What follows belongs to an exercise in optimizing a design on an open flow for small area; a production flow would make more cautious choices. RTL that was checked went through simulation tests only; none was proved equivalent to the original. Some runs may be left out. An edit can pass the tests and still lose a function that they never use. For runs 9 to 13, only the layout was checked, not whether the RTL still works. No driver is modelled on the clock port, so clocking that relies on it looks cheaper here than on a real chip.

==> design.v <==
module uart_rx #(parameter CLK_FREQ = 50000000, parameter BAUD_RATE = 9600)(
    input wire clk, rst_n, rx,
    output reg [7:0] rx_data,
    output reg rx_ready,
    input wire rx_ack
);
    localparam integer CLKS_PER_BIT = CLK_FREQ / BAUD_RATE;
    localparam integer HALF_BIT = CLKS_PER_BIT / 2;
    reg [15:0] clk_count;
    reg [3:0] bit_index;
    reg [7:0] data_buffer;
    reg rx_reg, rx_sync;
    reg [1:0] state;
    localparam IDLE=0, START=1, DATA=2, STOP=3;
    always @(posedge clk or negedge rst_n) begin
        if (!rst_n) begin
            rx_ready <= 0;
            state <= IDLE;
            clk_count <= 0;
            bit_index <= 0;
        end else begin
            rx_sync <= rx;
            rx_reg <= rx_sync;
            if (rx_ack) rx_ready <= 0;
            case(state)
                IDLE: begin
                    if (!rx_reg) begin
                        state <= START;
                        clk_count <= 0;
                    end
                end
                START: begin
                    if (clk_count == HALF_BIT) begin
                        if (!rx_reg) begin
                            state <= DATA;
                            clk_count <= 0;
                            bit_index <= 0;
                        end else state <= IDLE;
                    end else clk_count <= clk_count + 1;
                end
                DATA: begin
                    if (clk_count == CLKS_PER_BIT-1) begin
                        clk_count <= 0;
                        data_buffer[bit_index] <= rx_reg;
                        if (bit_index == 7) state <= STOP;
                        bit_index <= bit_index + 1;
                    end else clk_count <= clk_count + 1;
                end
                STOP: begin
                    if (clk_count == CLKS_PER_BIT-1) begin
                        rx_data <= data_buffer;
                        rx_ready <= 1;
                        state <= IDLE;
                    end else clk_count <= clk_count + 1;
                end
            endcase
        end
    end
endmodule
module uart_tx #(parameter CLK_FREQ = 50000000, parameter BAUD_RATE = 9600)(
    input wire clk, rst_n,
    output reg tx,
    input wire [7:0] tx_data,
    input wire tx_start,
    output reg tx_busy
);
    localparam integer CLKS_PER_BIT = CLK_FREQ / BAUD_RATE;
    reg [15:0] clk_count;
    reg [3:0] bit_index;
    reg [9:0] tx_shift;
    always @(posedge clk or negedge rst_n) begin
        if (!rst_n) begin
            tx <= 1;
            tx_busy <= 0;
        end else begin
            if (tx_start && !tx_busy) begin
                tx_shift <= {1'b1, tx_data, 1'b0};
                tx_busy <= 1;
                bit_index <= 0;
                clk_count <= 0;
            end else if (tx_busy) begin
                if (clk_count == CLKS_PER_BIT-1) begin
                    clk_count <= 0;
                    tx <= tx_shift[bit_index];
                    bit_index <= bit_index + 1;
                    if (bit_index == 9) tx_busy <= 0;
                end else clk_count <= clk_count + 1;
            end
        end
    end
endmodule
module uart_caesar_decoder (
    input  wire       clk,         
    input  wire       rst_n,       
    input  wire       uart_rx,     
    output wire       uart_tx,     
    output reg [3:0]  leds         
);
    parameter CLK_FREQ  = 50000000;  
    parameter BAUD_RATE = 1000000;
    wire        rx_ready;
    wire [7:0]  rx_data;
    reg         rx_ack;
    reg         tx_start;
    reg  [7:0]  tx_data;
    wire        tx_busy;
    uart_rx #(
        .CLK_FREQ(CLK_FREQ),
        .BAUD_RATE(BAUD_RATE)
    ) uart_receiver (
        .clk(clk),
        .rst_n(rst_n),
        .rx(uart_rx),
        .rx_data(rx_data),
        .rx_ready(rx_ready),
        .rx_ack(rx_ack)
    );
    uart_tx #(
        .CLK_FREQ(CLK_FREQ),
        .BAUD_RATE(BAUD_RATE)
    ) uart_transmitter (
        .clk(clk),
        .rst_n(rst_n),
        .tx(uart_tx),
        .tx_data(tx_data),
        .tx_start(tx_start),
        .tx_busy(tx_busy)
    );
    localparam S_WAIT_SHIFT = 0;
    localparam S_WAIT_MSG   = 1;
    localparam S_DECODE     = 2;
    localparam S_SEND       = 3;
    reg [1:0] state;
    reg [7:0] shift;
    reg [7:0] message[0:63];  
    reg [6:0] msg_index;
    reg       overflow_flag;
    reg [6:0] decode_index;   
    reg [6:0] send_index;     
    reg signed [8:0] tmp;     
    reg [25:0] blink_counter;
    always @(posedge clk or negedge rst_n) begin
        if (!rst_n) begin
            state <= S_WAIT_SHIFT;
            shift <= 0;
            msg_index <= 0;
            rx_ack <= 0;
            tx_start <= 0;
            overflow_flag <= 0;
            decode_index <= 0;
            send_index <= 0;
            leds <= 4'b0000;
            blink_counter <= 0;
        end else begin
            rx_ack   <= 0;
            tx_start <= 0;
            blink_counter <= blink_counter + 1;
            case (state)
                S_WAIT_SHIFT: begin
                    leds <= 4'b0000;  
                    if (rx_ready && !rx_ack) begin
                        if (rx_data >= "0" && rx_data <= "9")
                            shift <= rx_data - "0";
                        else
                            shift <= rx_data;
                        rx_ack <= 1;
                        msg_index <= 0;
                        overflow_flag <= 0;
                        state <= S_WAIT_MSG;
                    end
                end
                S_WAIT_MSG: begin
                    leds <= (4'b0001 << blink_counter[21:20]);
                    if (rx_ready && !rx_ack) begin
                        rx_ack <= 1;
                        if (rx_data == 8'h0A) begin  
                            decode_index <= 0;
                            state <= S_DECODE;
                        end else begin
                            if (msg_index < 64) begin
                                message[msg_index] <= rx_data;
                                msg_index <= msg_index + 1;
                            end else begin
                                overflow_flag <= 1;  
                            end
                        end
                    end
                end
                S_DECODE: begin
                    leds <= (4'b0001 << blink_counter[21:20]);
                    if (!overflow_flag && decode_index < msg_index && decode_index < 64) begin
                        if (message[decode_index] >= "A" && message[decode_index] <= "Z") begin
                            tmp = message[decode_index] - "A" - shift;
                            if (tmp < 0)
                                tmp = tmp + 26;
                            message[decode_index] <= tmp + "A";
                        end else if (message[decode_index] >= "a" && message[decode_index] <= "z") begin
                            tmp = message[decode_index] - "a" - shift;
                            if (tmp < 0)
                                tmp = tmp + 26;
                            message[decode_index] <= tmp + "a";
                        end
                        decode_index <= decode_index + 1;
                    end else begin
                        send_index <= 0;
                        state <= S_SEND;
                    end
                end
                S_SEND: begin
                    leds <= (4'b0001 << blink_counter[21:20]);
                    if (!tx_busy && !tx_start) begin
                        if (overflow_flag) begin
                            if (send_index == 0) begin
                                tx_data <= "!";
                                tx_start <= 1;
                                send_index <= 1;
                            end else begin
                                tx_data <= 8'h0A;  
                                tx_start <= 1;
                                state <= S_WAIT_SHIFT;
                            end
                        end else begin
                            if (send_index < msg_index) begin
                                tx_data <= message[send_index];
                                tx_start <= 1;
                                send_index <= send_index + 1;
                            end else begin
                                tx_data <= 8'h0A;  
                                tx_start <= 1;
                                state <= S_WAIT_SHIFT;
                            end
                        end
                    end
                end
            endcase
        end
    end
endmodule
==> run.sh <==
#!/bin/bash
# synth_recipe.tcl (not shown) runs the flow's synth.tcl, then flattens the netlist and writes it again
# the make line also repeats each setting of config.mk as NAME=value (left out here)
make -C /OpenROAD-flow-scripts/flow DESIGN_CONFIG=/design/flow/config.mk WORK_HOME=/design/flow/orfs CLKGATE_MAP_FILE= SYNTH_SCRIPT=/design/flow/synth_recipe.tcl finish
==> config.mk <==
export PLATFORM = sky130hd
export DESIGN_NAME = uart_caesar_decoder
export DESIGN_NICKNAME = uart_caesar_decoder
export VERILOG_FILES = /design/flow/design.v
export SDC_FILE = /design/flow/constraint.sdc
export NUM_CORES = 8
export LEC_CHECK = 0
export CAP_MARGIN = 30
export CORE_MARGIN = 2
export CORE_UTILIZATION = 30
export SLEW_MARGIN = 20
==> constraint.sdc <==
create_clock -name core_clock -period 20.0 [get_ports {clk}]
set_input_delay 4.0000 -clock core_clock [delete_from_list [all_inputs] [get_ports {clk}]]
set_output_delay 4.0000 -clock core_clock [all_outputs]
set_load 0.01 [all_outputs]
==> summary.txt, run 1 <==
- Time the final worst path needs with I/O delays and setup: 8.43 ns
- Number of buffers inserted for hold repair after clock tree synthesis: 0
- Insertion delay of the later-clocked pin in the worst-skew pair: 0.69 ns
- Transition time of the tightest slew-check pin: 1.24 ns
- Clk sink count: 651
- Via total after detailed routing: 31000
- Most common library cell in the layout ignoring fill and taps: edfxtp_1
- Async set or reset register ratio after synthesis: 0.131
- Global route total overflow: 0
- Required time worst endpoint: 20.36 ns
- Post-CTS resize count: 0
- DP HPWL: 123000 um
- Largest net degree at the start of global routing: 70
- Flip-flop and latch count after synthesis: 651
- Clock edge transition at the registers on the reported setup and hold paths: 0.06 ns
- Number of routed nets with antenna violations: 0
- Worst slew margin: 0.170
- Category of the most critical setup path: flip-flop to flip-flop
- TritonCTS clock tree: yes
- Post-CTS Repair Setup Buffers: 0
- Core Box Area: 111000 um2
- Count of buffer and inverter cells on the critical path: 4
- Effective utilization at floorplan: 0.303
- MaxCap Viol Count: 0
- Max Root-Sink Buffers: 3
- Final setup TNS: 0 ns
- Post-Syn Area per Cell: 11.5 um2
- Number of placed instances with taps included: 4417
- Longest individual stage delay on the worst path: 0.87 ns
- Htree depth: 3
- Largest Register: message
- Number of flip-flops in the largest register: 512
- Layout area overhead: 17.7%
- CP startpoint kind: flip-flop
- Arrival time at the worst endpoint: 8.78 ns
- Unrepaired setup endpoints after global routing: no
- Number of nets in the synthesized netlist: 3010
- Netlist area before placement: 33700 um2
- Design Area, Final: 39600 um2
- Top-level port count: 8
- Net total in the final layout: 3087
- Post-synthesis cell type count: 83
- Status: no timing/DRC/antenna violations
- Clock tree root buffer cell: clkbuf_16
- Portion of the post-synthesis area used by sequential elements: 0.568
- Final GP Congestion: 1.11
- Commonest cells after routing, fill and taps aside: 566 x edfxtp_1, 362 x nand3_1, 190 x nand2_1
- Vias in the first global route: 28500
- Worst path cell trace: buf_4, and2_2, buf_4, a21oi_1, o2111ai_1, or3_1, mux2i_1, inv_1, ha_1, ha_1, or3_1, a2111o_1, nand3_1, and2_1, xnor2_1, ha_1, and2_1, nor3_1, a41oi_1, xnor2_1, mux2i_1, a21oi_4, buf_4
-- run 1: final cells by class --
type,instances,area [um2],area share
Sequential cell,651,19100,0.483
Timing Repair Buffer,192,1670,0.0421
Inverter,71,267,0.00673
Multi-Input combinational cell,2027,14300,0.360
Tap cell,1488,1860,0.0470
Clock buffer,85,1910,0.0483
Clock inverter,49,472,0.0119
Antenna cell,19,47.5,0.00120
-- run 1: logic make-up after synthesis --
logic type	count (synthesis)	synth area share
AO/OA/AOI/OAI	713	0.165
buffers and inverters	262	0.0326
flip-flops	651	0.568
XOR/XNOR	74	0.0197
adder cells (fa/ha/maj)	67	0.0251
AND/OR/NAND/NOR	1120	0.172
multiplexers	53	0.0174
-- run 1: layer usage --
| layer | track usage | share of wire | vias to the layer above |
|---|---|---|---|
| li1 | - | - | 11800 |
| met1 | 0.372 | 0.35 | 15300 |
| met2 | 0.426 | 0.40 | 3026 |
| met3 | 0.158 | 0.16 | 933 |
| met4 | 0.217 | 0.092 | 13 |
| met5 | 0.0100 | 0.0019 | - |
-- run 1: synth_stat cells, types with 19 or more instances --
library cell  count  area, um2
buf_2            38        190
buf_1            25       93.8
nand3_1         363       1820
a22o_1           90        788
clkbuf_1        119        447
nor3_1           44        220
a21o_1           19        143
xor2_1           23        201
nor2b_1          23        144
nand4_1         126        788
mux2i_1          27        270
ha_1             66        826
and3_1           49        307
mux2_2           24        270
a31oi_1          22        138
a21oi_1         113        566
inv_1            67        251
edfxtp_1        566      17000
a211oi_2         54        676
xnor2_1          50        438
nand2_1         190        713
a221oi_1         69        604
o21ai_0          84        420
a22oi_1         133        998
nor2_1          162        608
and2_1           25        156
nor4_1           31        194
dfrtp_1          84       2100
-- run 1: per-stage QoR --
stage	setup WS [ns]	hold WS, ns
after global placement	11.67	0.404
after global routing	11.32	0.419
after CTS	11.83	0.415
after floorplan	12.11	0.400
after detailed placement	11.86	0.405
final	11.57	0.416
-- run 1: final timing paths --
| kind | start | endpoint | slack (ns) | depth (start not counted) |
|---|---|---|---|---|
| min reg2reg | tx_data[2]$_SDFFCE_PP0P_ | uart_transmitter.tx_shift[3]$_DFFE_PP_ | 0.42 | 0 |
| min in group asynchronous | rst_n | leds[0]$_DFF_PN0_ | 3.56 | 2 |
| max reg2reg | decode_index[3]$_DFFE_PN0P_ | message[36][4]$_DFFE_PP_ | 11.57 | 23 |
| max in group asynchronous | rst_n | uart_receiver.clk_count[5]$_DFFE_PN0P_ | 15.47 | 3 |
| max | decode_index[3]$_DFFE_PN0P_ | message[36][4]$_DFFE_PP_ | 11.57 | 23 |
| min | tx_data[2]$_SDFFCE_PP0P_ | uart_transmitter.tx_shift[3]$_DFFE_PP_ | 0.42 | 0 |
==> run_1/pins.png <==
Scale bar: 100 um. Pins as bars across the die edge, other pins in gray.
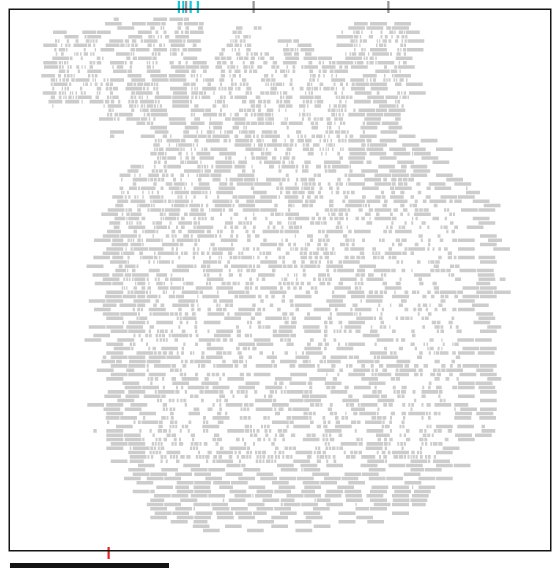
- leds: cyan (pins 4; direction output; edge top)
- clk: red (pins 1; direction input; edge bottom)
- all pins by edge: 7 top, 1 bottom
Vert. Die Dim: 339 um
number of buffers added on ports: 7
die boundary width: 339 um

==> run_1/final_clocks.png <==
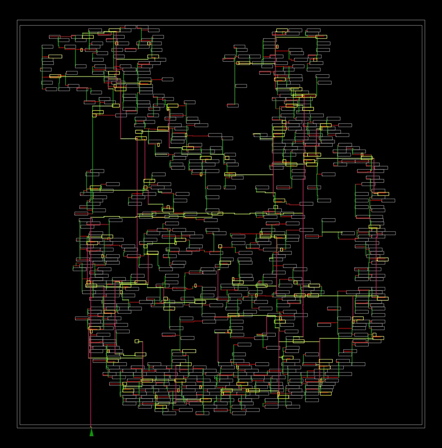
number of buffers added by the clock tree synthesis step: 74
sequential cell count of the final layout: 651

==> run_1/final_congestion.png <==
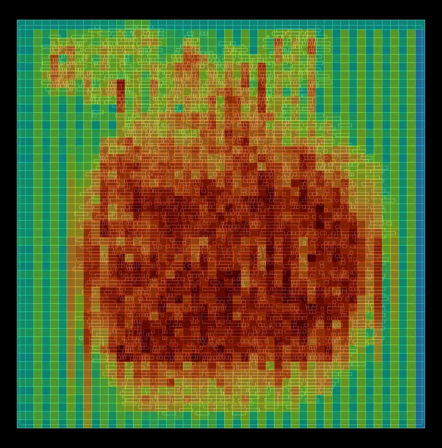
all-layer global routing usage: 0.310
M3 GR Usage: 0.158
GR peak layer: met2
utilization of the core after routing: 0.357
met1 demand-to-capacity share in global routing: 0.372

==> run_1/clock_map.png <==
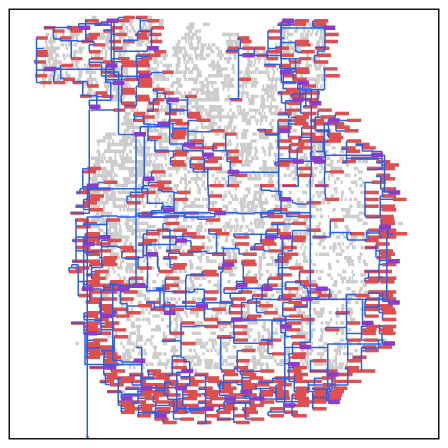

==> run 2: a larger rewrite; changed files in full <==
==> design.v <==
module uart_rx #(parameter CLK_FREQ = 50000000, parameter BAUD_RATE = 9600)(
    input  wire       clk, rst_n, rx,
    output reg  [7:0] data,
    output wire       done
);
    localparam integer CLKS_PER_BIT = CLK_FREQ / BAUD_RATE;
    localparam integer HALF_BIT = CLKS_PER_BIT / 2;
    localparam IDLE=0, START=1, DATA=2, STOP=3;
    reg       rx_sync, rx_reg;
    reg [1:0] state;
    reg [5:0] cnt;
    reg [2:0] bit_index;
    wire last = (cnt == CLKS_PER_BIT-1);
    assign done = (state == STOP) && last;
    always @(posedge clk) begin
        rx_sync <= rx;
        rx_reg  <= rx_sync;
    end
    always @(posedge clk) begin
        if (state == DATA && last) data <= {rx_reg, data[7:1]};
    end
    always @(posedge clk or negedge rst_n) begin
        if (!rst_n) begin
            state <= IDLE;
            bit_index <= 0;
        end else begin
            case (state)
                IDLE:  if (!rx_reg) state <= START;
                START: if (cnt == HALF_BIT) state <= rx_reg ? IDLE : DATA;
                DATA:  if (last) begin
                           bit_index <= bit_index + 1;
                           if (bit_index == 7) state <= STOP;
                       end
                STOP:  if (last) state <= IDLE;
            endcase
        end
    end
    always @(posedge clk) begin
        if (state == IDLE || (state == START && cnt == HALF_BIT) || last) cnt <= 0;
        else cnt <= cnt + 1;
    end
endmodule
module uart_tx #(parameter CLK_FREQ = 50000000, parameter BAUD_RATE = 9600)(
    input  wire       clk, rst_n,
    output wire       tx,
    input  wire [7:0] data,
    input  wire       start,
    output wire       idle
);
    localparam integer CLKS_PER_BIT = CLK_FREQ / BAUD_RATE;
    reg [5:0] cnt;
    reg [3:0] bit_index;    
    wire last = (cnt == CLKS_PER_BIT-1);
    assign idle = (bit_index == 10);
    assign tx = !(bit_index == 1 || (bit_index >= 2 && bit_index <= 9 && !data[bit_index-2]));
    always @(posedge clk or negedge rst_n) begin
        if (!rst_n) bit_index <= 10;
        else if (start) bit_index <= 15;
        else if (bit_index == 15) bit_index <= 0;
        else if (bit_index != 10 && last) bit_index <= bit_index + 1;
    end
    always @(posedge clk) begin
        if (bit_index == 15 || last) cnt <= 0;
        else cnt <= cnt + 1;
    end
endmodule
module uart_caesar_decoder (
    input  wire       clk,         
    input  wire       rst_n,       
    input  wire       uart_rx,     
    output wire       uart_tx,     
    output wire [3:0] leds         
);
    parameter CLK_FREQ  = 50000000;  
    parameter BAUD_RATE = 1000000;
    wire [7:0] rx_data;
    wire       rx_done;
    wire       tx_idle;
    reg  [7:0] tx_data;
    wire       issue;
    uart_rx #(.CLK_FREQ(CLK_FREQ), .BAUD_RATE(BAUD_RATE)) uart_receiver (
        .clk(clk), .rst_n(rst_n), .rx(uart_rx), .data(rx_data), .done(rx_done));
    uart_tx #(.CLK_FREQ(CLK_FREQ), .BAUD_RATE(BAUD_RATE)) uart_transmitter (
        .clk(clk), .rst_n(rst_n), .tx(uart_tx), .data(tx_data), .start(issue), .idle(tx_idle));
    localparam S_WAIT_SHIFT = 0;
    localparam S_WAIT_MSG   = 1;
    localparam S_DECODE     = 2;
    localparam S_SEND       = 3;
    reg  [1:0] state;
    reg        avail;         
    reg  [7:0] shift;
    reg  [6:0] msg_len;
    reg  [6:0] index;
    reg        overflow_flag;
    reg        active;        
    reg [21:0] blink;
    always @(posedge clk or negedge rst_n)
        if (!rst_n) blink <= 22'h3fffff;
        else        blink <= blink + 1;
    assign leds = active ? (4'b0001 << blink[21:20]) : 4'b0000;
    reg  [511:0] ring;
    wire         slot = (blink[5:0] == index[5:0]);
    wire [4:0] low   = rx_data[4:0];
    wire       alpha = (rx_data[7:6] == 2'b01) && (low != 0) && (low <= 26);
    wire [7:0] dec   = alpha ? (rx_data - shift + ((low <= shift) ? 8'd26 : 8'd0)) : rx_data;
    wire is_digit = (rx_data >= "0" && rx_data <= "9");
    wire newline  = (rx_data == 8'h0A);
    wire write = (state == S_WAIT_MSG) && avail && !newline && !msg_len[6] && slot;
    wire take  = ((state == S_WAIT_SHIFT) && avail) ||
                 ((state == S_WAIT_MSG) && avail && (newline || msg_len[6] || slot));
    assign issue = (state == S_SEND) && tx_idle;
    always @(posedge clk)
        ring <= {ring[503:0], write ? dec : ring[511:504]};
    always @(posedge clk or negedge rst_n) begin
        if (!rst_n) begin
            state  <= S_WAIT_SHIFT;
            avail  <= 0;
            active <= 0;
        end else begin
            active <= (state != S_WAIT_SHIFT);
            if (take) avail <= 0;
            else if (rx_done) avail <= 1;
            case (state)
                S_WAIT_SHIFT: if (avail) state <= S_WAIT_MSG;
                S_WAIT_MSG:   if (avail && newline) state <= S_DECODE;
                S_DECODE:     if (overflow_flag || index == msg_len) state <= S_SEND;
                S_SEND:       if (tx_idle && (overflow_flag ? index != 0 : index == msg_len))
                                  state <= S_WAIT_SHIFT;
            endcase
        end
    end
    always @(posedge clk) begin
        if (rx_done && (state == S_DECODE || state == S_SEND || (state == S_WAIT_SHIFT && !avail)))
            shift <= is_digit ? {4'd0, rx_data[3:0]} : rx_data;
        case (state)
            S_WAIT_SHIFT: begin
                msg_len <= 0;
                index <= 0;
                overflow_flag <= 0;
            end
            S_WAIT_MSG: begin
                if (avail) begin
                    if (newline) index <= 0;
                    else if (msg_len[6]) overflow_flag <= 1;
                    else if (slot) begin
                        msg_len <= msg_len + 1;
                        index <= index + 1;
                    end
                end
            end
            S_DECODE: begin
                if (overflow_flag || index == msg_len) index <= 0;
                else index <= index + 1;
            end
            S_SEND: begin
                if (tx_idle) begin
                    if (overflow_flag) index <= 1;
                    else if (index != msg_len) index <= index + 1;
                end
            end
        endcase
        if (issue) begin
            if (overflow_flag) tx_data <= (index == 0) ? "!" : 8'h0A;
            else if (index == msg_len) tx_data <= 8'h0A;
        end else if (state == S_SEND && !overflow_flag && index != 0 && slot)
            tx_data <= ring[7:0];
    end
endmodule
==> config.mk <==
export PLATFORM = sky130hd
export DESIGN_NAME = uart_caesar_decoder
export DESIGN_NICKNAME = uart_caesar_decoder
export VERILOG_FILES = /design/flow/design.v
export SDC_FILE = /design/flow/constraint.sdc
export NUM_CORES = 8
export LEC_CHECK = 0
export CAP_MARGIN = 30
export CORE_MARGIN = 2
export CORE_UTILIZATION = 30
export CTS_CLUSTER_DIAMETER = 100
export CTS_CLUSTER_SIZE = 30
export SLEW_MARGIN = 20
==> run_2/clock_map.png <==
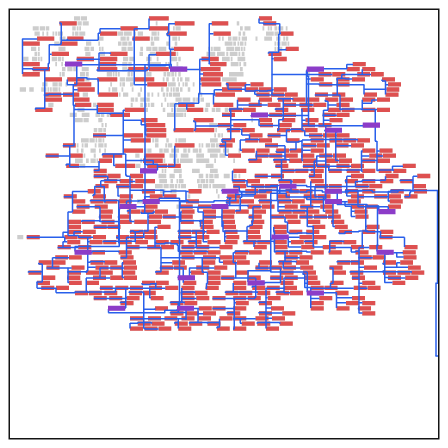
- clock wires: blue (length 5350 um)
- cells driving clock nets: purple (count 23)
- flip-flops: red (count 600)
- routed clock nets: 24
insertion delay of the later-clocked pin in the worst-skew pair: 0.55 ns
worst clock skew on the final layout: 0.0128 ns

==> run_2/drive_strength.png <==
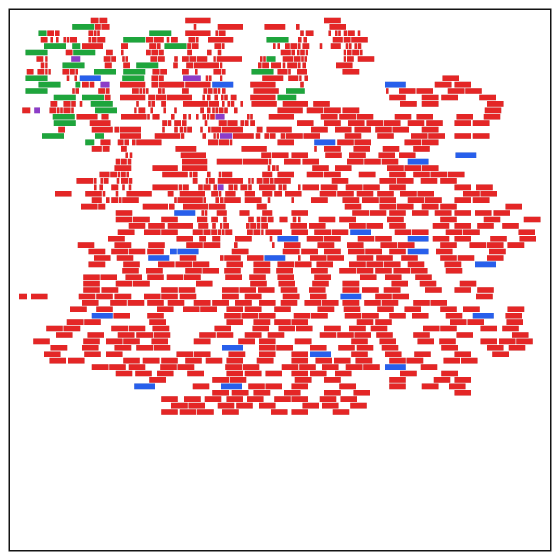
- drive 6 and up: blue (cells 24; share 2.4%; most used clkbuf_16)
- drive 1 or less: red (cells 945; share 94%; most used dfxtp_1)
- drive 3 to 4: purple (cells 7; share 0.69%; most used buf_4)
- drive 2: green (cells 32; share 3.2%; most used dfstp_2)
Layout area overhead: 9.72%
PnR worst setup slack: 13.10 ns

==> run_2/final_congestion.png <==
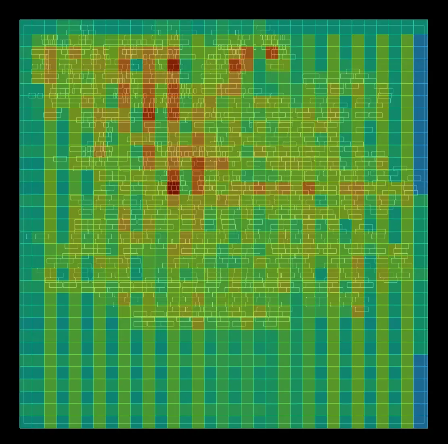
met1 demand-to-capacity share in global routing: 0.103
utilization of the core after routing: 0.332

==> summary.txt, run 2 <==
- Status: no timing/DRC/antenna violations
- Arrival time at the worst endpoint: 2.90 ns (-5.88 ns)
- Category of the most critical setup path: flip-flop to primary output
- Final setup TNS: 0 ns (unchanged)
- Startpoint of the worst register-to-register path: uart_receiver.data[2]$_DFFE_PP_
- Global route total overflow: 0 (unchanged)
- Combinational family with the most area after synthesis: simple AND/OR/NAND/NOR gates
- Post-CTS resize count: 0 (unchanged)
- Number of buffers inserted for hold repair after clock tree synthesis: 0 (unchanged)
- All-layer global routing usage: 0.0700 (-0.240)
- Worst-case setup slack after placement: 13.73 ns (+1.87 ns)
- Most common library cell in the layout ignoring fill and taps: dfxtp_1
- Library cell with the largest summed area after synthesis: dfxtp_1
- MaxCap Viol Count: 0 (unchanged)
- Vias in the first global route: 6190 (-78%)
- Arithmetic-cell share of the synthesized area counting full adders, half adders and majority gates: 0.0333 (+0.00822)
- Required time worst endpoint: 16.00 ns (-4.36 ns)
- Clock edge transition at the registers on the reported setup and hold paths: 0.11 ns (+0.05 ns)
- Longest individual stage delay on the worst path: 0.61 ns (-0.26 ns)
- Via total after detailed routing: 6238 (-80%)
- Number of routed nets with antenna violations: 0 (unchanged)
- Number of flip-flops in the largest register: 512 (unchanged)
- Post-Route Hold Slack: 0.322 ns (-0.0932 ns)
- Top cells by area, synth: dfxtp_1 69%, edfxtp_1 7.7%, dfstp_2 4.2%
- Proportion of synthesized area in mux cells: 0.00883 (-0.00856)
- Effective utilization at floorplan: 0.303 (-0.000603)
- Worst setup path startpoint: uart_transmitter.bit_index[1]$_DFFE_PN1P_
- Time the final worst path needs with I/O delays and setup: 6.90 ns (-1.53 ns)
- Commonest cells after routing, fill and taps aside: 526 x dfxtp_1, 53 x nor2_1, 39 x edfxtp_1
- Netlist area before placement: 15200 um2 (-55%)
- Number of buffers added on ports: 7 (unchanged)
- TritonCTS clock tree: yes
- Register-to-register setup slack: 15.86 ns (+4.29 ns)
- Clk sink count: 600 (-7.8%)
- Fraction of the mapped netlist area in compound gates: 0.0265 (-0.138)
- Worst slew margin: 0.403 (+0.233)
- Core Box Area: 50100 um2 (-55%)
- Post-synthesis cell type count: 54 (-35%)
- Post-CTS Repair Setup Buffers: 0 (unchanged)
- Post-Syn Area per Cell: 15.5 um2 (+35%)
- XOR/XNOR share of the synthesized area: 0.0347 (+0.0150)
- Flip-flop and latch count after synthesis: 600 (-7.8%)
- Max Root-Sink Buffers: 3 (unchanged)
- Number of buffers added by the clock tree synthesis step: 23 (-69%)
- Largest net degree at the start of global routing: 36 (-49%)
- Number of nets in the synthesized netlist: 1021 (-66%)
- Net total in the final layout: 1045 (-66%)
- Final GP Congestion: 0.792 (-29%)
## run 2: cell count changes after synthesis, sizes merged, moves of 68 or more
cell	before	now
a21oi	113	22
a221oi	75	0
a22o	90	0
a22oi	133	0
buf	72	4
clkbuf	119	6
dfrtp	84	11
dfxtp	0	526
edfxtp	566	39
nand2	190	37
nand3	363	16
nand4	127	7
nor2	162	53
## run 2: final timing paths
path | cells past startpoint | end
setup / recovery | 8 | uart_tx
hold / removal | 0 | ring[511]$_DFF_P_
setup reg to reg | 13 | ring[7]$_DFF_P_
hold reg to reg | 0 | ring[511]$_DFF_P_
max in group asynchronous | 2 | blink[0]$_DFF_PN1_
min in group asynchronous | 2 | uart_receiver.bit_index[1]$_DFFE_PN0P_
## run 2: cell type report
type                       count  area [um2]
inverter                      33         124
timing repair buffer           9        85.1
clock inverter                 1        8.76
fill                        4893       33400
multi-input combinational    337        2380
sequential                   600       12600
clock buffer                  28         594
tap                          672         841
## run 2: metal layers
| metal | wire length [um] | part of all wire | up-vias | global-route usage |
|---|---|---|---|---|
| met1 | 9710 | 0.55 | 2961 | 0.103 |
| met5 | 0 | 0 | - | 0 |
| met4 | 396 | 0.022 | 0 | 0.0207 |
| met3 | 580 | 0.033 | 26 | 0.0166 |
| li1 | - | - | 3207 | - |
| met2 | 7080 | 0.40 | 44 | 0.101 |
## run 2: cells by family after synthesis
kind of cell | Yosys count
xor gates and xnor gates | 60
adders and majority gates | 38
and+or+nand+nor | 161
DFF | 600
AOI/OAI and AO/OA | 68
buffers and inverters | 43
muxes | 10
## run 2: worst max-delay path: cells and delay by family, from the launching register on
family	cells	cell delay (ns)
buf+inv	2	0.65
mux	1	0.21
fa+ha+maj	1	0.33
flops	1	0.61
compound gates	4	0.54
## run 2: metrics by stage
stage	cells	util	cell area, um2
floorplan	980	-	15200
global placement	1650	0.320	16000
detailed placement	1650	0.320	16000
CTS	1679	0.332	16600
global route	1680	0.332	16600
finish	1680	0.332	16600
==> run_2/final_clocks.png <==
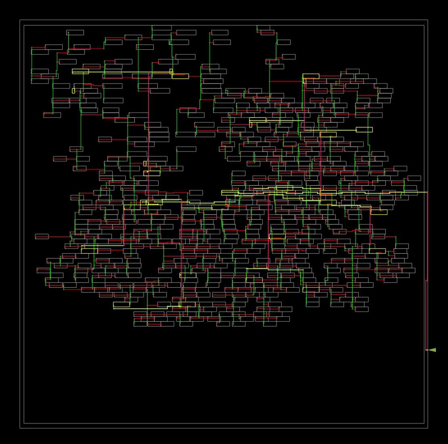

## Run 3: what changed since run 2
--- a/config.mk
+++ b/config.mk
@@ -8,6 +8,5 @@
 export CAP_MARGIN = 30
 export CORE_MARGIN = 2
 export CORE_UTILIZATION = 30
-export CTS_CLUSTER_DIAMETER = 100
-export CTS_CLUSTER_SIZE = 30
+export CTS_BUF_LIST = sky130_fd_sc_hd__clkbuf_8
 export SLEW_MARGIN = 20
==> run_3/final_clocks.png <==
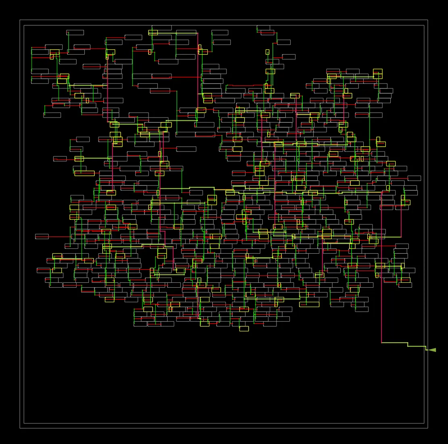
clk sink count: 600
insertion delay of the later-clocked pin in the worst-skew pair: 0.61 ns
clock buffer count in the final layout: 106
worst clock skew on the final layout: 0.0171 ns

==> run_3/final_congestion.png <==
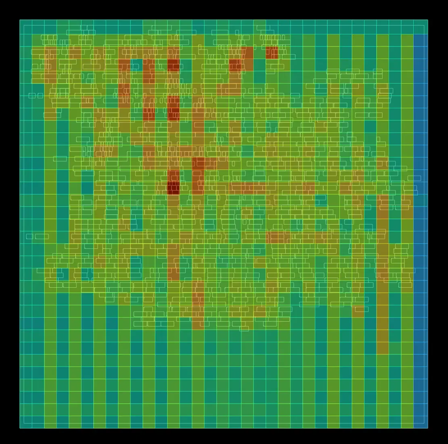
final routed wire length divided by cell count: 10.5 um
met2 Resource Use GR: 0.105
M3 GR Usage: 0.0269
met1 demand-to-capacity share in global routing: 0.104

==> summary.txt, run 3 <==
- Flip-flop and latch count after synthesis: 600 (unchanged)
- Via total after detailed routing: 6682 (+7.1%)
- XOR/XNOR share of the synthesized area: 0.0347 (unchanged)
- Number of nets in the synthesized netlist: 1021 (unchanged)
- Post-CTS resize count: 0 (unchanged)
- Status: no timing/DRC/antenna violations
- Fraction of the mapped netlist area in compound gates: 0.0265 (unchanged)
- Final GP Congestion: 0.792 (unchanged)
- Library cell with the largest summed area after synthesis: dfxtp_1
- Layout area overhead: 17.2%
- Number of flip-flops in the largest register: 512 (unchanged)
- Number of buffers added by the clock tree synthesis step: 85 (+270%)
- Post-CTS Repair Setup Buffers: 0 (unchanged)
- Number of buffers inserted for hold repair after clock tree synthesis: 0 (unchanged)
- Commonest cells after routing, fill and taps aside: 526 x dfxtp_1, 106 x clkbuf_8, 58 x inv_1
- Post-Syn Area per Cell: 15.5 um2 (unchanged)
- Utilization of the core after routing: 0.355 (+0.0226)
- Core Box Area: 50100 um2 (unchanged)
- Number of buffers added on ports: 7 (unchanged)
- Number of routed nets with antenna violations: 0 (unchanged)
- Non-filler instance count after layout: 1801 (+7.2%)
- Top cells by area, synth: dfxtp_1 69%, edfxtp_1 7.7%, dfstp_2 4.2%
- Proportion of synthesized area in mux cells: 0.00883 (unchanged)
- Global route total overflow: 0 (unchanged)
- Total placed instance area: 16000 um2 (unchanged)
- Post-synthesis cell type count: 54 (unchanged)
- Design Area, Final: 17800 um2 (+6.8%)
- Category of the most critical setup path: flip-flop to primary output
- Combinational family with the most area after synthesis: simple AND/OR/NAND/NOR gates
- Clock edge transition at the registers on the reported setup and hold paths: 0.06 ns (-0.05 ns)
- TritonCTS clock tree: yes
- Netlist area before placement: 15200 um2 (unchanged)
- # fillers: 4828 (-1.3%)
- MaxCap Viol Count: 0 (unchanged)
- Vias in the first global route: 6877 (+11%)
- Max Root-Sink Buffers: 3 (unchanged)
==> run_3/port_nets.png <==
Scale bar: 50 um.
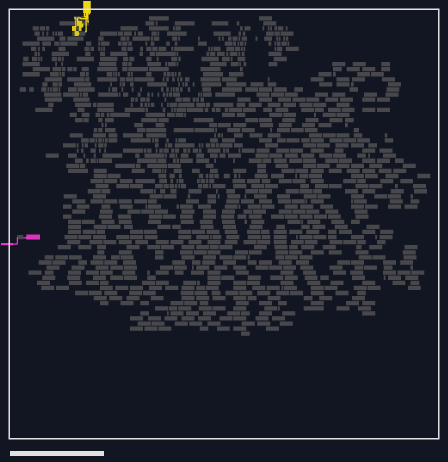
- leds: yellow (bits 4; direction output; edge top; end cells 4; buffers 4; wire 46.4 um)
- uart_rx: magenta (bits 1; direction input; edge left; end cells 1; buffers 1; wire 10.1 um)
top-level port count: 8

## run 3: cell count changes in the layout (fill, tap and decap cells not counted)
cell,change
clkbuf_16,-23
clkbuf_8,+106
clkbuf_1,-5
inv_8,+1
clkinv_2,+12
inv_1,+25
clkinv_8,+2
bufinv_16,+2
inv_6,+1
## run 3: logic make-up after synthesis
| kind of cell | Yosys count |
|---|---|
| AO/OA/AOI/OAI | 68 |
| buffers and inverters | 43 |
| XOR/XNOR | 60 |
| multiplexers | 10 |
| AND/OR/NAND/NOR | 161 |
| adder cells (fa/ha/maj) | 38 |
| flip-flops | 600 |
## run 3: metrics by stage
step | hold slack [ns] | setup WS, ns
after detailed placement | 0.312 | 13.73
after CTS | 0.293 | 13.04
after global routing | 0.311 | 12.88
final | 0.313 | 13.08
after floorplan | 0.310 | 14.36
after global placement | 0.312 | 13.75
## run 3: cell type report
class                           count  area [um2]  area share
Multi-Input combinational cell    337        2380       0.134
Clock buffer                      106        1460      0.0821
Tap cell                          672         841      0.0473
Inverter                           33         124     0.00697
Timing Repair Buffer                9        85.1     0.00479
Clock inverter                     44         275      0.0155
Sequential cell                   600       12600       0.709
## run 3: worst paths after layout
path	endpoint	slack [ns]	from	cells after the start
setup reg to reg	ring[7]$_DFF_P_	15.82	uart_receiver.data[2]$_DFFE_PP_	13
hold reg to reg	ring[96]$_DFF_P_	0.31	ring[88]$_DFF_P_	0
min in group asynchronous	active$_DFF_PN0_	3.81	rst_n	2
max in group asynchronous	uart_transmitter.bit_index[3]$_DFFE_PN1P_	15.84	rst_n	2
setup / recovery	uart_tx	13.08	uart_transmitter.bit_index[1]$_DFFE_PN1P_	8
hold / removal	ring[96]$_DFF_P_	0.31	ring[88]$_DFF_P_	0
## run 3: metal layers
layer  up-vias  part of all wire  track usage
li1       3386                 -            -
met1      3169              0.53        0.104
met2        87              0.40        0.105
met3        40             0.040       0.0269
met4         0             0.025       0.0424
met5         -                 0            0
## run 3: critical path, cell delays in order (launching register included)
cell             delay (ns)
dfstp_2                0.59
inv_1                  0.09
ha_1                   0.33
mux4_2                 0.21
o21ai_0                0.07
o21ai_0                0.19
a21oi_1                0.11
a31oi_1                0.17
clkdlybuf4s50_1        0.56
==> run_3/drive_strength.png <==
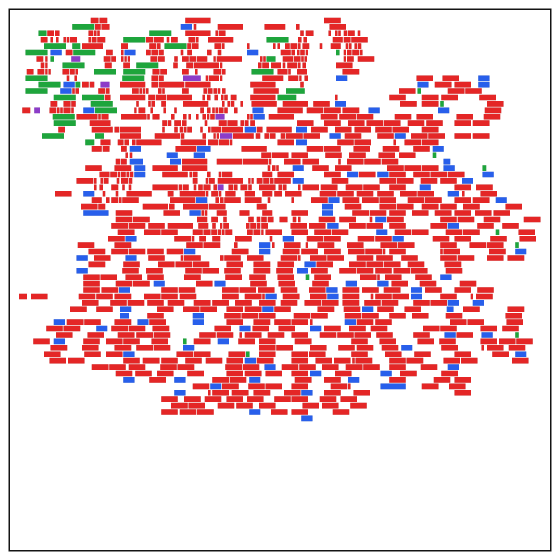

## Run 4: what changed since run 3
--- a/config.mk
+++ b/config.mk
@@ -8,5 +8,5 @@
 export CAP_MARGIN = 30
 export CORE_MARGIN = 2
 export CORE_UTILIZATION = 30
-export CTS_BUF_LIST = sky130_fd_sc_hd__clkbuf_8
+export CTS_BUF_LIST = sky130_fd_sc_hd__clkbuf_4
 export SLEW_MARGIN = 20
==> run_4/drive_strength.png <==
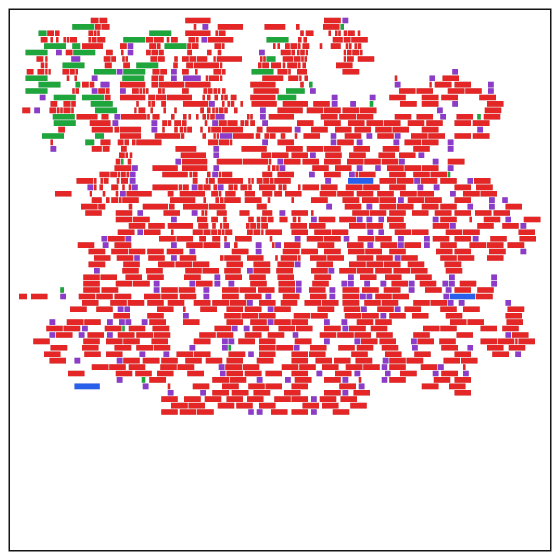
- drive 2: green (cells 42; share 3.4%; most used dfstp_2)
- drive 3 to 4: purple (cells 229; share 19%; most used clkbuf_4)
- drive 6 and up: blue (cells 3; share 0.24%; most used bufinv_16)
- drive 1 or less: red (cells 956; share 78%; most used dfxtp_1)
PnR worst setup slack: 12.90 ns
count of buffers not belonging to the clock network in the layout: 9
Layout area overhead: 18.0%

==> run_4/clock_map.png <==
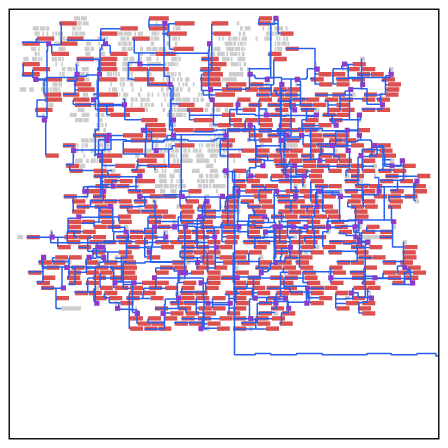
- flip-flops: red (count 600)
- cells driving clock nets: purple (count 140)
- clock wires: blue (length 7070 um)
- routed clock nets: 141
insertion delay of the later-clocked pin in the worst-skew pair: 0.80 ns

==> summary.txt, run 4 <==
- Final GP Congestion: 0.792 (unchanged)
- Post-synthesis cell type count: 54 (unchanged)
- Netlist area before placement: 15200 um2 (unchanged)
- Post-CTS resize count: 0 (unchanged)
- Category of the most critical setup path: flip-flop to primary output
- Design Area, Final: 17900 um2 (+0.73%)
- Top cells by area, synth: dfxtp_1 69%, edfxtp_1 7.7%, dfstp_2 4.2%
- Total placed instance area: 16000 um2 (unchanged)
- Worst-case setup slack after placement: 13.73 ns (unchanged)
- Global route total overflow: 0 (unchanged)
- Number of buffers inserted for hold repair after clock tree synthesis: 0 (unchanged)
- Status: no timing/DRC/antenna violations
- Top layer used by detailed routing: met4
- Number of routed nets with antenna violations: 0 (unchanged)
- Number of nets in the synthesized netlist: 1021 (unchanged)
- Top-level port count: 8 (unchanged)
- Max Root-Sink Buffers: 3 (unchanged)
- Number of buffers added on ports: 7 (unchanged)
- Wire length on met2: 7870 um (+2.9%)
- MaxCap Viol Count: 0 (unchanged)
- Library cell with the largest summed area after synthesis: dfxtp_1
- Clk sink count: 600 (unchanged)
- Via total after detailed routing: 7032 (+5.2%)
- Core Box Area: 50100 um2 (unchanged)
- Post-CTS Repair Setup Buffers: 0 (unchanged)
==> run_4/final_congestion.png <==
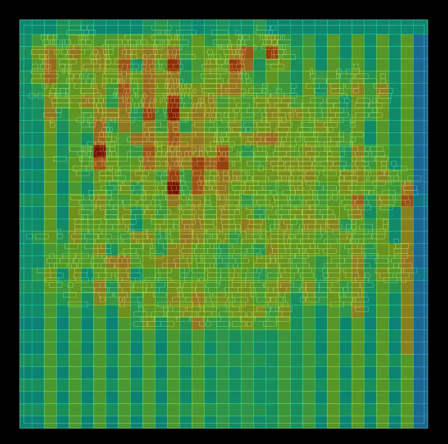
utilization of the core after routing: 0.358
final routed wire length divided by cell count: 10.3 um

run 4: path summary, 6_finish.rpt:
kind	slack (ns)	startpoint	cells past startpoint	endpoint
worst min register to register	0.30	ring[38]$_DFF_P_	0	ring[46]$_DFF_P_
min in group asynchronous	3.62	rst_n	2	uart_receiver.bit_index[0]$_DFFE_PN0P_
worst max-delay path	12.90	uart_transmitter.bit_index[1]$_DFFE_PN1P_	8	uart_tx
worst min-delay path	0.30	ring[38]$_DFF_P_	0	ring[46]$_DFF_P_
max in group asynchronous	16.02	rst_n	2	blink[3]$_DFF_PN1_
worst max register to register	15.88	uart_receiver.data[2]$_DFFE_PP_	13	ring[7]$_DFF_P_
run 4: metal layers:
metal  vias to the layer above  GRT usage
li1                       3574          -
met1                      3289      0.104
met2                       107      0.108
met3                        62     0.0377
met4                         0     0.0503
met5                         -          0
run 4: through the flow:
| step | std cells | hold WS [ns] |
|---|---|---|
| detailed placement | 1650 | 0.312 |
| finish | 1903 | 0.296 |
| floorplan | 980 | 0.310 |
| CTS | 1901 | 0.289 |
| global placement | 1650 | 0.312 |
| global route | 1903 | 0.300 |
run 4: cell families after synthesis:
| logic type | after synthesis | synth area share |
|---|---|---|
| multiplexers | 10 | 0.00883 |
| XOR/XNOR | 60 | 0.0347 |
| adder cells (fa/ha/maj) | 38 | 0.0333 |
| buffers and inverters | 43 | 0.0118 |
| flip-flops | 600 | 0.831 |
| AO/OA/AOI/OAI | 68 | 0.0265 |
| AND/OR/NAND/NOR | 161 | 0.0535 |
run 4: cell type report:
cell class	instances	area, um2
diodes	1	2.50
flip-flops and latches	600	12600
repair buffers	9	85.1
well taps	672	841
clock inverters	34	233
fillers	4912	32200
multi-input cells	337	2380
clock buffers	217	1630
inverters	33	124
run 4: worst max-delay path: stages (launching register included):
cell             delay [ns]
dfstp_2                0.59
inv_1                  0.09
ha_1                   0.32
mux4_2                 0.21
o21ai_0                0.07
o21ai_0                0.19
a21oi_1                0.11
a31oi_1                0.17
clkdlybuf4s50_1        0.56
==> run_4/final_clocks.png <==
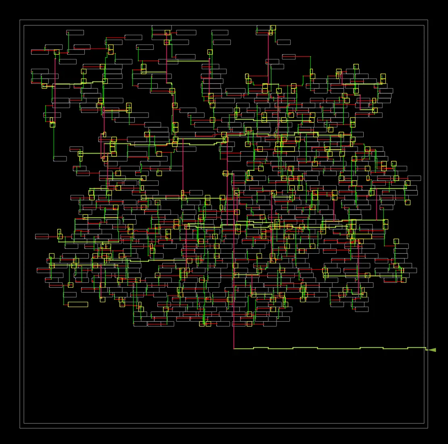

## Run 5: what changed since run 4
--- a/config.mk
+++ b/config.mk
@@ -8,5 +8,4 @@
 export CAP_MARGIN = 30
 export CORE_MARGIN = 2
 export CORE_UTILIZATION = 30
-export CTS_BUF_LIST = sky130_fd_sc_hd__clkbuf_4
 export SLEW_MARGIN = 20
==> run_5/final_clocks.png <==
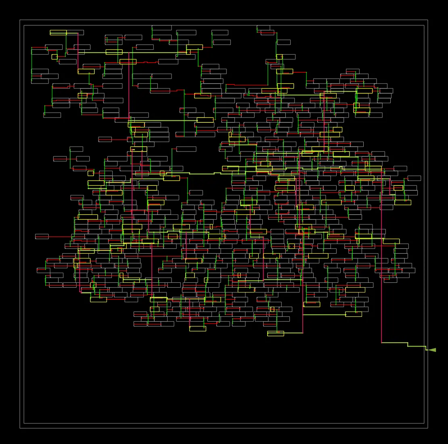
sequential cell count of the final layout: 600
insertion delay of the later-clocked pin in the worst-skew pair: 0.57 ns
number of buffers added by the clock tree synthesis step: 53
clock buffer count in the final layout: 71

==> run_5/port_nets.png <==
Scale bar: 50 um.
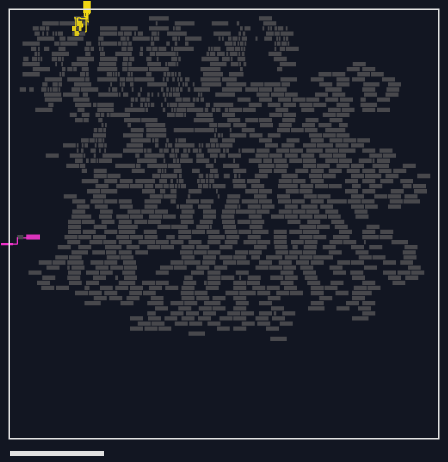

==> summary.txt, run 5 <==
- MaxCap Viol Count: 0 (unchanged)
- Number of placed instances with taps included: 1650 (unchanged)
- Top delay family on crit path: buffers and inverters
- Count of buffer and inverter cells on the critical path: 2 (unchanged)
- Most prevalent standard cell on the critical path: o21ai_0
- Number of stages on the worst hold path: 0 (unchanged)
- Post-CTS resize count: 0 (unchanged)
- Worst path cell trace: inv_1, ha_1, mux4_2, o21ai_0, o21ai_0, a21oi_1, a31oi_1, clkdlybuf4s50_1
- Via total after detailed routing: 6501 (-7.6%)
- Number of buffers added on ports: 7 (unchanged)
- HP Start: ring[167]$_DFF_P_
- Library cell with the largest summed area after synthesis: dfxtp_1
- Area of the multi-input gates: 2380 um2 (unchanged)
- Final GP Congestion: 0.792 (unchanged)
- Worst-case setup slack after placement: 13.73 ns (unchanged)
- Reg area: 12600 um2 (unchanged)
- Longest individual stage delay on the worst path: 0.59 ns (about the same)
- Category of the most critical setup path: flip-flop to primary output
- Startpoint of the worst register-to-register path: uart_receiver.data[2]$_DFFE_PP_
- End of the worst register-to-register path: ring[7]$_DFF_P_
- Critical-path cell with the highest stage delay: dfstp_2
- Non-filler instance count after layout: 1745 (-8.3%)
- Number of nets in the synthesized netlist: 1021 (unchanged)
- Status: no timing/DRC/antenna violations
- Register-to-register setup slack: 15.89 ns (about the same)
==> run_5/clock_map.png <==
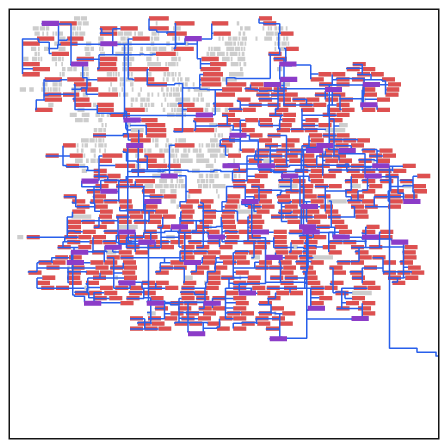
- clock wires: blue (length 5910 um)
- cells driving clock nets: purple (count 53)
- flip-flops: red (count 600)
- routed clock nets: 54
worst clock skew on the final layout: 0.0162 ns

-- run 5: cell counts after synthesis --
Identical to the previous run, type by type.
-- run 5: final cells by class --
cell class                 instances  area share
multi-input combinational        337       0.133
timing repair buffer               9     0.00474
inverter                          33     0.00690
clock inverter                    23      0.0205
tap                              672      0.0468
sequential                       600       0.702
clock buffer                      71      0.0862
-- run 5: worst max-delay path by stage --
| stage | to | cells after the start | slack [ns] | start |
|---|---|---|---|---|
| 2_1_floorplan | uart_tx | 7 | 14.36 | uart_transmitter.bit_index[1]$_DFFE_PN1P_ |
| 3_3_place_gp | uart_tx | 8 | 13.75 | uart_transmitter.bit_index[1]$_DFFE_PN1P_ |
| 3_5_place_dp | uart_tx | 8 | 13.73 | uart_transmitter.bit_index[1]$_DFFE_PN1P_ |
| 4_1_cts | uart_tx | 8 | 13.11 | uart_transmitter.bit_index[1]$_DFFE_PN1P_ |
| 5_1_grt | uart_tx | 8 | 12.95 | uart_transmitter.bit_index[1]$_DFFE_PN1P_ |
| 6_report | uart_tx | 8 | 13.12 | uart_transmitter.bit_index[1]$_DFFE_PN1P_ |
-- run 5: cell families (layout without fill, tap and decap cells) --
kind of cell    Yosys count  after routing  synth area share
simple gates            161            161            0.0535
buf+inv                  43            136            0.0118
flops                   600            600             0.831
xor+xnor                 60             60            0.0347
mux                      10             10           0.00883
compound gates           68             68            0.0265
fa+ha+maj                38             38            0.0333
-- run 5: routing by layer --
layer  track usage  wire [um]  vias to the layer above
li1              -          -                     3315
met3        0.0215        861                       46
met2         0.106       7390                       84
met4        0.0329        540                        0
met5             0          0                        -
met1         0.103       9730                     3056
-- run 5: per-stage QoR --
step | hold slack, ns | utilization
CTS | 0.318 | 0.358
global route | 0.317 | 0.359
floorplan | 0.310 | -
detailed placement | 0.312 | 0.320
global placement | 0.312 | 0.320
finish | 0.318 | 0.359
-- run 5: worst register-to-register path, stage by stage (launching register included) --
cell	delay (ns)
edfxtp_1	0.52
ha_1	0.42
and4_1	0.22
a2111oi_0	0.44
o21ai_0	0.33
fa_1	0.51
ha_1	0.24
fa_1	0.41
a21o_1	0.17
a21oi_1	0.22
o21bai_1	0.09
a21oi_1	0.18
xnor2_1	0.09
o31ai_1	0.20
==> run_5/final_congestion.png <==
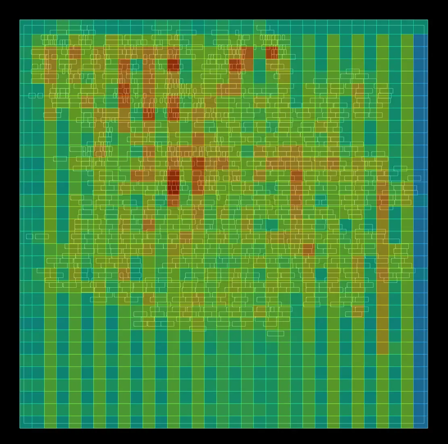

## Run 6: what changed since run 5
--- a/config.mk
+++ b/config.mk
@@ -7,5 +7,6 @@
 export LEC_CHECK = 0
 export CAP_MARGIN = 30
 export CORE_MARGIN = 2
-export CORE_UTILIZATION = 30
+export CORE_UTILIZATION = 60
+export PLACE_DENSITY = 0.8
 export SLEW_MARGIN = 20
==> run_6/final_congestion.png <==
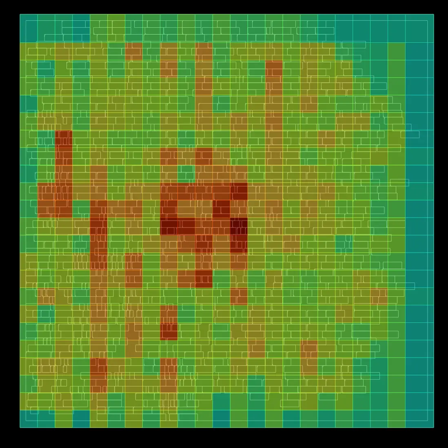
utilization of the core after routing: 0.698
final routed wire length divided by cell count: 15.3 um
met2 Resource Use GR: 0.271
all-layer global routing usage: 0.170
met1 demand-to-capacity share in global routing: 0.232

==> run_6/clock_map.png <==
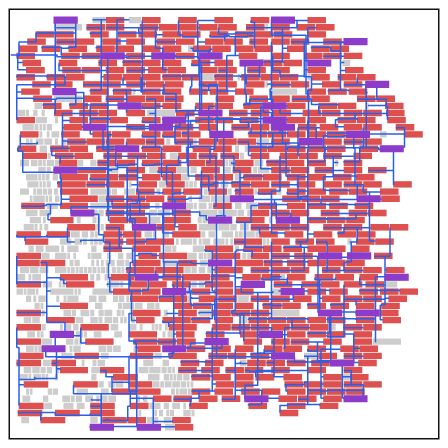
- flip-flops: red (count 600)
- clock wires: blue (length 5870 um)
- cells driving clock nets: purple (count 52)
- flops lie: spread over the die
worst clock skew on the final layout: 0.0153 ns
insertion delay of the later-clocked pin in the worst-skew pair: 0.56 ns

==> run_6/pins.png <==
Scale bar: 50 um. Pins as bars across the die edge, other pins in gray.
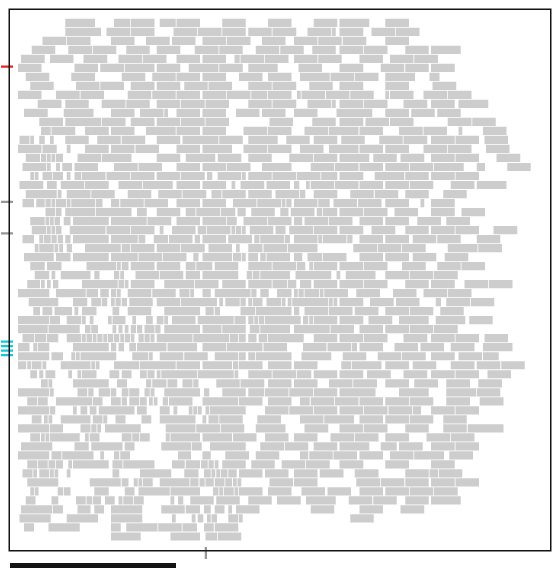
- leds: cyan (pins 4; direction output; edge left)
- clk: red (pins 1; direction input; edge left)
- all pins by edge: 7 left, 1 bottom
Vert. Die Dim: 163 um
die boundary width: 163 um

==> summary.txt, run 6 <==
- Worst path cell trace: inv_1, ha_1, mux4_2, o21ai_0, o21ai_0, a21oi_1, a31oi_1, clkdlybuf4s50_1
- Post-synth top area share: 0.694
- Number of placed instances with taps included: 1310 (-21%)
- Time the final worst path needs with I/O delays and setup: 6.84 ns
- Most common library cell in the layout ignoring fill and taps: dfxtp_1
- GR peak layer: met2
- Unrepaired setup endpoints after global routing: no
- Number of routed nets with antenna violations: 0
- Status: no timing/DRC/antenna violations
- Number of enable flip-flop cells after synthesis: 39
- Startpoint of the worst register-to-register path: uart_receiver.data[1]$_DFFE_PP_
- Die footprint: 26600 um2
- Worst setup path startpoint: uart_transmitter.bit_index[1]$_DFFE_PN1P_
- Standard-cell row count: 58
- Total count of hold-check failures in the final report: 0
- Final GP Congestion: 0.812 (+2.5%)
- Required time worst endpoint: 16.00 ns
- DRT Pass-1 Iters: 5
- Number of buffers added on ports: 7 (unchanged)
- Final setup TNS: 0 ns
- Number of buffers added by the clock tree synthesis step: 52 (-1.9%)
- Largest Register: ring
- Via total after detailed routing: 6719 (+3.4%)
- Design Area, Final: 17400 um2
- Most frequently used flop master after synthesis: dfxtp_1
- End of the worst register-to-register path: ring[7]$_DFF_P_
- Top achievable clock speed: 0.146 GHz
- Crit share post-route: 0.342
- Type of element capturing the critical path: primary output
- Most prevalent standard cell on the critical path: o21ai_0
- List of most frequent post-synthesis cells: 526 x dfxtp_1, 53 x nor2_1, 39 x edfxtp_1
- Final Setup Violations: 0
- Commonest cells after routing, fill and taps aside: 526 x dfxtp_1, 53 x nor2_1, 53 x clkbuf_16
- Category of the most critical setup path: flip-flop to primary output
- Number of DRC violations after detailed routing: 0
- Critical-path cell with the highest stage delay: dfstp_2
- Layout area overhead: 15.0%
- Number of buffers inserted for hold repair after clock tree synthesis: 0
- Post-CTS resize count: 0 (unchanged)
- Arrival time at the worst endpoint: 2.84 ns
- M3 GR Usage: 0.0367 (+0.0152)
- Effective utilization at floorplan: 0.607
- TritonCTS clock tree: yes
- Non-filler instance count after layout: 1408 (-19%)
- Longest individual stage delay on the worst path: 0.59 ns (about the same)
- MaxCap Viol Count: 0 (unchanged)
- Worst reg-to-reg path cell count: 15
- Post-synthesis cell type count: 54
- Library cell with the largest summed area after synthesis: dfxtp_1
- Top cells by area, synth: dfxtp_1 69%, edfxtp_1 7.7%, dfstp_2 4.2%
- Capturing instance or port of the critical path: uart_tx
- Registers with the most flip-flops: ring x512, blink x22
- Max Root-Sink Buffers: 3
- # diodes: 0
- Register-to-register setup slack: 15.42 ns (-0.47 ns)
- Number of nets in the synthesized netlist: 1021 (unchanged)
- Largest fanout on the critical path: 7
run 6: per-layer routing:
layer | wire (um) | vias to the layer above | share of wire
met5 | 0 | - | 0
met4 | 567 | 0 | 0.026
met3 | 952 | 55 | 0.044
met2 | 9830 | 156 | 0.46
met1 | 10200 | 3204 | 0.47
li1 | - | 3304 | -
run 6: area by class of cell:
class | count | area, um2
flip-flops and latches | 600 | 12600
fillers | 1601 | 7530
multi-input cells | 337 | 2380
clock buffers | 71 | 1480
well taps | 330 | 413
clock inverters | 26 | 332
inverters | 33 | 124
repair buffers | 11 | 97.6
run 6: critical path: cells and delay by family, from the launching register on:
family	cells	cell delay, ns
AO/OA/AOI/OAI	4	0.47
multiplexers	1	0.24
buffers and inverters	2	0.65
adder cells (fa/ha/maj)	1	0.34
flip-flops	1	0.59
run 6: kinds of logic after synthesis:
group	after synthesis	synth area share
AO/OA/AOI/OAI	68	0.0265
XOR/XNOR	60	0.0347
adder cells (fa/ha/maj)	38	0.0333
buffers and inverters	43	0.0118
flip-flops	600	0.831
multiplexers	10	0.00883
AND/OR/NAND/NOR	161	0.0535
run 6: how the worst min path moves through the flow:
| stage | startpoint | end | slack [ns] | depth (start not counted) |
|---|---|---|---|---|
| 4_1_cts | ring[122]$_DFF_P_ | ring[130]$_DFF_P_ | 0.32 | 0 |
| 3_3_place_gp | ring[63]$_DFF_P_ | ring[71]$_DFF_P_ | 0.31 | 0 |
| 5_1_grt | ring[122]$_DFF_P_ | ring[130]$_DFF_P_ | 0.32 | 0 |
| 3_5_place_dp | ring[369]$_DFF_P_ | ring[377]$_DFF_P_ | 0.31 | 0 |
| 6_report | ring[480]$_DFF_P_ | ring[488]$_DFF_P_ | 0.32 | 0 |
| 2_1_floorplan | ring[92]$_DFF_P_ | ring[100]$_DFF_P_ | 0.31 | 0 |
run 6: metrics by stage:
| stage | util | setup slack [ns] | hold WS, ns |
|---|---|---|---|
| after floorplan | - | 14.36 | 0.310 |
| after global placement | 0.625 | 13.77 | 0.310 |
| after detailed placement | 0.625 | 13.77 | 0.312 |
| after CTS | 0.698 | 13.16 | 0.320 |
| after global routing | 0.698 | 13.06 | 0.319 |
| final | 0.698 | 13.16 | 0.316 |
==> run_6/port_nets.png <==
Scale bar: 50 um.
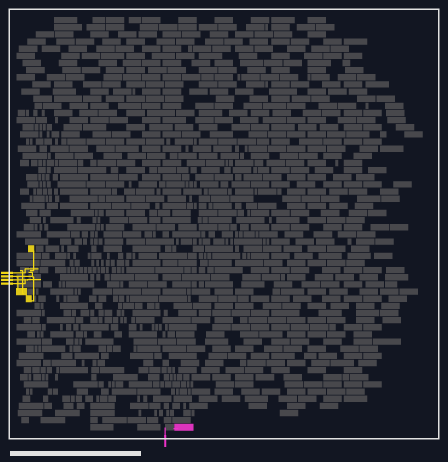

## Run 7: what changed since run 6
--- a/config.mk
+++ b/config.mk
@@ -8,5 +8,7 @@
 export CAP_MARGIN = 30
 export CORE_MARGIN = 2
 export CORE_UTILIZATION = 60
+export CTS_CLUSTER_DIAMETER = 100
+export CTS_CLUSTER_SIZE = 30
 export PLACE_DENSITY = 0.8
 export SLEW_MARGIN = 20
==> run_7/port_nets.png <==
Scale bar: 50 um.
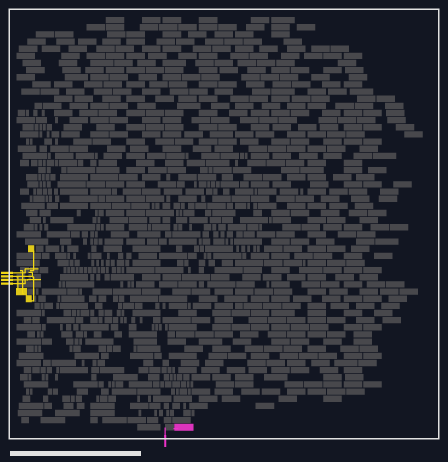
- uart_rx: magenta (bits 1; direction input; edge bottom; end cells 1; buffers 1; wire 5.30 um)
- leds: yellow (bits 4; direction output; edge left; end cells 4; buffers 4; wire 76.4 um)

==> run_7/drive_strength.png <==
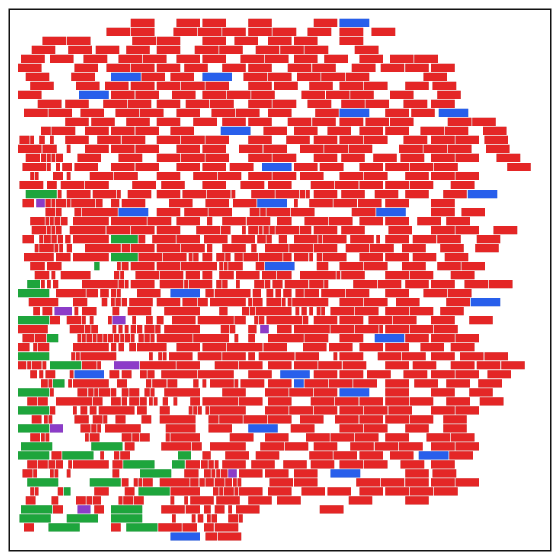
Design Area, Final: 16200 um2
Layout area overhead: 7.05%
count of buffers not belonging to the clock network in the layout: 11

==> summary.txt, run 7 <==
- Number of DRC violations after detailed routing: 0 (unchanged)
- All-layer global routing usage: 0.143 (-0.0269)
- Number of buffers inserted for hold repair after clock tree synthesis: 0 (unchanged)
- Largest Register: ring
- Post-Route Hold Slack: 0.327 ns (+0.0109 ns)
- Met1 demand-to-capacity share in global routing: 0.216 (-0.0160)
- Post-synth top area share: 0.694 (unchanged)
- Required time worst endpoint: 16.00 ns (about the same)
- Time the final worst path needs with I/O delays and setup: 6.84 ns (-0.00360 ns)
- Most common library cell in the layout ignoring fill and taps: dfxtp_1
- Top achievable clock speed: 0.146 GHz (about the same)
- # fillers: 1731 (+8.1%)
- GR peak layer: met2
- Post-synthesis cell type count: 54 (unchanged)
- Worst clock skew on the final layout: 0.0116 ns (-0.00370 ns)
- Top cells by area, synth: dfxtp_1 69%, edfxtp_1 7.7%, dfstp_2 4.2%
- # diodes: 0 (unchanged)
- Longest individual stage delay on the worst path: 0.61 ns (+0.02 ns)
- List of most frequent post-synthesis cells: 526 x dfxtp_1, 53 x nor2_1, 39 x edfxtp_1
- Crit share post-route: 0.342 (about the same)
- Most frequently used flop master after synthesis: dfxtp_1
- Number of nets in the synthesized netlist: 1021 (unchanged)
- Library cell with the largest summed area after synthesis: dfxtp_1
- Final GP Congestion: 0.812 (unchanged)
- M3 GR Usage: 0.0227 (-0.0140)
- Number of routed nets with antenna violations: 0 (unchanged)
- TritonCTS clock tree: yes
- Type of element capturing the critical path: primary output
- Standard-cell row count: 58 (unchanged)
- Post-CTS resize count: 0 (unchanged)
- Arrival time at the worst endpoint: 2.84 ns (about the same)
- Count of buffer and inverter cells on the critical path: 2 (unchanged)
- Number of enable flip-flop cells after synthesis: 39 (unchanged)
- Number of buffers added on ports: 7 (unchanged)
- Met2 Resource Use GR: 0.217 (-0.0534)
- Status: no timing/DRC/antenna violations
- Effective utilization at floorplan: 0.607 (unchanged)
- Top delay family on crit path: buffers and inverters
==> run_7/pins.png <==
Scale bar: 50 um. Pins as bars across the die edge, other pins in gray.
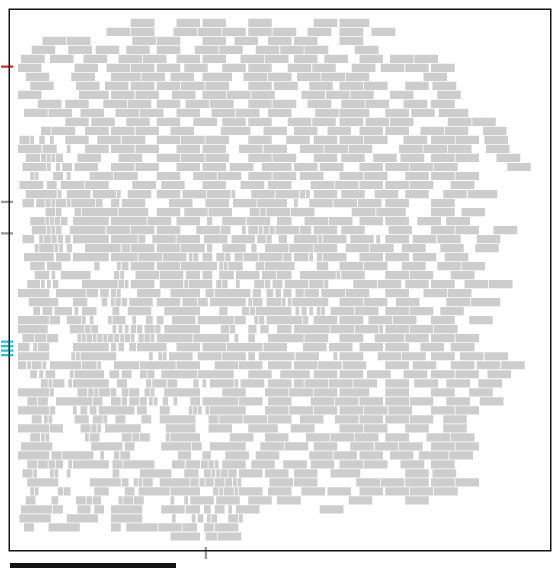
- leds: cyan (pins 4; direction output; edge left)
- clk: red (pins 1; direction input; edge left)

run 7: worst reg2reg max path, cell delays in order, from the launching register on:
cell and delay, ns:
edfxtp_1 0.55, ha_1 0.36, a21o_1 0.18, a21o_1 0.16, a21oi_1 0.13, nor2b_1 0.05, o21ai_0 0.45, fa_1 0.51
ha_1 0.24, fa_1 0.43, a21o_1 0.18, a21oi_1 0.23, o21bai_1 0.10, a21oi_1 0.18, xnor2_1 0.10, o31ai_1 0.25
run 7: stage by stage:
stage,worst slack [ns],instances
2_1_floorplan,14.36,980
3_3_place_gp,13.77,1308
3_5_place_dp,13.77,1310
4_1_cts,13.13,1342
5_1_grt,13.03,1343
6_report,13.16,1343
run 7: metal layers:
layer / wire length (um) / vias to the layer above
li1: - / 3202
met1: 9510 / 2997
met2: 7750 / 88
met3: 656 / 27
met4: 340 / 0
met5: 0 / -
run 7: kinds of logic after synthesis:
logic type / count (synthesis) / synth area share
XOR/XNOR: 60 / 0.0347
buffers and inverters: 43 / 0.0118
adder cells (fa/ha/maj): 38 / 0.0333
flip-flops: 600 / 0.831
AND/OR/NAND/NOR: 161 / 0.0535
AO/OA/AOI/OAI: 68 / 0.0265
multiplexers: 10 / 0.00883
run 7: cell type report:
class                      instances  area [um2]  share of cell area
timing repair buffer              11        97.6             0.00601
inverter                          33         124             0.00763
tap                              330         413              0.0254
sequential                       600       12600               0.777
multi-input combinational        337        2380               0.147
clock buffer                      31         606              0.0373
clock inverter                     1        8.76            0.000539
run 7: worst paths after layout:
path	end	from	slack, ns
worst max-delay path	uart_tx	uart_transmitter.bit_index[1]$_DFFE_PN1P_	13.16
worst min-delay path	ring[90]$_DFF_P_	ring[82]$_DFF_P_	0.33
worst max register to register	ring[7]$_DFF_P_	uart_receiver.data[1]$_DFFE_PP_	15.80
worst min register to register	ring[90]$_DFF_P_	ring[82]$_DFF_P_	0.33
max in group asynchronous	blink[6]$_DFF_PN1_	rst_n	15.80
min in group asynchronous	state[0]$_DFFE_PN0P_	rst_n	3.84
==> run_7/final_clocks.png <==
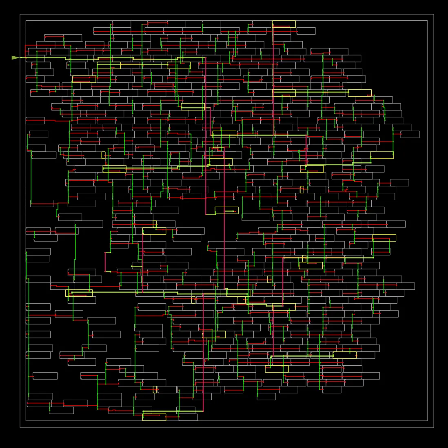

## Run 8: what changed since run 7
==> flow/run.sh (new file) <==
#!/bin/bash
# Own layout flow: the standard synthesis, then the combinational logic is
# re-mapped with a stronger ABC script (every register instance is kept as
# it is), then the standard layout with custom clock-tree options.
set -euo pipefail
W=$(pwd)
F=$W/flow
R=$W/orfs/results/$FLOW_PLATFORM/uart_caesar_decoder/base
PLAT=$FLOW_HOME/platforms/$FLOW_PLATFORM
LIB=$PLAT/lib/sky130_fd_sc_hd__tt_025C_1v80.lib

# 1. standard synthesis
bash standard.sh synth > $W/log_1_synth.log 2>&1

# 2. re-map the combinational logic; flip-flops stay as they are
cp $R/1_2_yosys.v $W/std_1_2_yosys.v
DU=$(sed -n '/DONT_USE_CELLS/,/^$/p' $PLAT/config.mk | grep -o 'sky130_fd_sc_hd__[a-z0-9_]*' | sed 's/^/-dont_use /' | tr '\n' ' ')
yosys -l $W/log_2_resyn.log -p "
read_liberty -ignore_miss_func $LIB
blackbox sky130_fd_sc_hd__df* sky130_fd_sc_hd__edf* sky130_fd_sc_hd__sdf* sky130_fd_sc_hd__dl*
read_verilog $W/std_1_2_yosys.v
hierarchy -top $FLOW_TOP
flatten
opt -purge
abc -liberty $LIB $DU -script $F/resyn.abc
opt_clean -purge
hilomap -singleton -hicell sky130_fd_sc_hd__conb_1 HI -locell sky130_fd_sc_hd__conb_1 LO
opt_clean -purge
tee -o $W/resyn_stat.txt stat -liberty $LIB
write_verilog -noattr -nohex -nodec $W/resyn_1_2_yosys.v
" > /dev/null
cp $W/resyn_1_2_yosys.v $R/1_2_yosys.v
rm -f $R/1_synth.odb $R/1_synth.sdc

# 3. layout
export CTS_ARGS="${CTS_ARGS_OVERRIDE:--sink_clustering_enable -repair_clock_nets -sink_clustering_size 30 -sink_clustering_max_diameter 100 -dont_use_dummy_load}"
bash standard.sh finish > $W/log_3_layout.log 2>&1
==> flow/resyn.abc (new file) <==
strash
dc2
dch -f
amap -m
topo
==> standard.sh (new file) <==
#!/bin/bash
# synth_recipe.tcl (not shown) runs the flow's synth.tcl, then flattens the netlist and writes it again
# the make line also repeats each setting of config.mk as NAME=value (left out here)
make -C /OpenROAD-flow-scripts/flow DESIGN_CONFIG=/design/flow/config.mk WORK_HOME=/design/flow/orfs CLKGATE_MAP_FILE= SYNTH_SCRIPT=/design/flow/synth_recipe.tcl "${@:-finish}"
--- a/config.mk
+++ b/config.mk
@@ -7,8 +7,5 @@
 export LEC_CHECK = 0
 export CAP_MARGIN = 30
 export CORE_MARGIN = 2
-export CORE_UTILIZATION = 60
-export CTS_CLUSTER_DIAMETER = 100
-export CTS_CLUSTER_SIZE = 30
-export PLACE_DENSITY = 0.8
+export CORE_UTILIZATION = 30
 export SLEW_MARGIN = 20
removed: run.sh
==> run_8/final_clocks.png <==
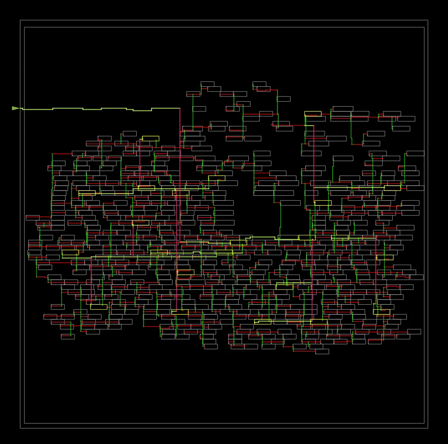
worst clock skew on the final layout: 0.0327 ns
insertion delay of the later-clocked pin in the worst-skew pair: 0.55 ns

==> run_8/drive_strength.png <==
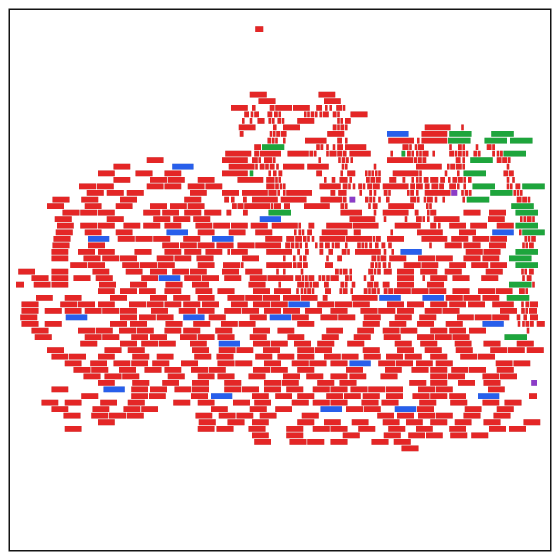
PnR worst setup slack: 13.00 ns
count of buffers not belonging to the clock network in the layout: 12
Design Area, Final: 16000 um2
Layout area overhead: 9.96%

==> run_8/clock_map.png <==
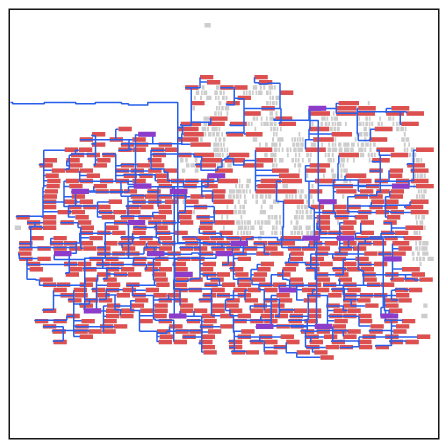

==> summary.txt, run 8 <==
- All-layer global routing usage: 0.0734 (-0.0696)
- Crit share post-route: 0.350 (+0.00807)
- Number of DRC violations after detailed routing: 0 (unchanged)
- Count of buffer and inverter cells on the critical path: 3 (+1)
- Register-to-register setup slack: 16.45 ns (+0.65 ns)
- Most common library cell in the layout ignoring fill and taps: dfxtp_1
- # diodes: 0 (unchanged)
- Wire length after detailed routing: 17700 um
- Required time worst endpoint: 16.00 ns (about the same)
- Ratio of cells with drive above 1 in the final layout: 0.0508
- Non-filler instance count after layout: 1638 (+22%)
- Arrival time at the worst endpoint: 3.00 ns (+0.16 ns)
- Die boundary width: 224 um
- Longest individual stage delay on the worst path: 0.60 ns (about the same)
- Time the final worst path needs with I/O delays and setup: 7.00 ns (+0.161 ns)
- Number of routed nets with antenna violations: 0 (unchanged)
- Standard-cell row count: 80 (+38%)
- Top achievable clock speed: 0.143 GHz (-2.3%)
- # fillers: 4615 (+170%)
- Number of nets in the synthesized netlist: 991 (-2.9%)
- Number of buffers added on ports: 7 (unchanged)
- Status: no timing/DRC/antenna violations
- Unrepaired setup endpoints after global routing: no
- Global route total overflow: 0
- Largest Register: ring
- Number of placed instances with taps included: 1614 (+23%)
- Number of buffers inserted for hold repair after clock tree synthesis: 0 (unchanged)
- Top delay family on crit path: compound AO/OA/AOI/OAI gates
- TritonCTS clock tree: yes
- Final GP Congestion: 0.764 (-6.0%)
==> run 8: cell types whose count changed in the layout (fill, tap and decap cells not counted), sizes merged, moves of 7 or more <==
cell,change
o22ai,+17
inv,-34
and3,+8
ha,-34
clkinv,+62
nand2,-15
nor2,+66
nand3,-11
a211oi,+12
nor3,+7
xnor2,-38
xor2,-22
clkbuf,-7
==> run 8: cell type report <==
cell class	count	area (um2)	share of cell area
sequential	600	12600	0.788
timing repair buffer	12	103	0.00641
inverter	62	233	0.0145
multi-input combinational	326	1710	0.107
tap	615	769	0.0481
clock buffer	23	576	0.0360
==> run 8: worst register-to-register path: cells and delay by family, from the launching register on <==
family | cells | cell delay (ns)
DFF | 1 | 0.56
and+or+nand+nor | 14 | 2.40
buffers and inverters | 4 | 0.39
AOI/OAI and AO/OA | 1 | 0.12
==> run 8: per-layer routing <==
layer / vias up / GRT usage / routed length (um)
li1: 3314 / - / -
met2: 95 / 0.108 / 7060
met4: 0 / 0.0201 / 368
met3: 26 / 0.0169 / 719
met5: - / 0 / 0
met1: 3061 / 0.107 / 9530
==> run 8: metrics by stage <==
step / hold WS [ns] / setup slack, ns / area [um2]
after floorplan: 0.310 / 14.35 / 14500
after global placement: 0.310 / 13.53 / 15400
after detailed placement: 0.312 / 13.55 / 15400
after CTS: 0.323 / 12.93 / 16000
after global routing: 0.332 / 12.74 / 16000
final: 0.312 / 13.00 / 16000
==> run 8: path summary, 6_finish.rpt <==
kind,depth (start not counted),start,endpoint
worst min register to register,0,ring[484]$_DFF_P_,ring[492]$_DFF_P_
worst max register to register,19,blink[0]$_DFF_PN1_,blink[21]$_DFF_PN1_
worst max-delay path,6,uart_transmitter.bit_index[1]$_DFFE_PN1P_,uart_tx
max in group asynchronous,2,rst_n,blink[11]$_DFF_PN1_
worst min-delay path,0,ring[484]$_DFF_P_,ring[492]$_DFF_P_
min in group asynchronous,2,rst_n,state[1]$_DFFE_PN0P_
==> run_8/pins.png <==
Scale bar: 50 um. Pins as bars across the die edge, other pins in gray.
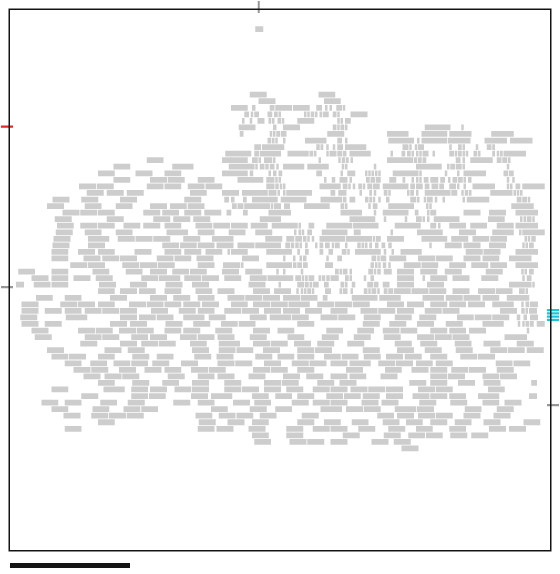

## Run 9: what changed since run 8
--- a/design.v
+++ b/design.v
@@ -105,9 +105,9 @@
     wire [7:0] dec   = alpha ? (rx_data - shift + ((low <= shift) ? 8'd26 : 8'd0)) : rx_data;
     wire is_digit = (rx_data >= "0" && rx_data <= "9");
     wire newline  = (rx_data == 8'h0A);
-    wire write = (state == S_WAIT_MSG) && avail && !newline && !msg_len[6] && slot;
+    wire write = (state == S_WAIT_MSG) && avail && !newline && !index[6] && slot;
     wire take  = ((state == S_WAIT_SHIFT) && avail) ||
-                 ((state == S_WAIT_MSG) && avail && (newline || msg_len[6] || slot));
+                 ((state == S_WAIT_MSG) && avail && (newline || index[6] || slot));
     assign issue = (state == S_SEND) && tx_idle;
     always @(posedge clk)
         ring <= {ring[503:0], write ? dec : ring[511:504]};
@@ -134,18 +134,17 @@
             shift <= is_digit ? {4'd0, rx_data[3:0]} : rx_data;
         case (state)
             S_WAIT_SHIFT: begin
-                msg_len <= 0;
                 index <= 0;
                 overflow_flag <= 0;
             end
             S_WAIT_MSG: begin
                 if (avail) begin
-                    if (newline) index <= 0;
-                    else if (msg_len[6]) overflow_flag <= 1;
-                    else if (slot) begin
-                        msg_len <= msg_len + 1;
-                        index <= index + 1;
+                    if (newline) begin
+                        msg_len <= index;
+                        index <= 0;
                     end
+                    else if (index[6]) overflow_flag <= 1;
+                    else if (slot) index <= index + 1;
                 end
             end
             S_DECODE: begin
--- a/flow/run.sh
+++ b/flow/run.sh
@@ -33,5 +33,7 @@
 rm -f $R/1_synth.odb $R/1_synth.sdc
 
 # 3. layout
-export CTS_ARGS="${CTS_ARGS_OVERRIDE:--sink_clustering_enable -repair_clock_nets -sink_clustering_size 30 -sink_clustering_max_diameter 100 -dont_use_dummy_load}"
+export CTS_ARGS="-sink_clustering_enable -repair_clock_nets -sink_clustering_size 30 -sink_clustering_max_diameter 100 -dont_use_dummy_load"
+if [[ -f $F/cts_args ]]; then export CTS_ARGS="$(cat $F/cts_args)"; fi
+if [[ -f $F/extra_env ]]; then set -a; source $F/extra_env; set +a; fi
 bash standard.sh finish > $W/log_3_layout.log 2>&1
==> flow/cts_args (new file) <==
-sink_clustering_enable -repair_clock_nets -sink_clustering_size 35 -sink_clustering_max_diameter 80 -dont_use_dummy_load
==> run_9/pins.png <==
Scale bar: 50 um. Pins as bars across the die edge, other pins in gray.
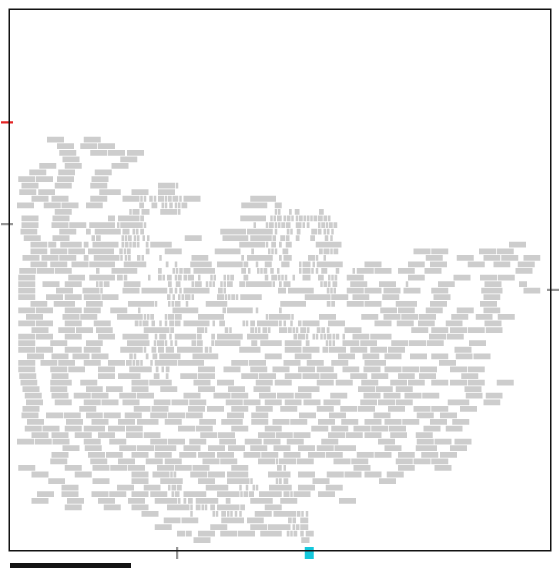
die boundary width: 224 um
Vert. Die Dim: 224 um

==> run_9/final_congestion.png <==
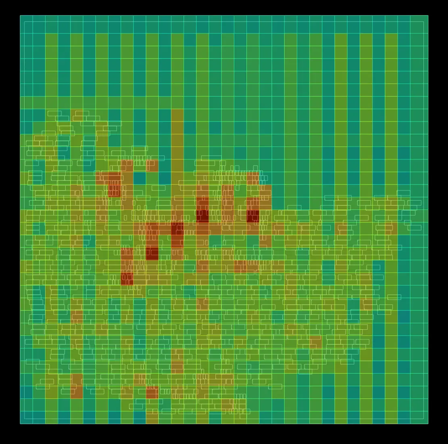
met1 demand-to-capacity share in global routing: 0.102
final routed wire length divided by cell count: 10.6 um
met2 Resource Use GR: 0.101

==> run_9/final_clocks.png <==
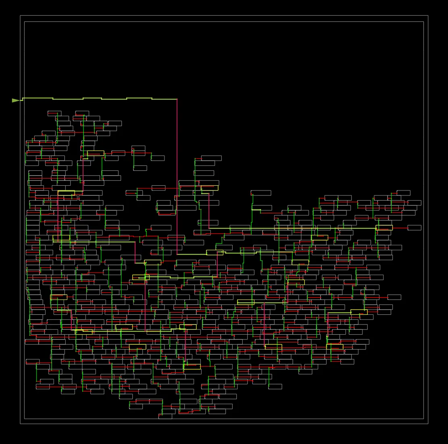
worst clock skew on the final layout: 0.0426 ns
insertion delay of the later-clocked pin in the worst-skew pair: 0.56 ns

==> summary.txt, run 9 <==
- Cell count after synthesis: 983
- DRT Pass-1 Iters: 4
- Non-filler instance count after layout: 1631 (-0.43%)
- Number of nets in the synthesized netlist: 986 (-0.50%)
- TritonCTS clock tree: yes
- Global route total overflow: 0 (unchanged)
- Ratio of cells with drive above 1 in the final layout: 0.0483 (-0.00256)
- Worst reg-to-reg path cell count: 19 (unchanged)
- Arrival time at the worst endpoint: 2.35 ns (-0.65 ns)
- CP startpoint kind: flip-flop
- Number of buffers inserted for hold repair after clock tree synthesis: 0 (unchanged)
- DP HPWL: 10700 um
- Startpoint of the worst register-to-register path: uart_receiver.data[1]$_DFFE_PP_
- Effective utilization at floorplan: 0.304
- Required time worst endpoint: 16.00 ns (about the same)
- Number of buffers added on ports: 7 (unchanged)
- Core Box Area: 47600 um2
- Commonest cells after routing, fill and taps aside: 526 x dfxtp_1, 125 x nor2_1, 56 x clkinv_1
- Synth warnings: 3
- Largest net degree at the start of global routing: 36
- Net total in the final layout: 1020
- Layout area overhead: 9.63%
- Antenna violations before repair: 1
- All-layer global routing usage: 0.0693 (-0.00405)
- Time the final worst path needs with I/O delays and setup: 6.35 ns (-0.648 ns)
- Total count of hold-check failures in the final report: 0
- Worst setup path startpoint: uart_transmitter.bit_index[1]$_DFFE_PN1P_
- Reg area: 12600 um2 (unchanged)
- Most common library cell in the layout ignoring fill and taps: dfxtp_1
- Registers with the most flip-flops: ring x512, blink x22
- Max Root-Sink Buffers: 3
- Unrepaired setup endpoints after global routing: no
- Largest Register: ring
- Number of routed nets with antenna violations: 0 (unchanged)
- # fillers: 4623 (+0.17%)
- HP Start: ring[283]$_DFF_P_
- Top achievable clock speed: 0.157 GHz (+10%)
- Wire length after detailed routing: 17200 um (-2.5%)
- Standard-cell row count: 80 (unchanged)
- Max-slew violations: 0
- Clock edge transition at the registers on the reported setup and hold paths: 0.12 ns
- Via total after detailed routing: 6342
- Number of stages on the worst hold path: 0 (unchanged)
- Number of placed instances with taps included: 1609 (-0.31%)
- Post-CTS resize count: 0
- Post-Syn Area per Cell: 14.7 um2
- Final GP Congestion: 0.803 (+5.2%)
- Crit share post-route: 0.318 (-0.0324)
- Final Setup Violations: 0
- PnR worst setup slack: 13.65 ns (+0.648 ns)
- Top-level port count: 8
- Number of buffers added by the clock tree synthesis step: 21
- Status: no timing/DRC/antenna violations
- Global-route wire length before repair: 28800 um
- Area of the multi-input gates: 1670 um2 (-2.5%)
- Worst-case setup slack after placement: 14.24 ns (+0.688 ns)
- Number of DRC violations after detailed routing: 0 (unchanged)
[run 9: worst paths after layout]
kind	to	slack, ns
setup / recovery	uart_tx	13.65
hold / removal	ring[291]$_DFF_P_	0.29
setup reg to reg	ring[6]$_DFF_P_	16.15
hold reg to reg	ring[291]$_DFF_P_	0.29
max in group asynchronous	uart_transmitter.bit_index[3]$_DFFE_PN1P_	15.77
min in group asynchronous	avail$_DFFE_PN0P_	3.86
[run 9: stage by stage]
stage               instance area, um2  utilization  hold WS, ns
detailed placement               15300        0.322        0.312
global placement                 15300        0.322        0.310
finish                           15900        0.333        0.292
global route                     15900        0.333        0.303
CTS                              15900        0.333        0.295
floorplan                        14500            -        0.310
[run 9: layer usage]
metal	up-vias	share of wire	GRT usage
met5	-	0	0
li1	3275	-	-
met4	0	0.018	0.0191
met2	82	0.40	0.101
met3	28	0.041	0.0169
met1	2957	0.54	0.102
[run 9: area by class of cell]
class	instances	area share
Antenna cell	1	0.000158
Clock buffer	21	0.0331
Tap cell	615	0.0485
Inverter	56	0.0132
Timing Repair Buffer	11	0.00615
Multi-Input combinational cell	327	0.105
Sequential cell	600	0.794
[run 9: critical path, cell delays in order (launching register included)]
cell and delay (ns):
dfstp_2 0.61, clkinv_1 0.11, nor2_1 0.11, o21ai_0 0.08, o221ai_1 0.19, o2111ai_1 0.17, clkdlybuf4s50_1 0.53
==> run_9/port_nets.png <==
Scale bar: 50 um.
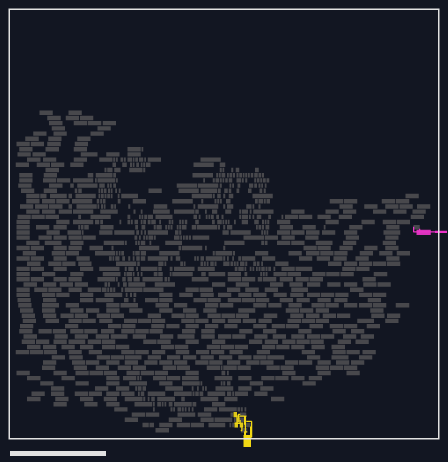

## Run 10: what changed since run 9
==> flow/cts_args (replaced) <==
-sink_clustering_enable -repair_clock_nets -dont_use_dummy_load
==> run_10/port_nets.png <==
Scale bar: 50 um.
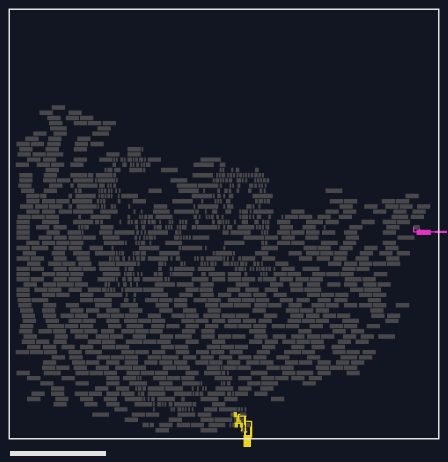
- leds: yellow (bits 4; direction output; edge bottom; end cells 4; buffers 4; wire 54.2 um)
- uart_rx: magenta (bits 1; direction input; edge right; end cells 1; buffers 1; wire 16.8 um)

==> run_10/final_congestion.png <==
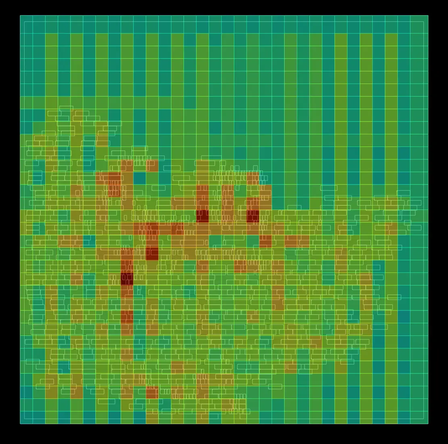
utilization of the core after routing: 0.348
met2 Resource Use GR: 0.106

==> summary.txt, run 10 <==
- Post-CTS resize count: 0 (unchanged)
- Wire length after detailed routing: 17900 um (+3.9%)
- Required time worst endpoint: 16.00 ns (about the same)
- Status: no timing/DRC/antenna violations
- Clock edge transition at the registers on the reported setup and hold paths: 0.06 ns (-0.06 ns)
- Number of buffers added by the clock tree synthesis step: 50 (+140%)
- Max Root-Sink Buffers: 3 (unchanged)
- Number of routed nets with antenna violations: 0 (unchanged)
- Ratio of cells with drive above 1 in the final layout: 0.0747 (+0.0264)
- All-layer global routing usage: 0.0746 (+0.00530)
- Crit share post-route: 0.317 (about the same)
- Final Setup Violations: 0 (unchanged)
- Global-route wire length before repair: 30600 um (+6.0%)
- Synth warnings: 3 (unchanged)
- Layout area overhead: 14.6%
- Number of nets in the synthesized netlist: 986 (unchanged)
- Startpoint of the worst register-to-register path: uart_receiver.data[1]$_DFFE_PP_
- Post-Syn Area per Cell: 14.7 um2 (unchanged)
- Number of DRC violations after detailed routing: 0 (unchanged)
- Registers with the most flip-flops: ring x512, blink x22
- Effective utilization at floorplan: 0.304 (unchanged)
- Max-slew violations: 0 (unchanged)
- Standard-cell row count: 80 (unchanged)
- Vert. Die Dim: 224 um (unchanged)
- Die boundary width: 224 um (unchanged)
- HP Start: ring[230]$_DFF_P_
- Worst setup path startpoint: uart_transmitter.bit_index[1]$_DFFE_PN1P_
- Most common library cell in the layout ignoring fill and taps: dfxtp_1
- Time the final worst path needs with I/O delays and setup: 6.35 ns (-0.00580 ns)
- DRT Pass-1 Iters: 4 (unchanged)
- Arrival time at the worst endpoint: 2.35 ns (about the same)
- Unrepaired setup endpoints after global routing: no
- Top-level port count: 8 (unchanged)
- Total placed instance area: 15300 um2 (unchanged)
- Via total after detailed routing: 6539 (+3.1%)
- Number of buffers inserted for hold repair after clock tree synthesis: 0 (unchanged)
- Top achievable clock speed: 0.158 GHz (about the same)
- Final routed wire length divided by cell count: 10.8 um (+2.0%)
- DP HPWL: 10700 um (unchanged)
- Global route total overflow: 0 (unchanged)
- Critical-path cell with the highest stage delay: dfstp_2
- Worst path cell trace: clkinv_1, nor2_1, o21ai_0, o221ai_1, o2111ai_1, clkdlybuf4s50_1
- Largest net degree at the start of global routing: 36 (unchanged)
- Total count of hold-check failures in the final report: 0 (unchanged)
- Largest Register: ring
==> run_10/clock_map.png <==
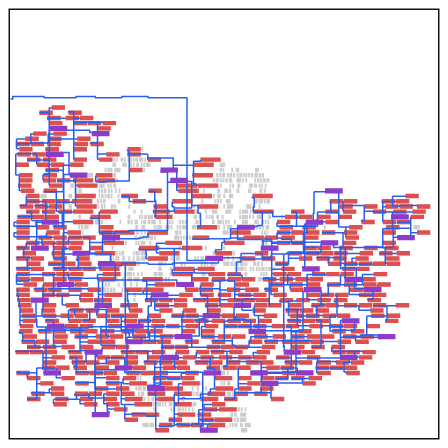
- flip-flops: red (count 600)
- cells driving clock nets: purple (count 50)
- clock wires: blue (length 5550 um)
- routed clock nets: 51
insertion delay of the later-clocked pin in the worst-skew pair: 0.58 ns
worst clock skew on the final layout: 0.0696 ns

## run 10: path summary, 6_finish.rpt
check                                                          to  slack, ns  cells past startpoint
min                                             ring[238]$_DFF_P_       0.27                      0
max reg2reg                                       ring[6]$_DFF_P_      16.13                     19
min reg2reg                                     ring[238]$_DFF_P_       0.27                      0
min in group asynchronous                        active$_DFF_PN0_       3.86                      2
max                                                       uart_tx      13.65                      6
max in group asynchronous  uart_receiver.bit_index[0]$_DFFE_PN0P_      15.75                      2
## run 10: stage by stage
stage | instances | utilization | worst slack [ns]
after global placement | 1608 | 0.322 | 14.27
after global routing | 1659 | 0.348 | 13.46
final | 1660 | 0.348 | 13.65
after detailed placement | 1609 | 0.322 | 14.24
after floorplan | 983 | - | 14.86
after CTS | 1659 | 0.348 | 13.61
## run 10: layout make-up
| class | count | area, um2 |
|---|---|---|
| Tap cell | 615 | 769 |
| Multi-Input combinational cell | 327 | 1670 |
| Antenna cell | 1 | 2.50 |
| Sequential cell | 600 | 12600 |
| Timing Repair Buffer | 11 | 97.6 |
| Clock buffer | 50 | 1250 |
| Inverter | 56 | 210 |
| Fill cell | 4548 | 31000 |
## run 10: layer usage
layer / up-vias / wire (um) / track usage
met2: 121 / 7090 / 0.106
met3: 51 / 1030 / 0.0227
li1: 3341 / - / -
met5: - / 0 / 0
met4: 0 / 549 / 0.0346
met1: 3026 / 9220 / 0.104
## run 10: worst max-delay path, delay by kind of cell (launching register included)
family | cells | cell delay (ns)
flip-flops | 1 | 0.58
AND/OR/NAND/NOR | 1 | 0.11
buffers and inverters | 2 | 0.64
AO/OA/AOI/OAI | 3 | 0.45
==> run_10/pins.png <==
Scale bar: 50 um. Pins as bars across the die edge, other pins in gray.
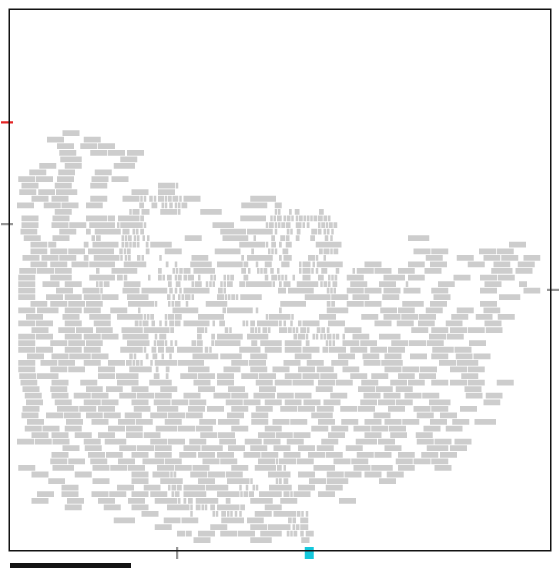

## Run 11: what changed since run 10
==> flow/extra_env (new file) <==
BUFFER_PORTS_ARGS="-buffer_cell sky130_fd_sc_hd__buf_1"
removed: flow/cts_args
==> run_11/pins.png <==
Scale bar: 50 um. Pins as bars across the die edge, other pins in gray.
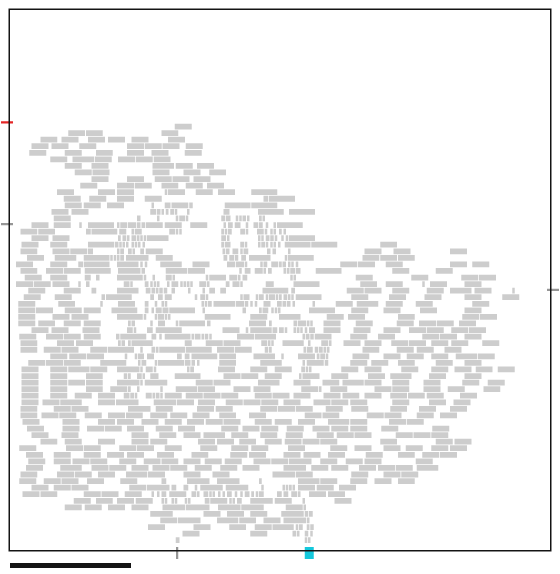
- clk: red (pins 1; direction input; edge left)
- leds: cyan (pins 4; direction output; edge bottom)
- all pins by edge: 5 bottom, 2 left, 1 right

==> run_11/drive_strength.png <==
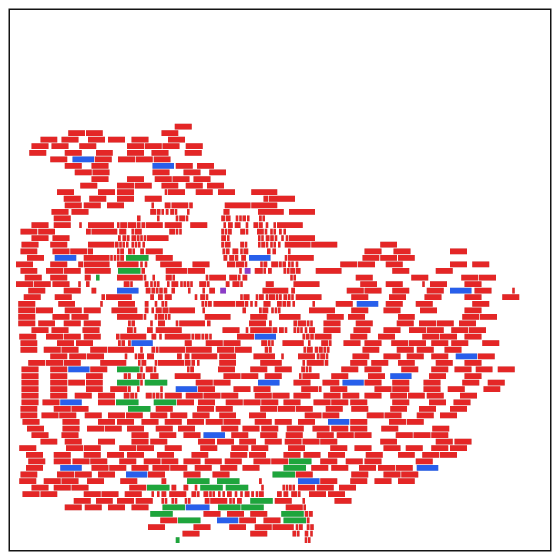
- drive 1 or less: red (cells 965; share 95%; most used dfxtp_1)
- drive 3 to 4: purple (cells 2; share 0.20%; most used buf_4)
- drive 2: green (cells 26; share 2.6%; most used dfstp_2)
- drive 6 and up: blue (cells 24; share 2.4%; most used clkbuf_16)
PnR worst setup slack: 14.02 ns
Design Area, Final: 15900 um2
count of buffers not belonging to the clock network in the layout: 11
Layout area overhead: 9.81%

==> run_11/final_congestion.png <==
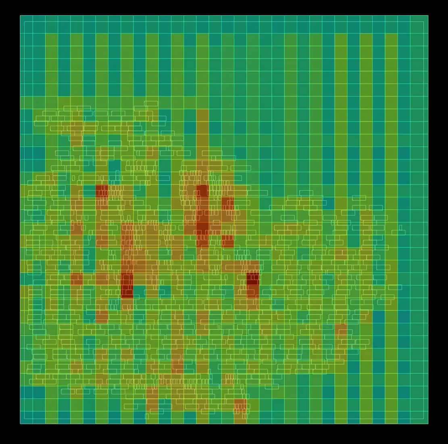
all-layer global routing usage: 0.0707
final routed wire length divided by cell count: 10.6 um
met2 Resource Use GR: 0.101

==> summary.txt, run 11 <==
- Status: no timing/DRC/antenna violations
- Die boundary width: 224 um (unchanged)
- Number of DRC violations after detailed routing: 0 (unchanged)
- Wire length after detailed routing: 17400 um (-3.0%)
- Number of nets in the synthesized netlist: 986 (unchanged)
- Synth warnings: 3 (unchanged)
- Standard-cell row count: 80 (unchanged)
- Post-Syn Area per Cell: 14.7 um2 (unchanged)
- Met1 demand-to-capacity share in global routing: 0.105 (+0.00134)
- DRT Pass-1 Iters: 4 (unchanged)
- Global-route wire length before repair: 29400 um (-3.7%)
- Max-slew violations: 0 (unchanged)
- Worst clock skew on the final layout: 0.0796 ns (+0.00991 ns)
- Max Root-Sink Buffers: 3 (unchanged)
- Top achievable clock speed: 0.167 GHz (+6.1%)
- Required time worst endpoint: 16.00 ns (about the same)
- Via total after detailed routing: 6387 (-2.3%)
- Most common library cell in the layout ignoring fill and taps: dfxtp_1
- # diodes: 0 (-1)
- Crit share post-route: 0.299 (-0.0182)
- Largest net degree at the start of global routing: 36 (unchanged)
- Vert. Die Dim: 224 um (unchanged)
- Insertion delay of the later-clocked pin in the worst-skew pair: 0.59 ns (about the same)
- Largest Register: ring
- Arrival time at the worst endpoint: 1.98 ns (-0.37 ns)
- Time the final worst path needs with I/O delays and setup: 5.98 ns (-0.364 ns)
- Total placed instance area: 15300 um2 (-0.33%)
- GR peak layer: met1
- Htree depth: 1
- Clock edge transition at the registers on the reported setup and hold paths: 0.11 ns (+0.05 ns)
- Registers with the most flip-flops: ring x512, blink x22
- Number of buffers inserted for hold repair after clock tree synthesis: 0 (unchanged)
- Ratio of cells with drive above 1 in the final layout: 0.0511 (-0.0236)
- Number of buffers added by the clock tree synthesis step: 23 (-54%)
- Number of routed nets with antenna violations: 0 (unchanged)
- Final Setup Violations: 0 (unchanged)
- Total count of hold-check failures in the final report: 0 (unchanged)
- Global route total overflow: 0 (unchanged)
- Effective utilization at floorplan: 0.304 (unchanged)
- M3 GR Usage: 0.0165 (-0.00616)
-- run 11: cell type report --
class                           count  area (um2)
Fill cell                        4648       31700
Sequential cell                   600       12600
Multi-Input combinational cell    327        1670
Tap cell                          615         769
Clock buffer                       23         576
Inverter                           56         210
Timing Repair Buffer               11        75.1
-- run 11: final timing paths --
kind | end | from | depth (start not counted) | slack [ns]
setup / recovery | uart_tx | uart_transmitter.bit_index[1]$_DFFE_PN1P_ | 6 | 14.02
hold / removal | ring[224]$_DFF_P_ | ring[216]$_DFF_P_ | 0 | 0.28
setup reg to reg | ring[6]$_DFF_P_ | uart_receiver.data[1]$_DFFE_PP_ | 18 | 16.40
hold reg to reg | ring[224]$_DFF_P_ | ring[216]$_DFF_P_ | 0 | 0.28
max in group asynchronous | blink[1]$_DFF_PN1_ | rst_n | 2 | 16.12
min in group asynchronous | active$_DFF_PN0_ | rst_n | 1 | 3.41
-- run 11: critical path, stage by stage (launching register included) --
cell       delay, ns
dfstp_2         0.60
clkinv_1        0.11
nor2_1          0.11
o21ai_0         0.08
o221ai_1        0.18
o2111ai_1       0.15
buf_1           0.17
-- run 11: layer usage --
metal | routed length, um | up-vias
met3 | 706 | 33
met4 | 410 | 0
met2 | 6850 | 62
li1 | - | 3268
met1 | 9390 | 3024
met5 | 0 | -
-- run 11: through the flow --
| stage | utilization | hold slack [ns] | std cells | setup WS (ns) |
|---|---|---|---|---|
| after floorplan | - | 0.310 | 983 | 14.86 |
| after global placement | 0.321 | 0.310 | 1607 | 14.68 |
| after detailed placement | 0.321 | 0.312 | 1608 | 14.64 |
| after CTS | 0.333 | 0.273 | 1631 | 13.99 |
| after global routing | 0.334 | 0.277 | 1632 | 13.90 |
| final | 0.334 | 0.275 | 1632 | 14.02 |
==> run_11/port_nets.png <==
Scale bar: 50 um.
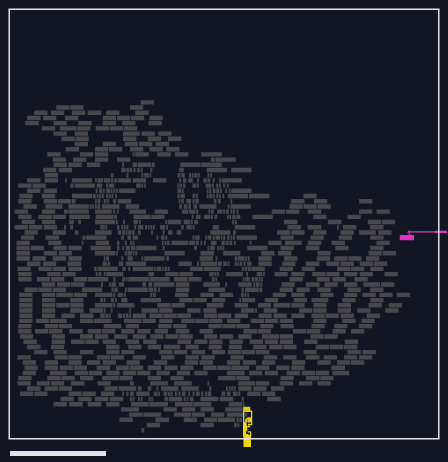

## Run 12: what changed since run 11
==> flow/cts_args (new file) <==
-sink_clustering_enable -repair_clock_nets -sink_clustering_size 20 -sink_clustering_max_diameter 50 -dont_use_dummy_load -buf_list sky130_fd_sc_hd__clkbuf_8
removed: flow/extra_env
==> run_12/port_nets.png <==
Scale bar: 50 um.
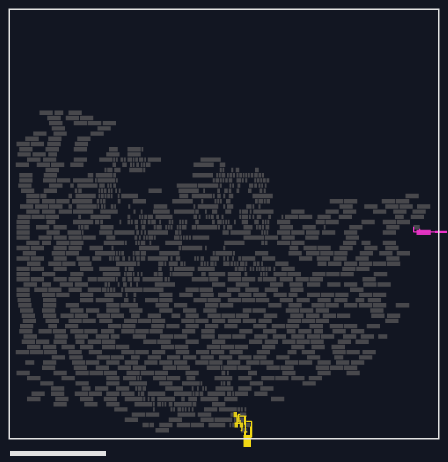
- leds: yellow (bits 4; direction output; edge bottom; end cells 4; buffers 4; wire 54.2 um)
- uart_rx: magenta (bits 1; direction input; edge right; end cells 1; buffers 1; wire 16.8 um)

==> run_12/clock_map.png <==
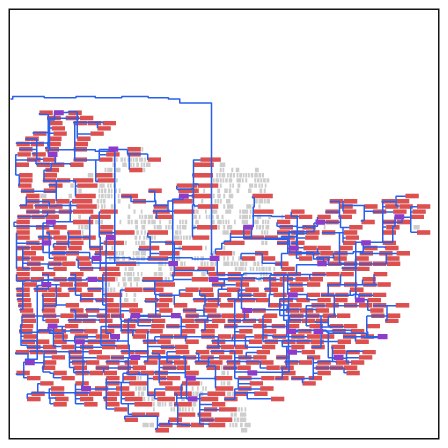
- cells driving clock nets: purple (count 38)
- flip-flops: red (count 600)
- clock wires: blue (length 5380 um)
- routed clock nets: 39
worst clock skew on the final layout: 0.0871 ns

==> run_12/pins.png <==
Scale bar: 50 um. Pins as bars across the die edge, other pins in gray.
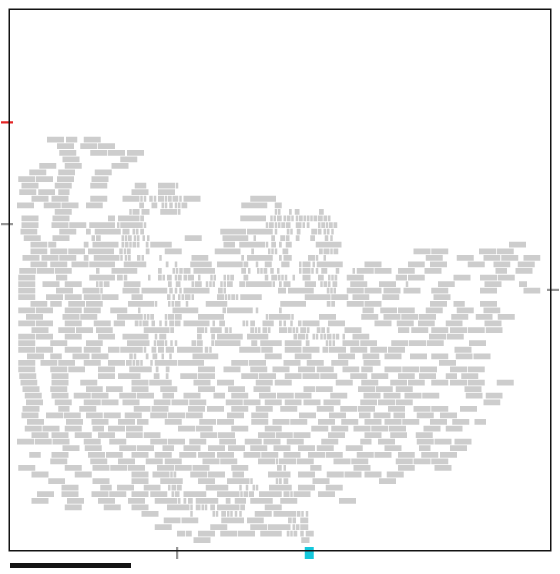
- leds: cyan (pins 4; direction output; edge bottom)
- clk: red (pins 1; direction input; edge left)
- all pins by edge: 5 bottom, 2 left, 1 right

==> summary.txt, run 12 <==
- Insertion delay of the later-clocked pin in the worst-skew pair: 0.58 ns (about the same)
- Final routed wire length divided by cell count: 10.6 um (about the same)
- Top achievable clock speed: 0.157 GHz (-6.1%)
- Non-filler instance count after layout: 1648 (+0.98%)
- Max-slew violations: 0 (unchanged)
- Via total after detailed routing: 6390 (+0.047%)
- Amount of wire on met3 after detailed routing: 954 um (+35%)
- Most common library cell in the layout ignoring fill and taps: dfxtp_1
- Die boundary width: 224 um (unchanged)
- Layout area overhead: 9.62%
- Arrival time at the worst endpoint: 2.37 ns (+0.39 ns)
- Vert. Die Dim: 224 um (unchanged)
- Worst path cell trace: clkinv_1, nor2_1, o21ai_0, o221ai_1, o2111ai_1, clkdlybuf4s50_1
- Status: no timing/DRC/antenna violations
- # fillers: 4652 (+0.086%)
- Number of DRC violations after detailed routing: 0 (unchanged)
- Final Setup Violations: 0 (unchanged)
- Number of placed instances with taps included: 1609 (+0.062%)
- DRT Pass-1 Iters: 4 (unchanged)
- Crit share post-route: 0.319 (+0.0193)
- Time the final worst path needs with I/O delays and setup: 6.37 ns (+0.387 ns)
- Max Root-Sink Buffers: 3 (unchanged)
- Longest individual stage delay on the worst path: 0.60 ns (about the same)
- Largest Register: ring
- All-layer global routing usage: 0.0718 (+0.00105)
- Reg area: 12600 um2 (unchanged)
- Number of buffers added by the clock tree synthesis step: 38 (+65%)
- Count of buffer and inverter cells on the critical path: 2 (unchanged)
- Number of routed nets with antenna violations: 0 (unchanged)
- Post-Route M1 WL: 9310 um (-0.77%)
- Effective utilization at floorplan: 0.304 (unchanged)
- Ratio of cells with drive above 1 in the final layout: 0.0640 (+0.0128)
- Htree depth: 2 (+1)
- Netlist area before placement: 14500 um2
- Largest net degree at the start of global routing: 36 (unchanged)
- Wire length on met2: 6840 um (-0.25%)
- Standard-cell row count: 80 (unchanged)
- Registers with the most flip-flops: ring x512, blink x22
- Synth warnings: 3 (unchanged)
- Wire length after detailed routing: 17500 um (+0.89%)
- Number of nets in the synthesized netlist: 986 (unchanged)
- Area of the multi-input gates: 1670 um2 (unchanged)
- Cell count after synthesis: 983
- Total count of hold-check failures in the final report: 0 (unchanged)
- Top layer used by detailed routing: met4
- Global-route wire length before repair: 29400 um (about the same)
- Post-Syn Area per Cell: 14.7 um2 (unchanged)
- Critical-path cell with the highest stage delay: dfstp_2
- Clock edge transition at the registers on the reported setup and hold paths: 0.11 ns (about the same)
- Worst-case setup slack after placement: 14.24 ns (-0.395 ns)
- Required time worst endpoint: 16.00 ns (about the same)
- Number of buffers inserted for hold repair after clock tree synthesis: 0 (unchanged)
- Top delay family on crit path: buffers and inverters
## run 12: layout make-up
cell class,instances,share of cell area
multi-input combinational,327,0.105
tap,615,0.0485
inverter,56,0.0132
sequential,600,0.794
clock buffer,38,0.0329
antenna,1,0.000158
timing repair buffer,11,0.00615
## run 12: final timing paths
kind                                               to  slack, ns  depth (start not counted)                                 startpoint
max                                           uart_tx      13.63                          6  uart_transmitter.bit_index[1]$_DFFE_PN1P_
max in group asynchronous  asynchronous set/reset pin      15.73                          2                                      rst_n
max reg2reg                           ring[6]$_DFF_P_      16.13                         19            uart_receiver.data[1]$_DFFE_PP_
min in group asynchronous            active$_DFF_PN0_       3.83                          2                                      rst_n
min                                 ring[242]$_DFF_P_       0.26                          0                          ring[234]$_DFF_P_
min reg2reg                         ring[242]$_DFF_P_       0.26                          0                          ring[234]$_DFF_P_
## run 12: through the flow
step | util | cell area [um2] | hold slack (ns)
floorplan | - | 14500 | 0.310
global placement | 0.322 | 15300 | 0.310
detailed placement | 0.322 | 15300 | 0.312
CTS | 0.333 | 15900 | 0.267
global route | 0.333 | 15900 | 0.254
finish | 0.333 | 15900 | 0.262
## run 12: worst reg2reg max path: stages (launching register included)
cell,delay [ns]
edfxtp_1,0.51
nor2b_1,0.23
nor3_1,0.07
o311ai_0,0.45
nand3_1,0.12
nand2_1,0.10
a21oi_1,0.10
nor2_1,0.13
a21oi_1,0.06
nor2_1,0.24
nor2_1,0.08
nor2_1,0.16
nor2_1,0.07
nor2_1,0.18
o22ai_1,0.16
nor2_1,0.14
nor2_1,0.09
nor2_1,0.10
a211oi_1,0.06
o32ai_1,0.65
## run 12: layer usage
metal	vias up	track usage
met1	2943	0.102
met4	0	0.0308
li1	3306	-
met3	32	0.0206
met5	-	0
met2	109	0.101
==> run_12/drive_strength.png <==
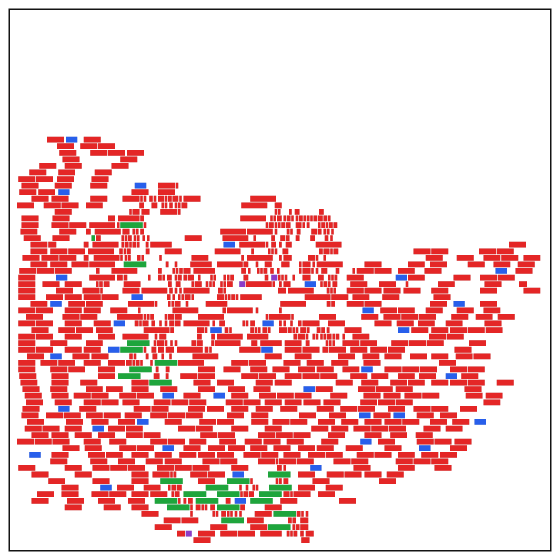

## Run 13: what changed since run 12
==> flow/cts_args (replaced) <==
-sink_clustering_enable -repair_clock_nets -sink_clustering_size 18 -sink_clustering_max_diameter 60 -dont_use_dummy_load -buf_list sky130_fd_sc_hd__clkbuf_8
==> run_13/drive_strength.png <==
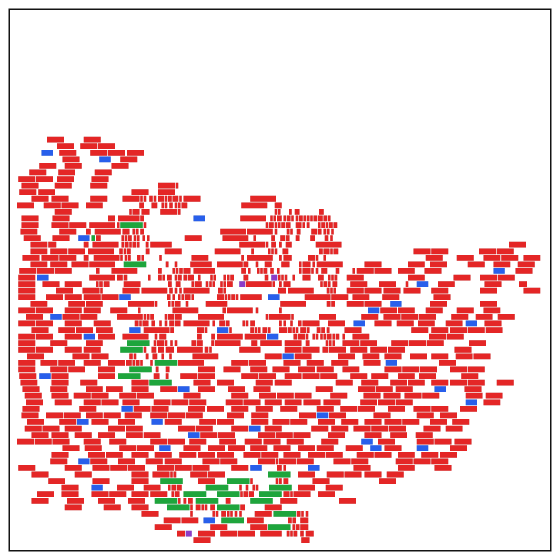
- drive 1 or less: red (cells 966; share 94%; most used dfxtp_1)
- drive 3 to 4: purple (cells 3; share 0.29%; most used buf_4)
- drive 2: green (cells 25; share 2.4%; most used dfstp_2)
- drive 6 and up: blue (cells 39; share 3.8%; most used clkbuf_8)
Design Area, Final: 15900 um2
Layout area overhead: 9.71%
PnR worst setup slack: 13.63 ns

==> run_13/pins.png <==
Scale bar: 50 um. Pins as bars across the die edge, other pins in gray.
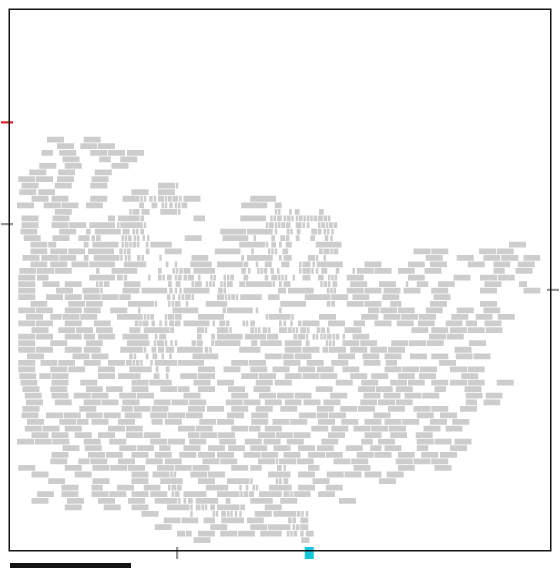
- clk: red (pins 1; direction input; edge left)
- leds: cyan (pins 4; direction output; edge bottom)
- all pins by edge: 5 bottom, 2 left, 1 right

==> run_13/port_nets.png <==
Scale bar: 50 um.
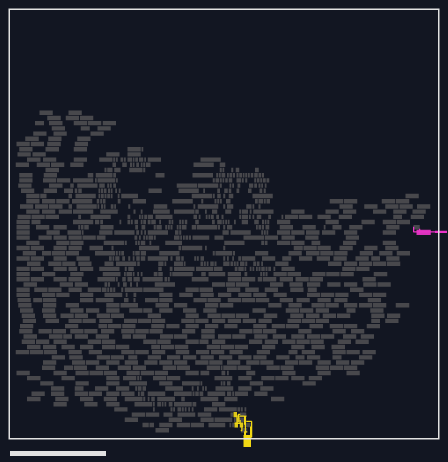

==> summary.txt, run 13 <==
- Number of stages on the worst hold path: 0 (unchanged)
- Most common library cell in the layout ignoring fill and taps: dfxtp_1
- # fillers: 4612 (-0.86%)
- Total count of hold-check failures in the final report: 0 (unchanged)
- Synth warnings: 3 (unchanged)
- Status: no timing/DRC/antenna violations
- Worst clock skew on the final layout: 0.0621 ns (-0.0250 ns)
- Clock edge transition at the registers on the reported setup and hold paths: 0.10 ns (about the same)
- Effective utilization at floorplan: 0.304 (unchanged)
- End of the worst register-to-register path: ring[6]$_DFF_P_
- Number of buffers inserted for hold repair after clock tree synthesis: 0 (unchanged)
- Largest net degree at the start of global routing: 36 (unchanged)
- Required time worst endpoint: 16.00 ns (about the same)
- Htree depth: 2 (unchanged)
- Cell count after synthesis: 983 (unchanged)
- Wire length after detailed routing: 17500 um (+0.21%)
- Number of DRC violations after detailed routing: 0 (unchanged)
- Max Root-Sink Buffers: 3 (unchanged)
- Worst reg-to-reg path cell count: 19 (unchanged)
- Netlist area before placement: 14500 um2 (unchanged)
- DRT Pass-1 Iters: 4 (unchanged)
- Number of nets in the synthesized netlist: 986 (unchanged)
- All-layer global routing usage: 0.0719 (+0.000114)
- Top achievable clock speed: 0.157 GHz (about the same)
- Standard-cell row count: 80 (unchanged)
- Crit share post-route: 0.319 (about the same)
- Area of the multi-input gates: 1670 um2 (unchanged)
- Via total after detailed routing: 6407 (+0.27%)
- Ratio of cells with drive above 1 in the final layout: 0.0649 (+0.000906)
- Number of routed nets with antenna violations: 0 (unchanged)
- Reg area: 12600 um2 (unchanged)
- Time the final worst path needs with I/O delays and setup: 6.37 ns (+0.00150 ns)
- Number of buffers added by the clock tree synthesis step: 39 (+2.6%)
- Final Setup Violations: 0 (unchanged)
- Die boundary width: 224 um (unchanged)
- Hold path endpoint: ring[279]$_DFF_P_
- Non-filler instance count after layout: 1649 (+0.061%)
- Startpoint of the worst register-to-register path: uart_receiver.data[1]$_DFFE_PP_
- Post-Syn Area per Cell: 14.7 um2 (unchanged)
- Vert. Die Dim: 224 um (unchanged)
- Registers with the most flip-flops: ring x512, blink x22
- Arrival time at the worst endpoint: 2.37 ns (about the same)
- Number of placed instances with taps included: 1609 (unchanged)
- Insertion delay of the later-clocked pin in the worst-skew pair: 0.59 ns (about the same)
- Max-slew violations: 0 (unchanged)
-- run 13: how the worst max path moves through the flow --
stage,start,to,cells after the start
floorplan,uart_transmitter.bit_index[1]$_DFFE_PN1P_,uart_tx,5
global placement,uart_transmitter.bit_index[1]$_DFFE_PN1P_,uart_tx,6
detailed placement,uart_transmitter.bit_index[1]$_DFFE_PN1P_,uart_tx,6
CTS,uart_transmitter.bit_index[1]$_DFFE_PN1P_,uart_tx,6
global route,uart_transmitter.bit_index[1]$_DFFE_PN1P_,uart_tx,6
finish,uart_transmitter.bit_index[1]$_DFFE_PN1P_,uart_tx,6
-- run 13: per-layer routing --
layer  global-route usage  share of wire  routed length (um)  vias up
li1                     -              -                   -     3303
met1                0.102           0.53                9300     2972
met2                0.102           0.39                6830       92
met3               0.0198          0.054                 947       40
met4               0.0329          0.027                 473        0
met5                    0              0                   0        -
-- run 13: cell type report --
cell class / instances / share of cell area
Multi-Input combinational cell: 327 / 0.105
Clock buffer: 39 / 0.0338
Tap cell: 615 / 0.0484
Antenna cell: 1 / 0.000157
Timing Repair Buffer: 11 / 0.00614
Inverter: 56 / 0.0132
Sequential cell: 600 / 0.793
-- run 13: through the flow --
stage | hold slack (ns) | setup slack (ns) | instance area, um2 | util
3_3_place_gp | 0.310 | 14.27 | 15300 | 0.322
4_1_cts | 0.306 | 13.56 | 15900 | 0.333
5_1_grt | 0.296 | 13.41 | 15900 | 0.333
6_report | 0.299 | 13.63 | 15900 | 0.333
2_1_floorplan | 0.310 | 14.86 | 14500 | -
3_5_place_dp | 0.312 | 14.24 | 15300 | 0.322
-- run 13: worst max-delay path, stage by stage, from the launching register on --
cell	delay, ns
dfstp_2	0.60
clkinv_1	0.11
nor2_1	0.11
o21ai_0	0.08
o221ai_1	0.20
o2111ai_1	0.18
clkdlybuf4s50_1	0.53

==> notes/layouts.md <==
Pictures saved along the way, in no particular order.

Routed clock nets over the placement.
panel A
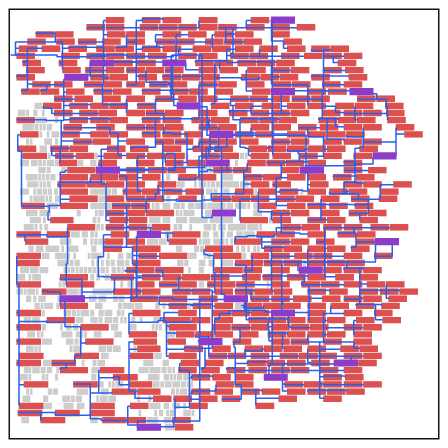
panel B
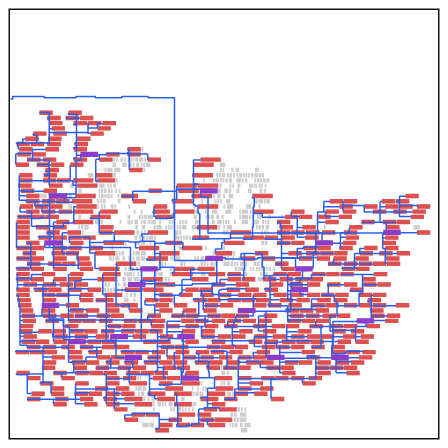
panel C
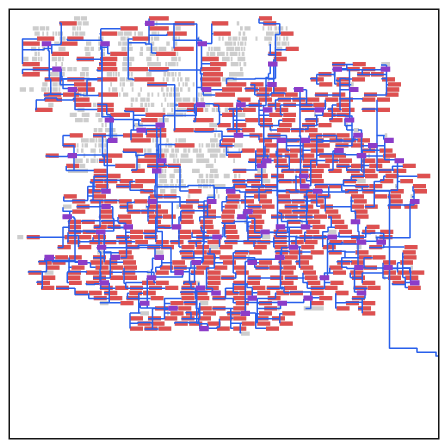
| from | picture |
|---|---|
| run 3 | panel C |
| run 9 | panel B |
| run 7 | panel A |


==> layout pictures side by side <==
Routing congestion map.
image #1
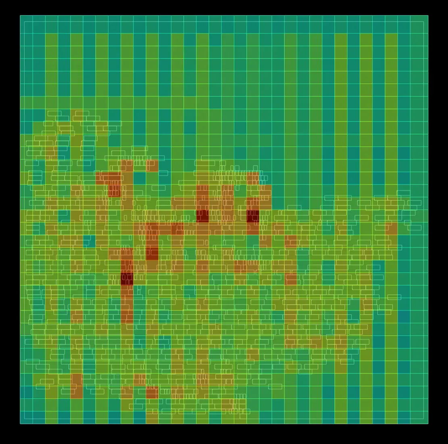
image #2
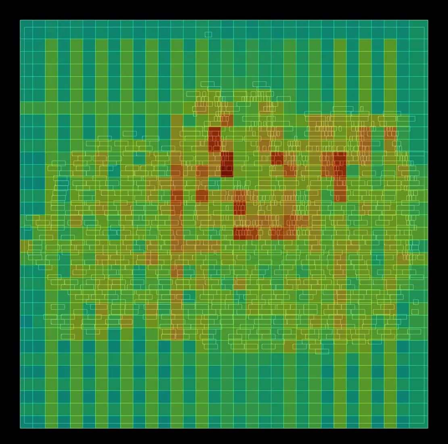
image #3
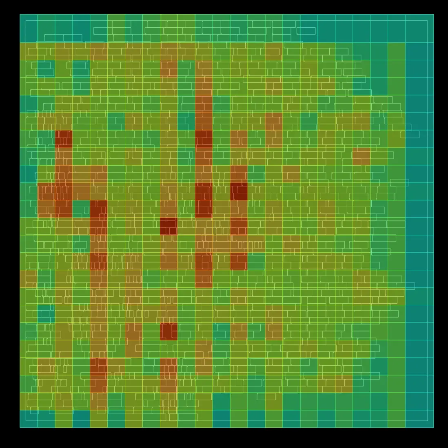
For run 13, see image #1.
For run 8, see image #2.
For run 7, see image #3.
Of these, highest track usage: image #3
Of these, highest utilization: image #3

separate check: timing with driven ports:
In the flow no input, the clock included, has a driving cell. The finished layouts below were timed again as built, in two steps. Step 1: set_driving_cell puts a clkbuf_16 on clk and a buf_2 on each other input, an assumption about the parent block. Step 2 also shifts input and output timing later by t, the mid clock arrival at the registers, as if the neighbouring blocks saw the same clock. Three values: ideal, step 1, step 2; two values: the first two.
run | shift t [ns] | setup WS [ns] | worst setup path at the end | slew at the worst register clock pin (ns)
run 1 | 0.738 | 11.571 / 11.571 / 11.571 | register to register | 0.07 / 0.07
run 2 | 0.601 | 13.104 / 13.052 / 13.653 | register to output | 0.11 / 0.11
run 3 | 0.652 | 13.075 / 13.028 / 13.680 | register to output | 0.07 / 0.07
run 4 | 0.823 | 12.897 / 12.847 / 13.670 | register to output | 0.07 / 0.07
run 5 | 0.611 | 13.118 / 13.065 / 13.676 | register to output | 0.07 / 0.07
run 6 | 0.595 | 13.155 / 13.109 / 13.704 | register to output | 0.07 / 0.07
run 7 | 0.586 | 13.159 / 13.113 / 13.699 | register to output | 0.11 / 0.11
run 8 | 0.580 | 12.998 / 12.947 / 13.526 | register to output | 0.11 / 0.11
run 9 | 0.575 | 13.646 / 13.595 / 14.170 | register to output | 0.12 / 0.12
run 10 | 0.588 | 13.652 / 13.603 / 14.191 | register to output | 0.07 / 0.07
run 11 | 0.600 | 14.016 / 13.966 / 14.566 | register to output | 0.12 / 0.12
run 12 | 0.586 | 13.629 / 13.584 / 14.170 | register to output | 0.11 / 0.11
run 13 | 0.601 | 13.628 / 13.581 / 14.183 | register to output | 0.11 / 0.11
After both steps setup and hold are still met in every run listed.
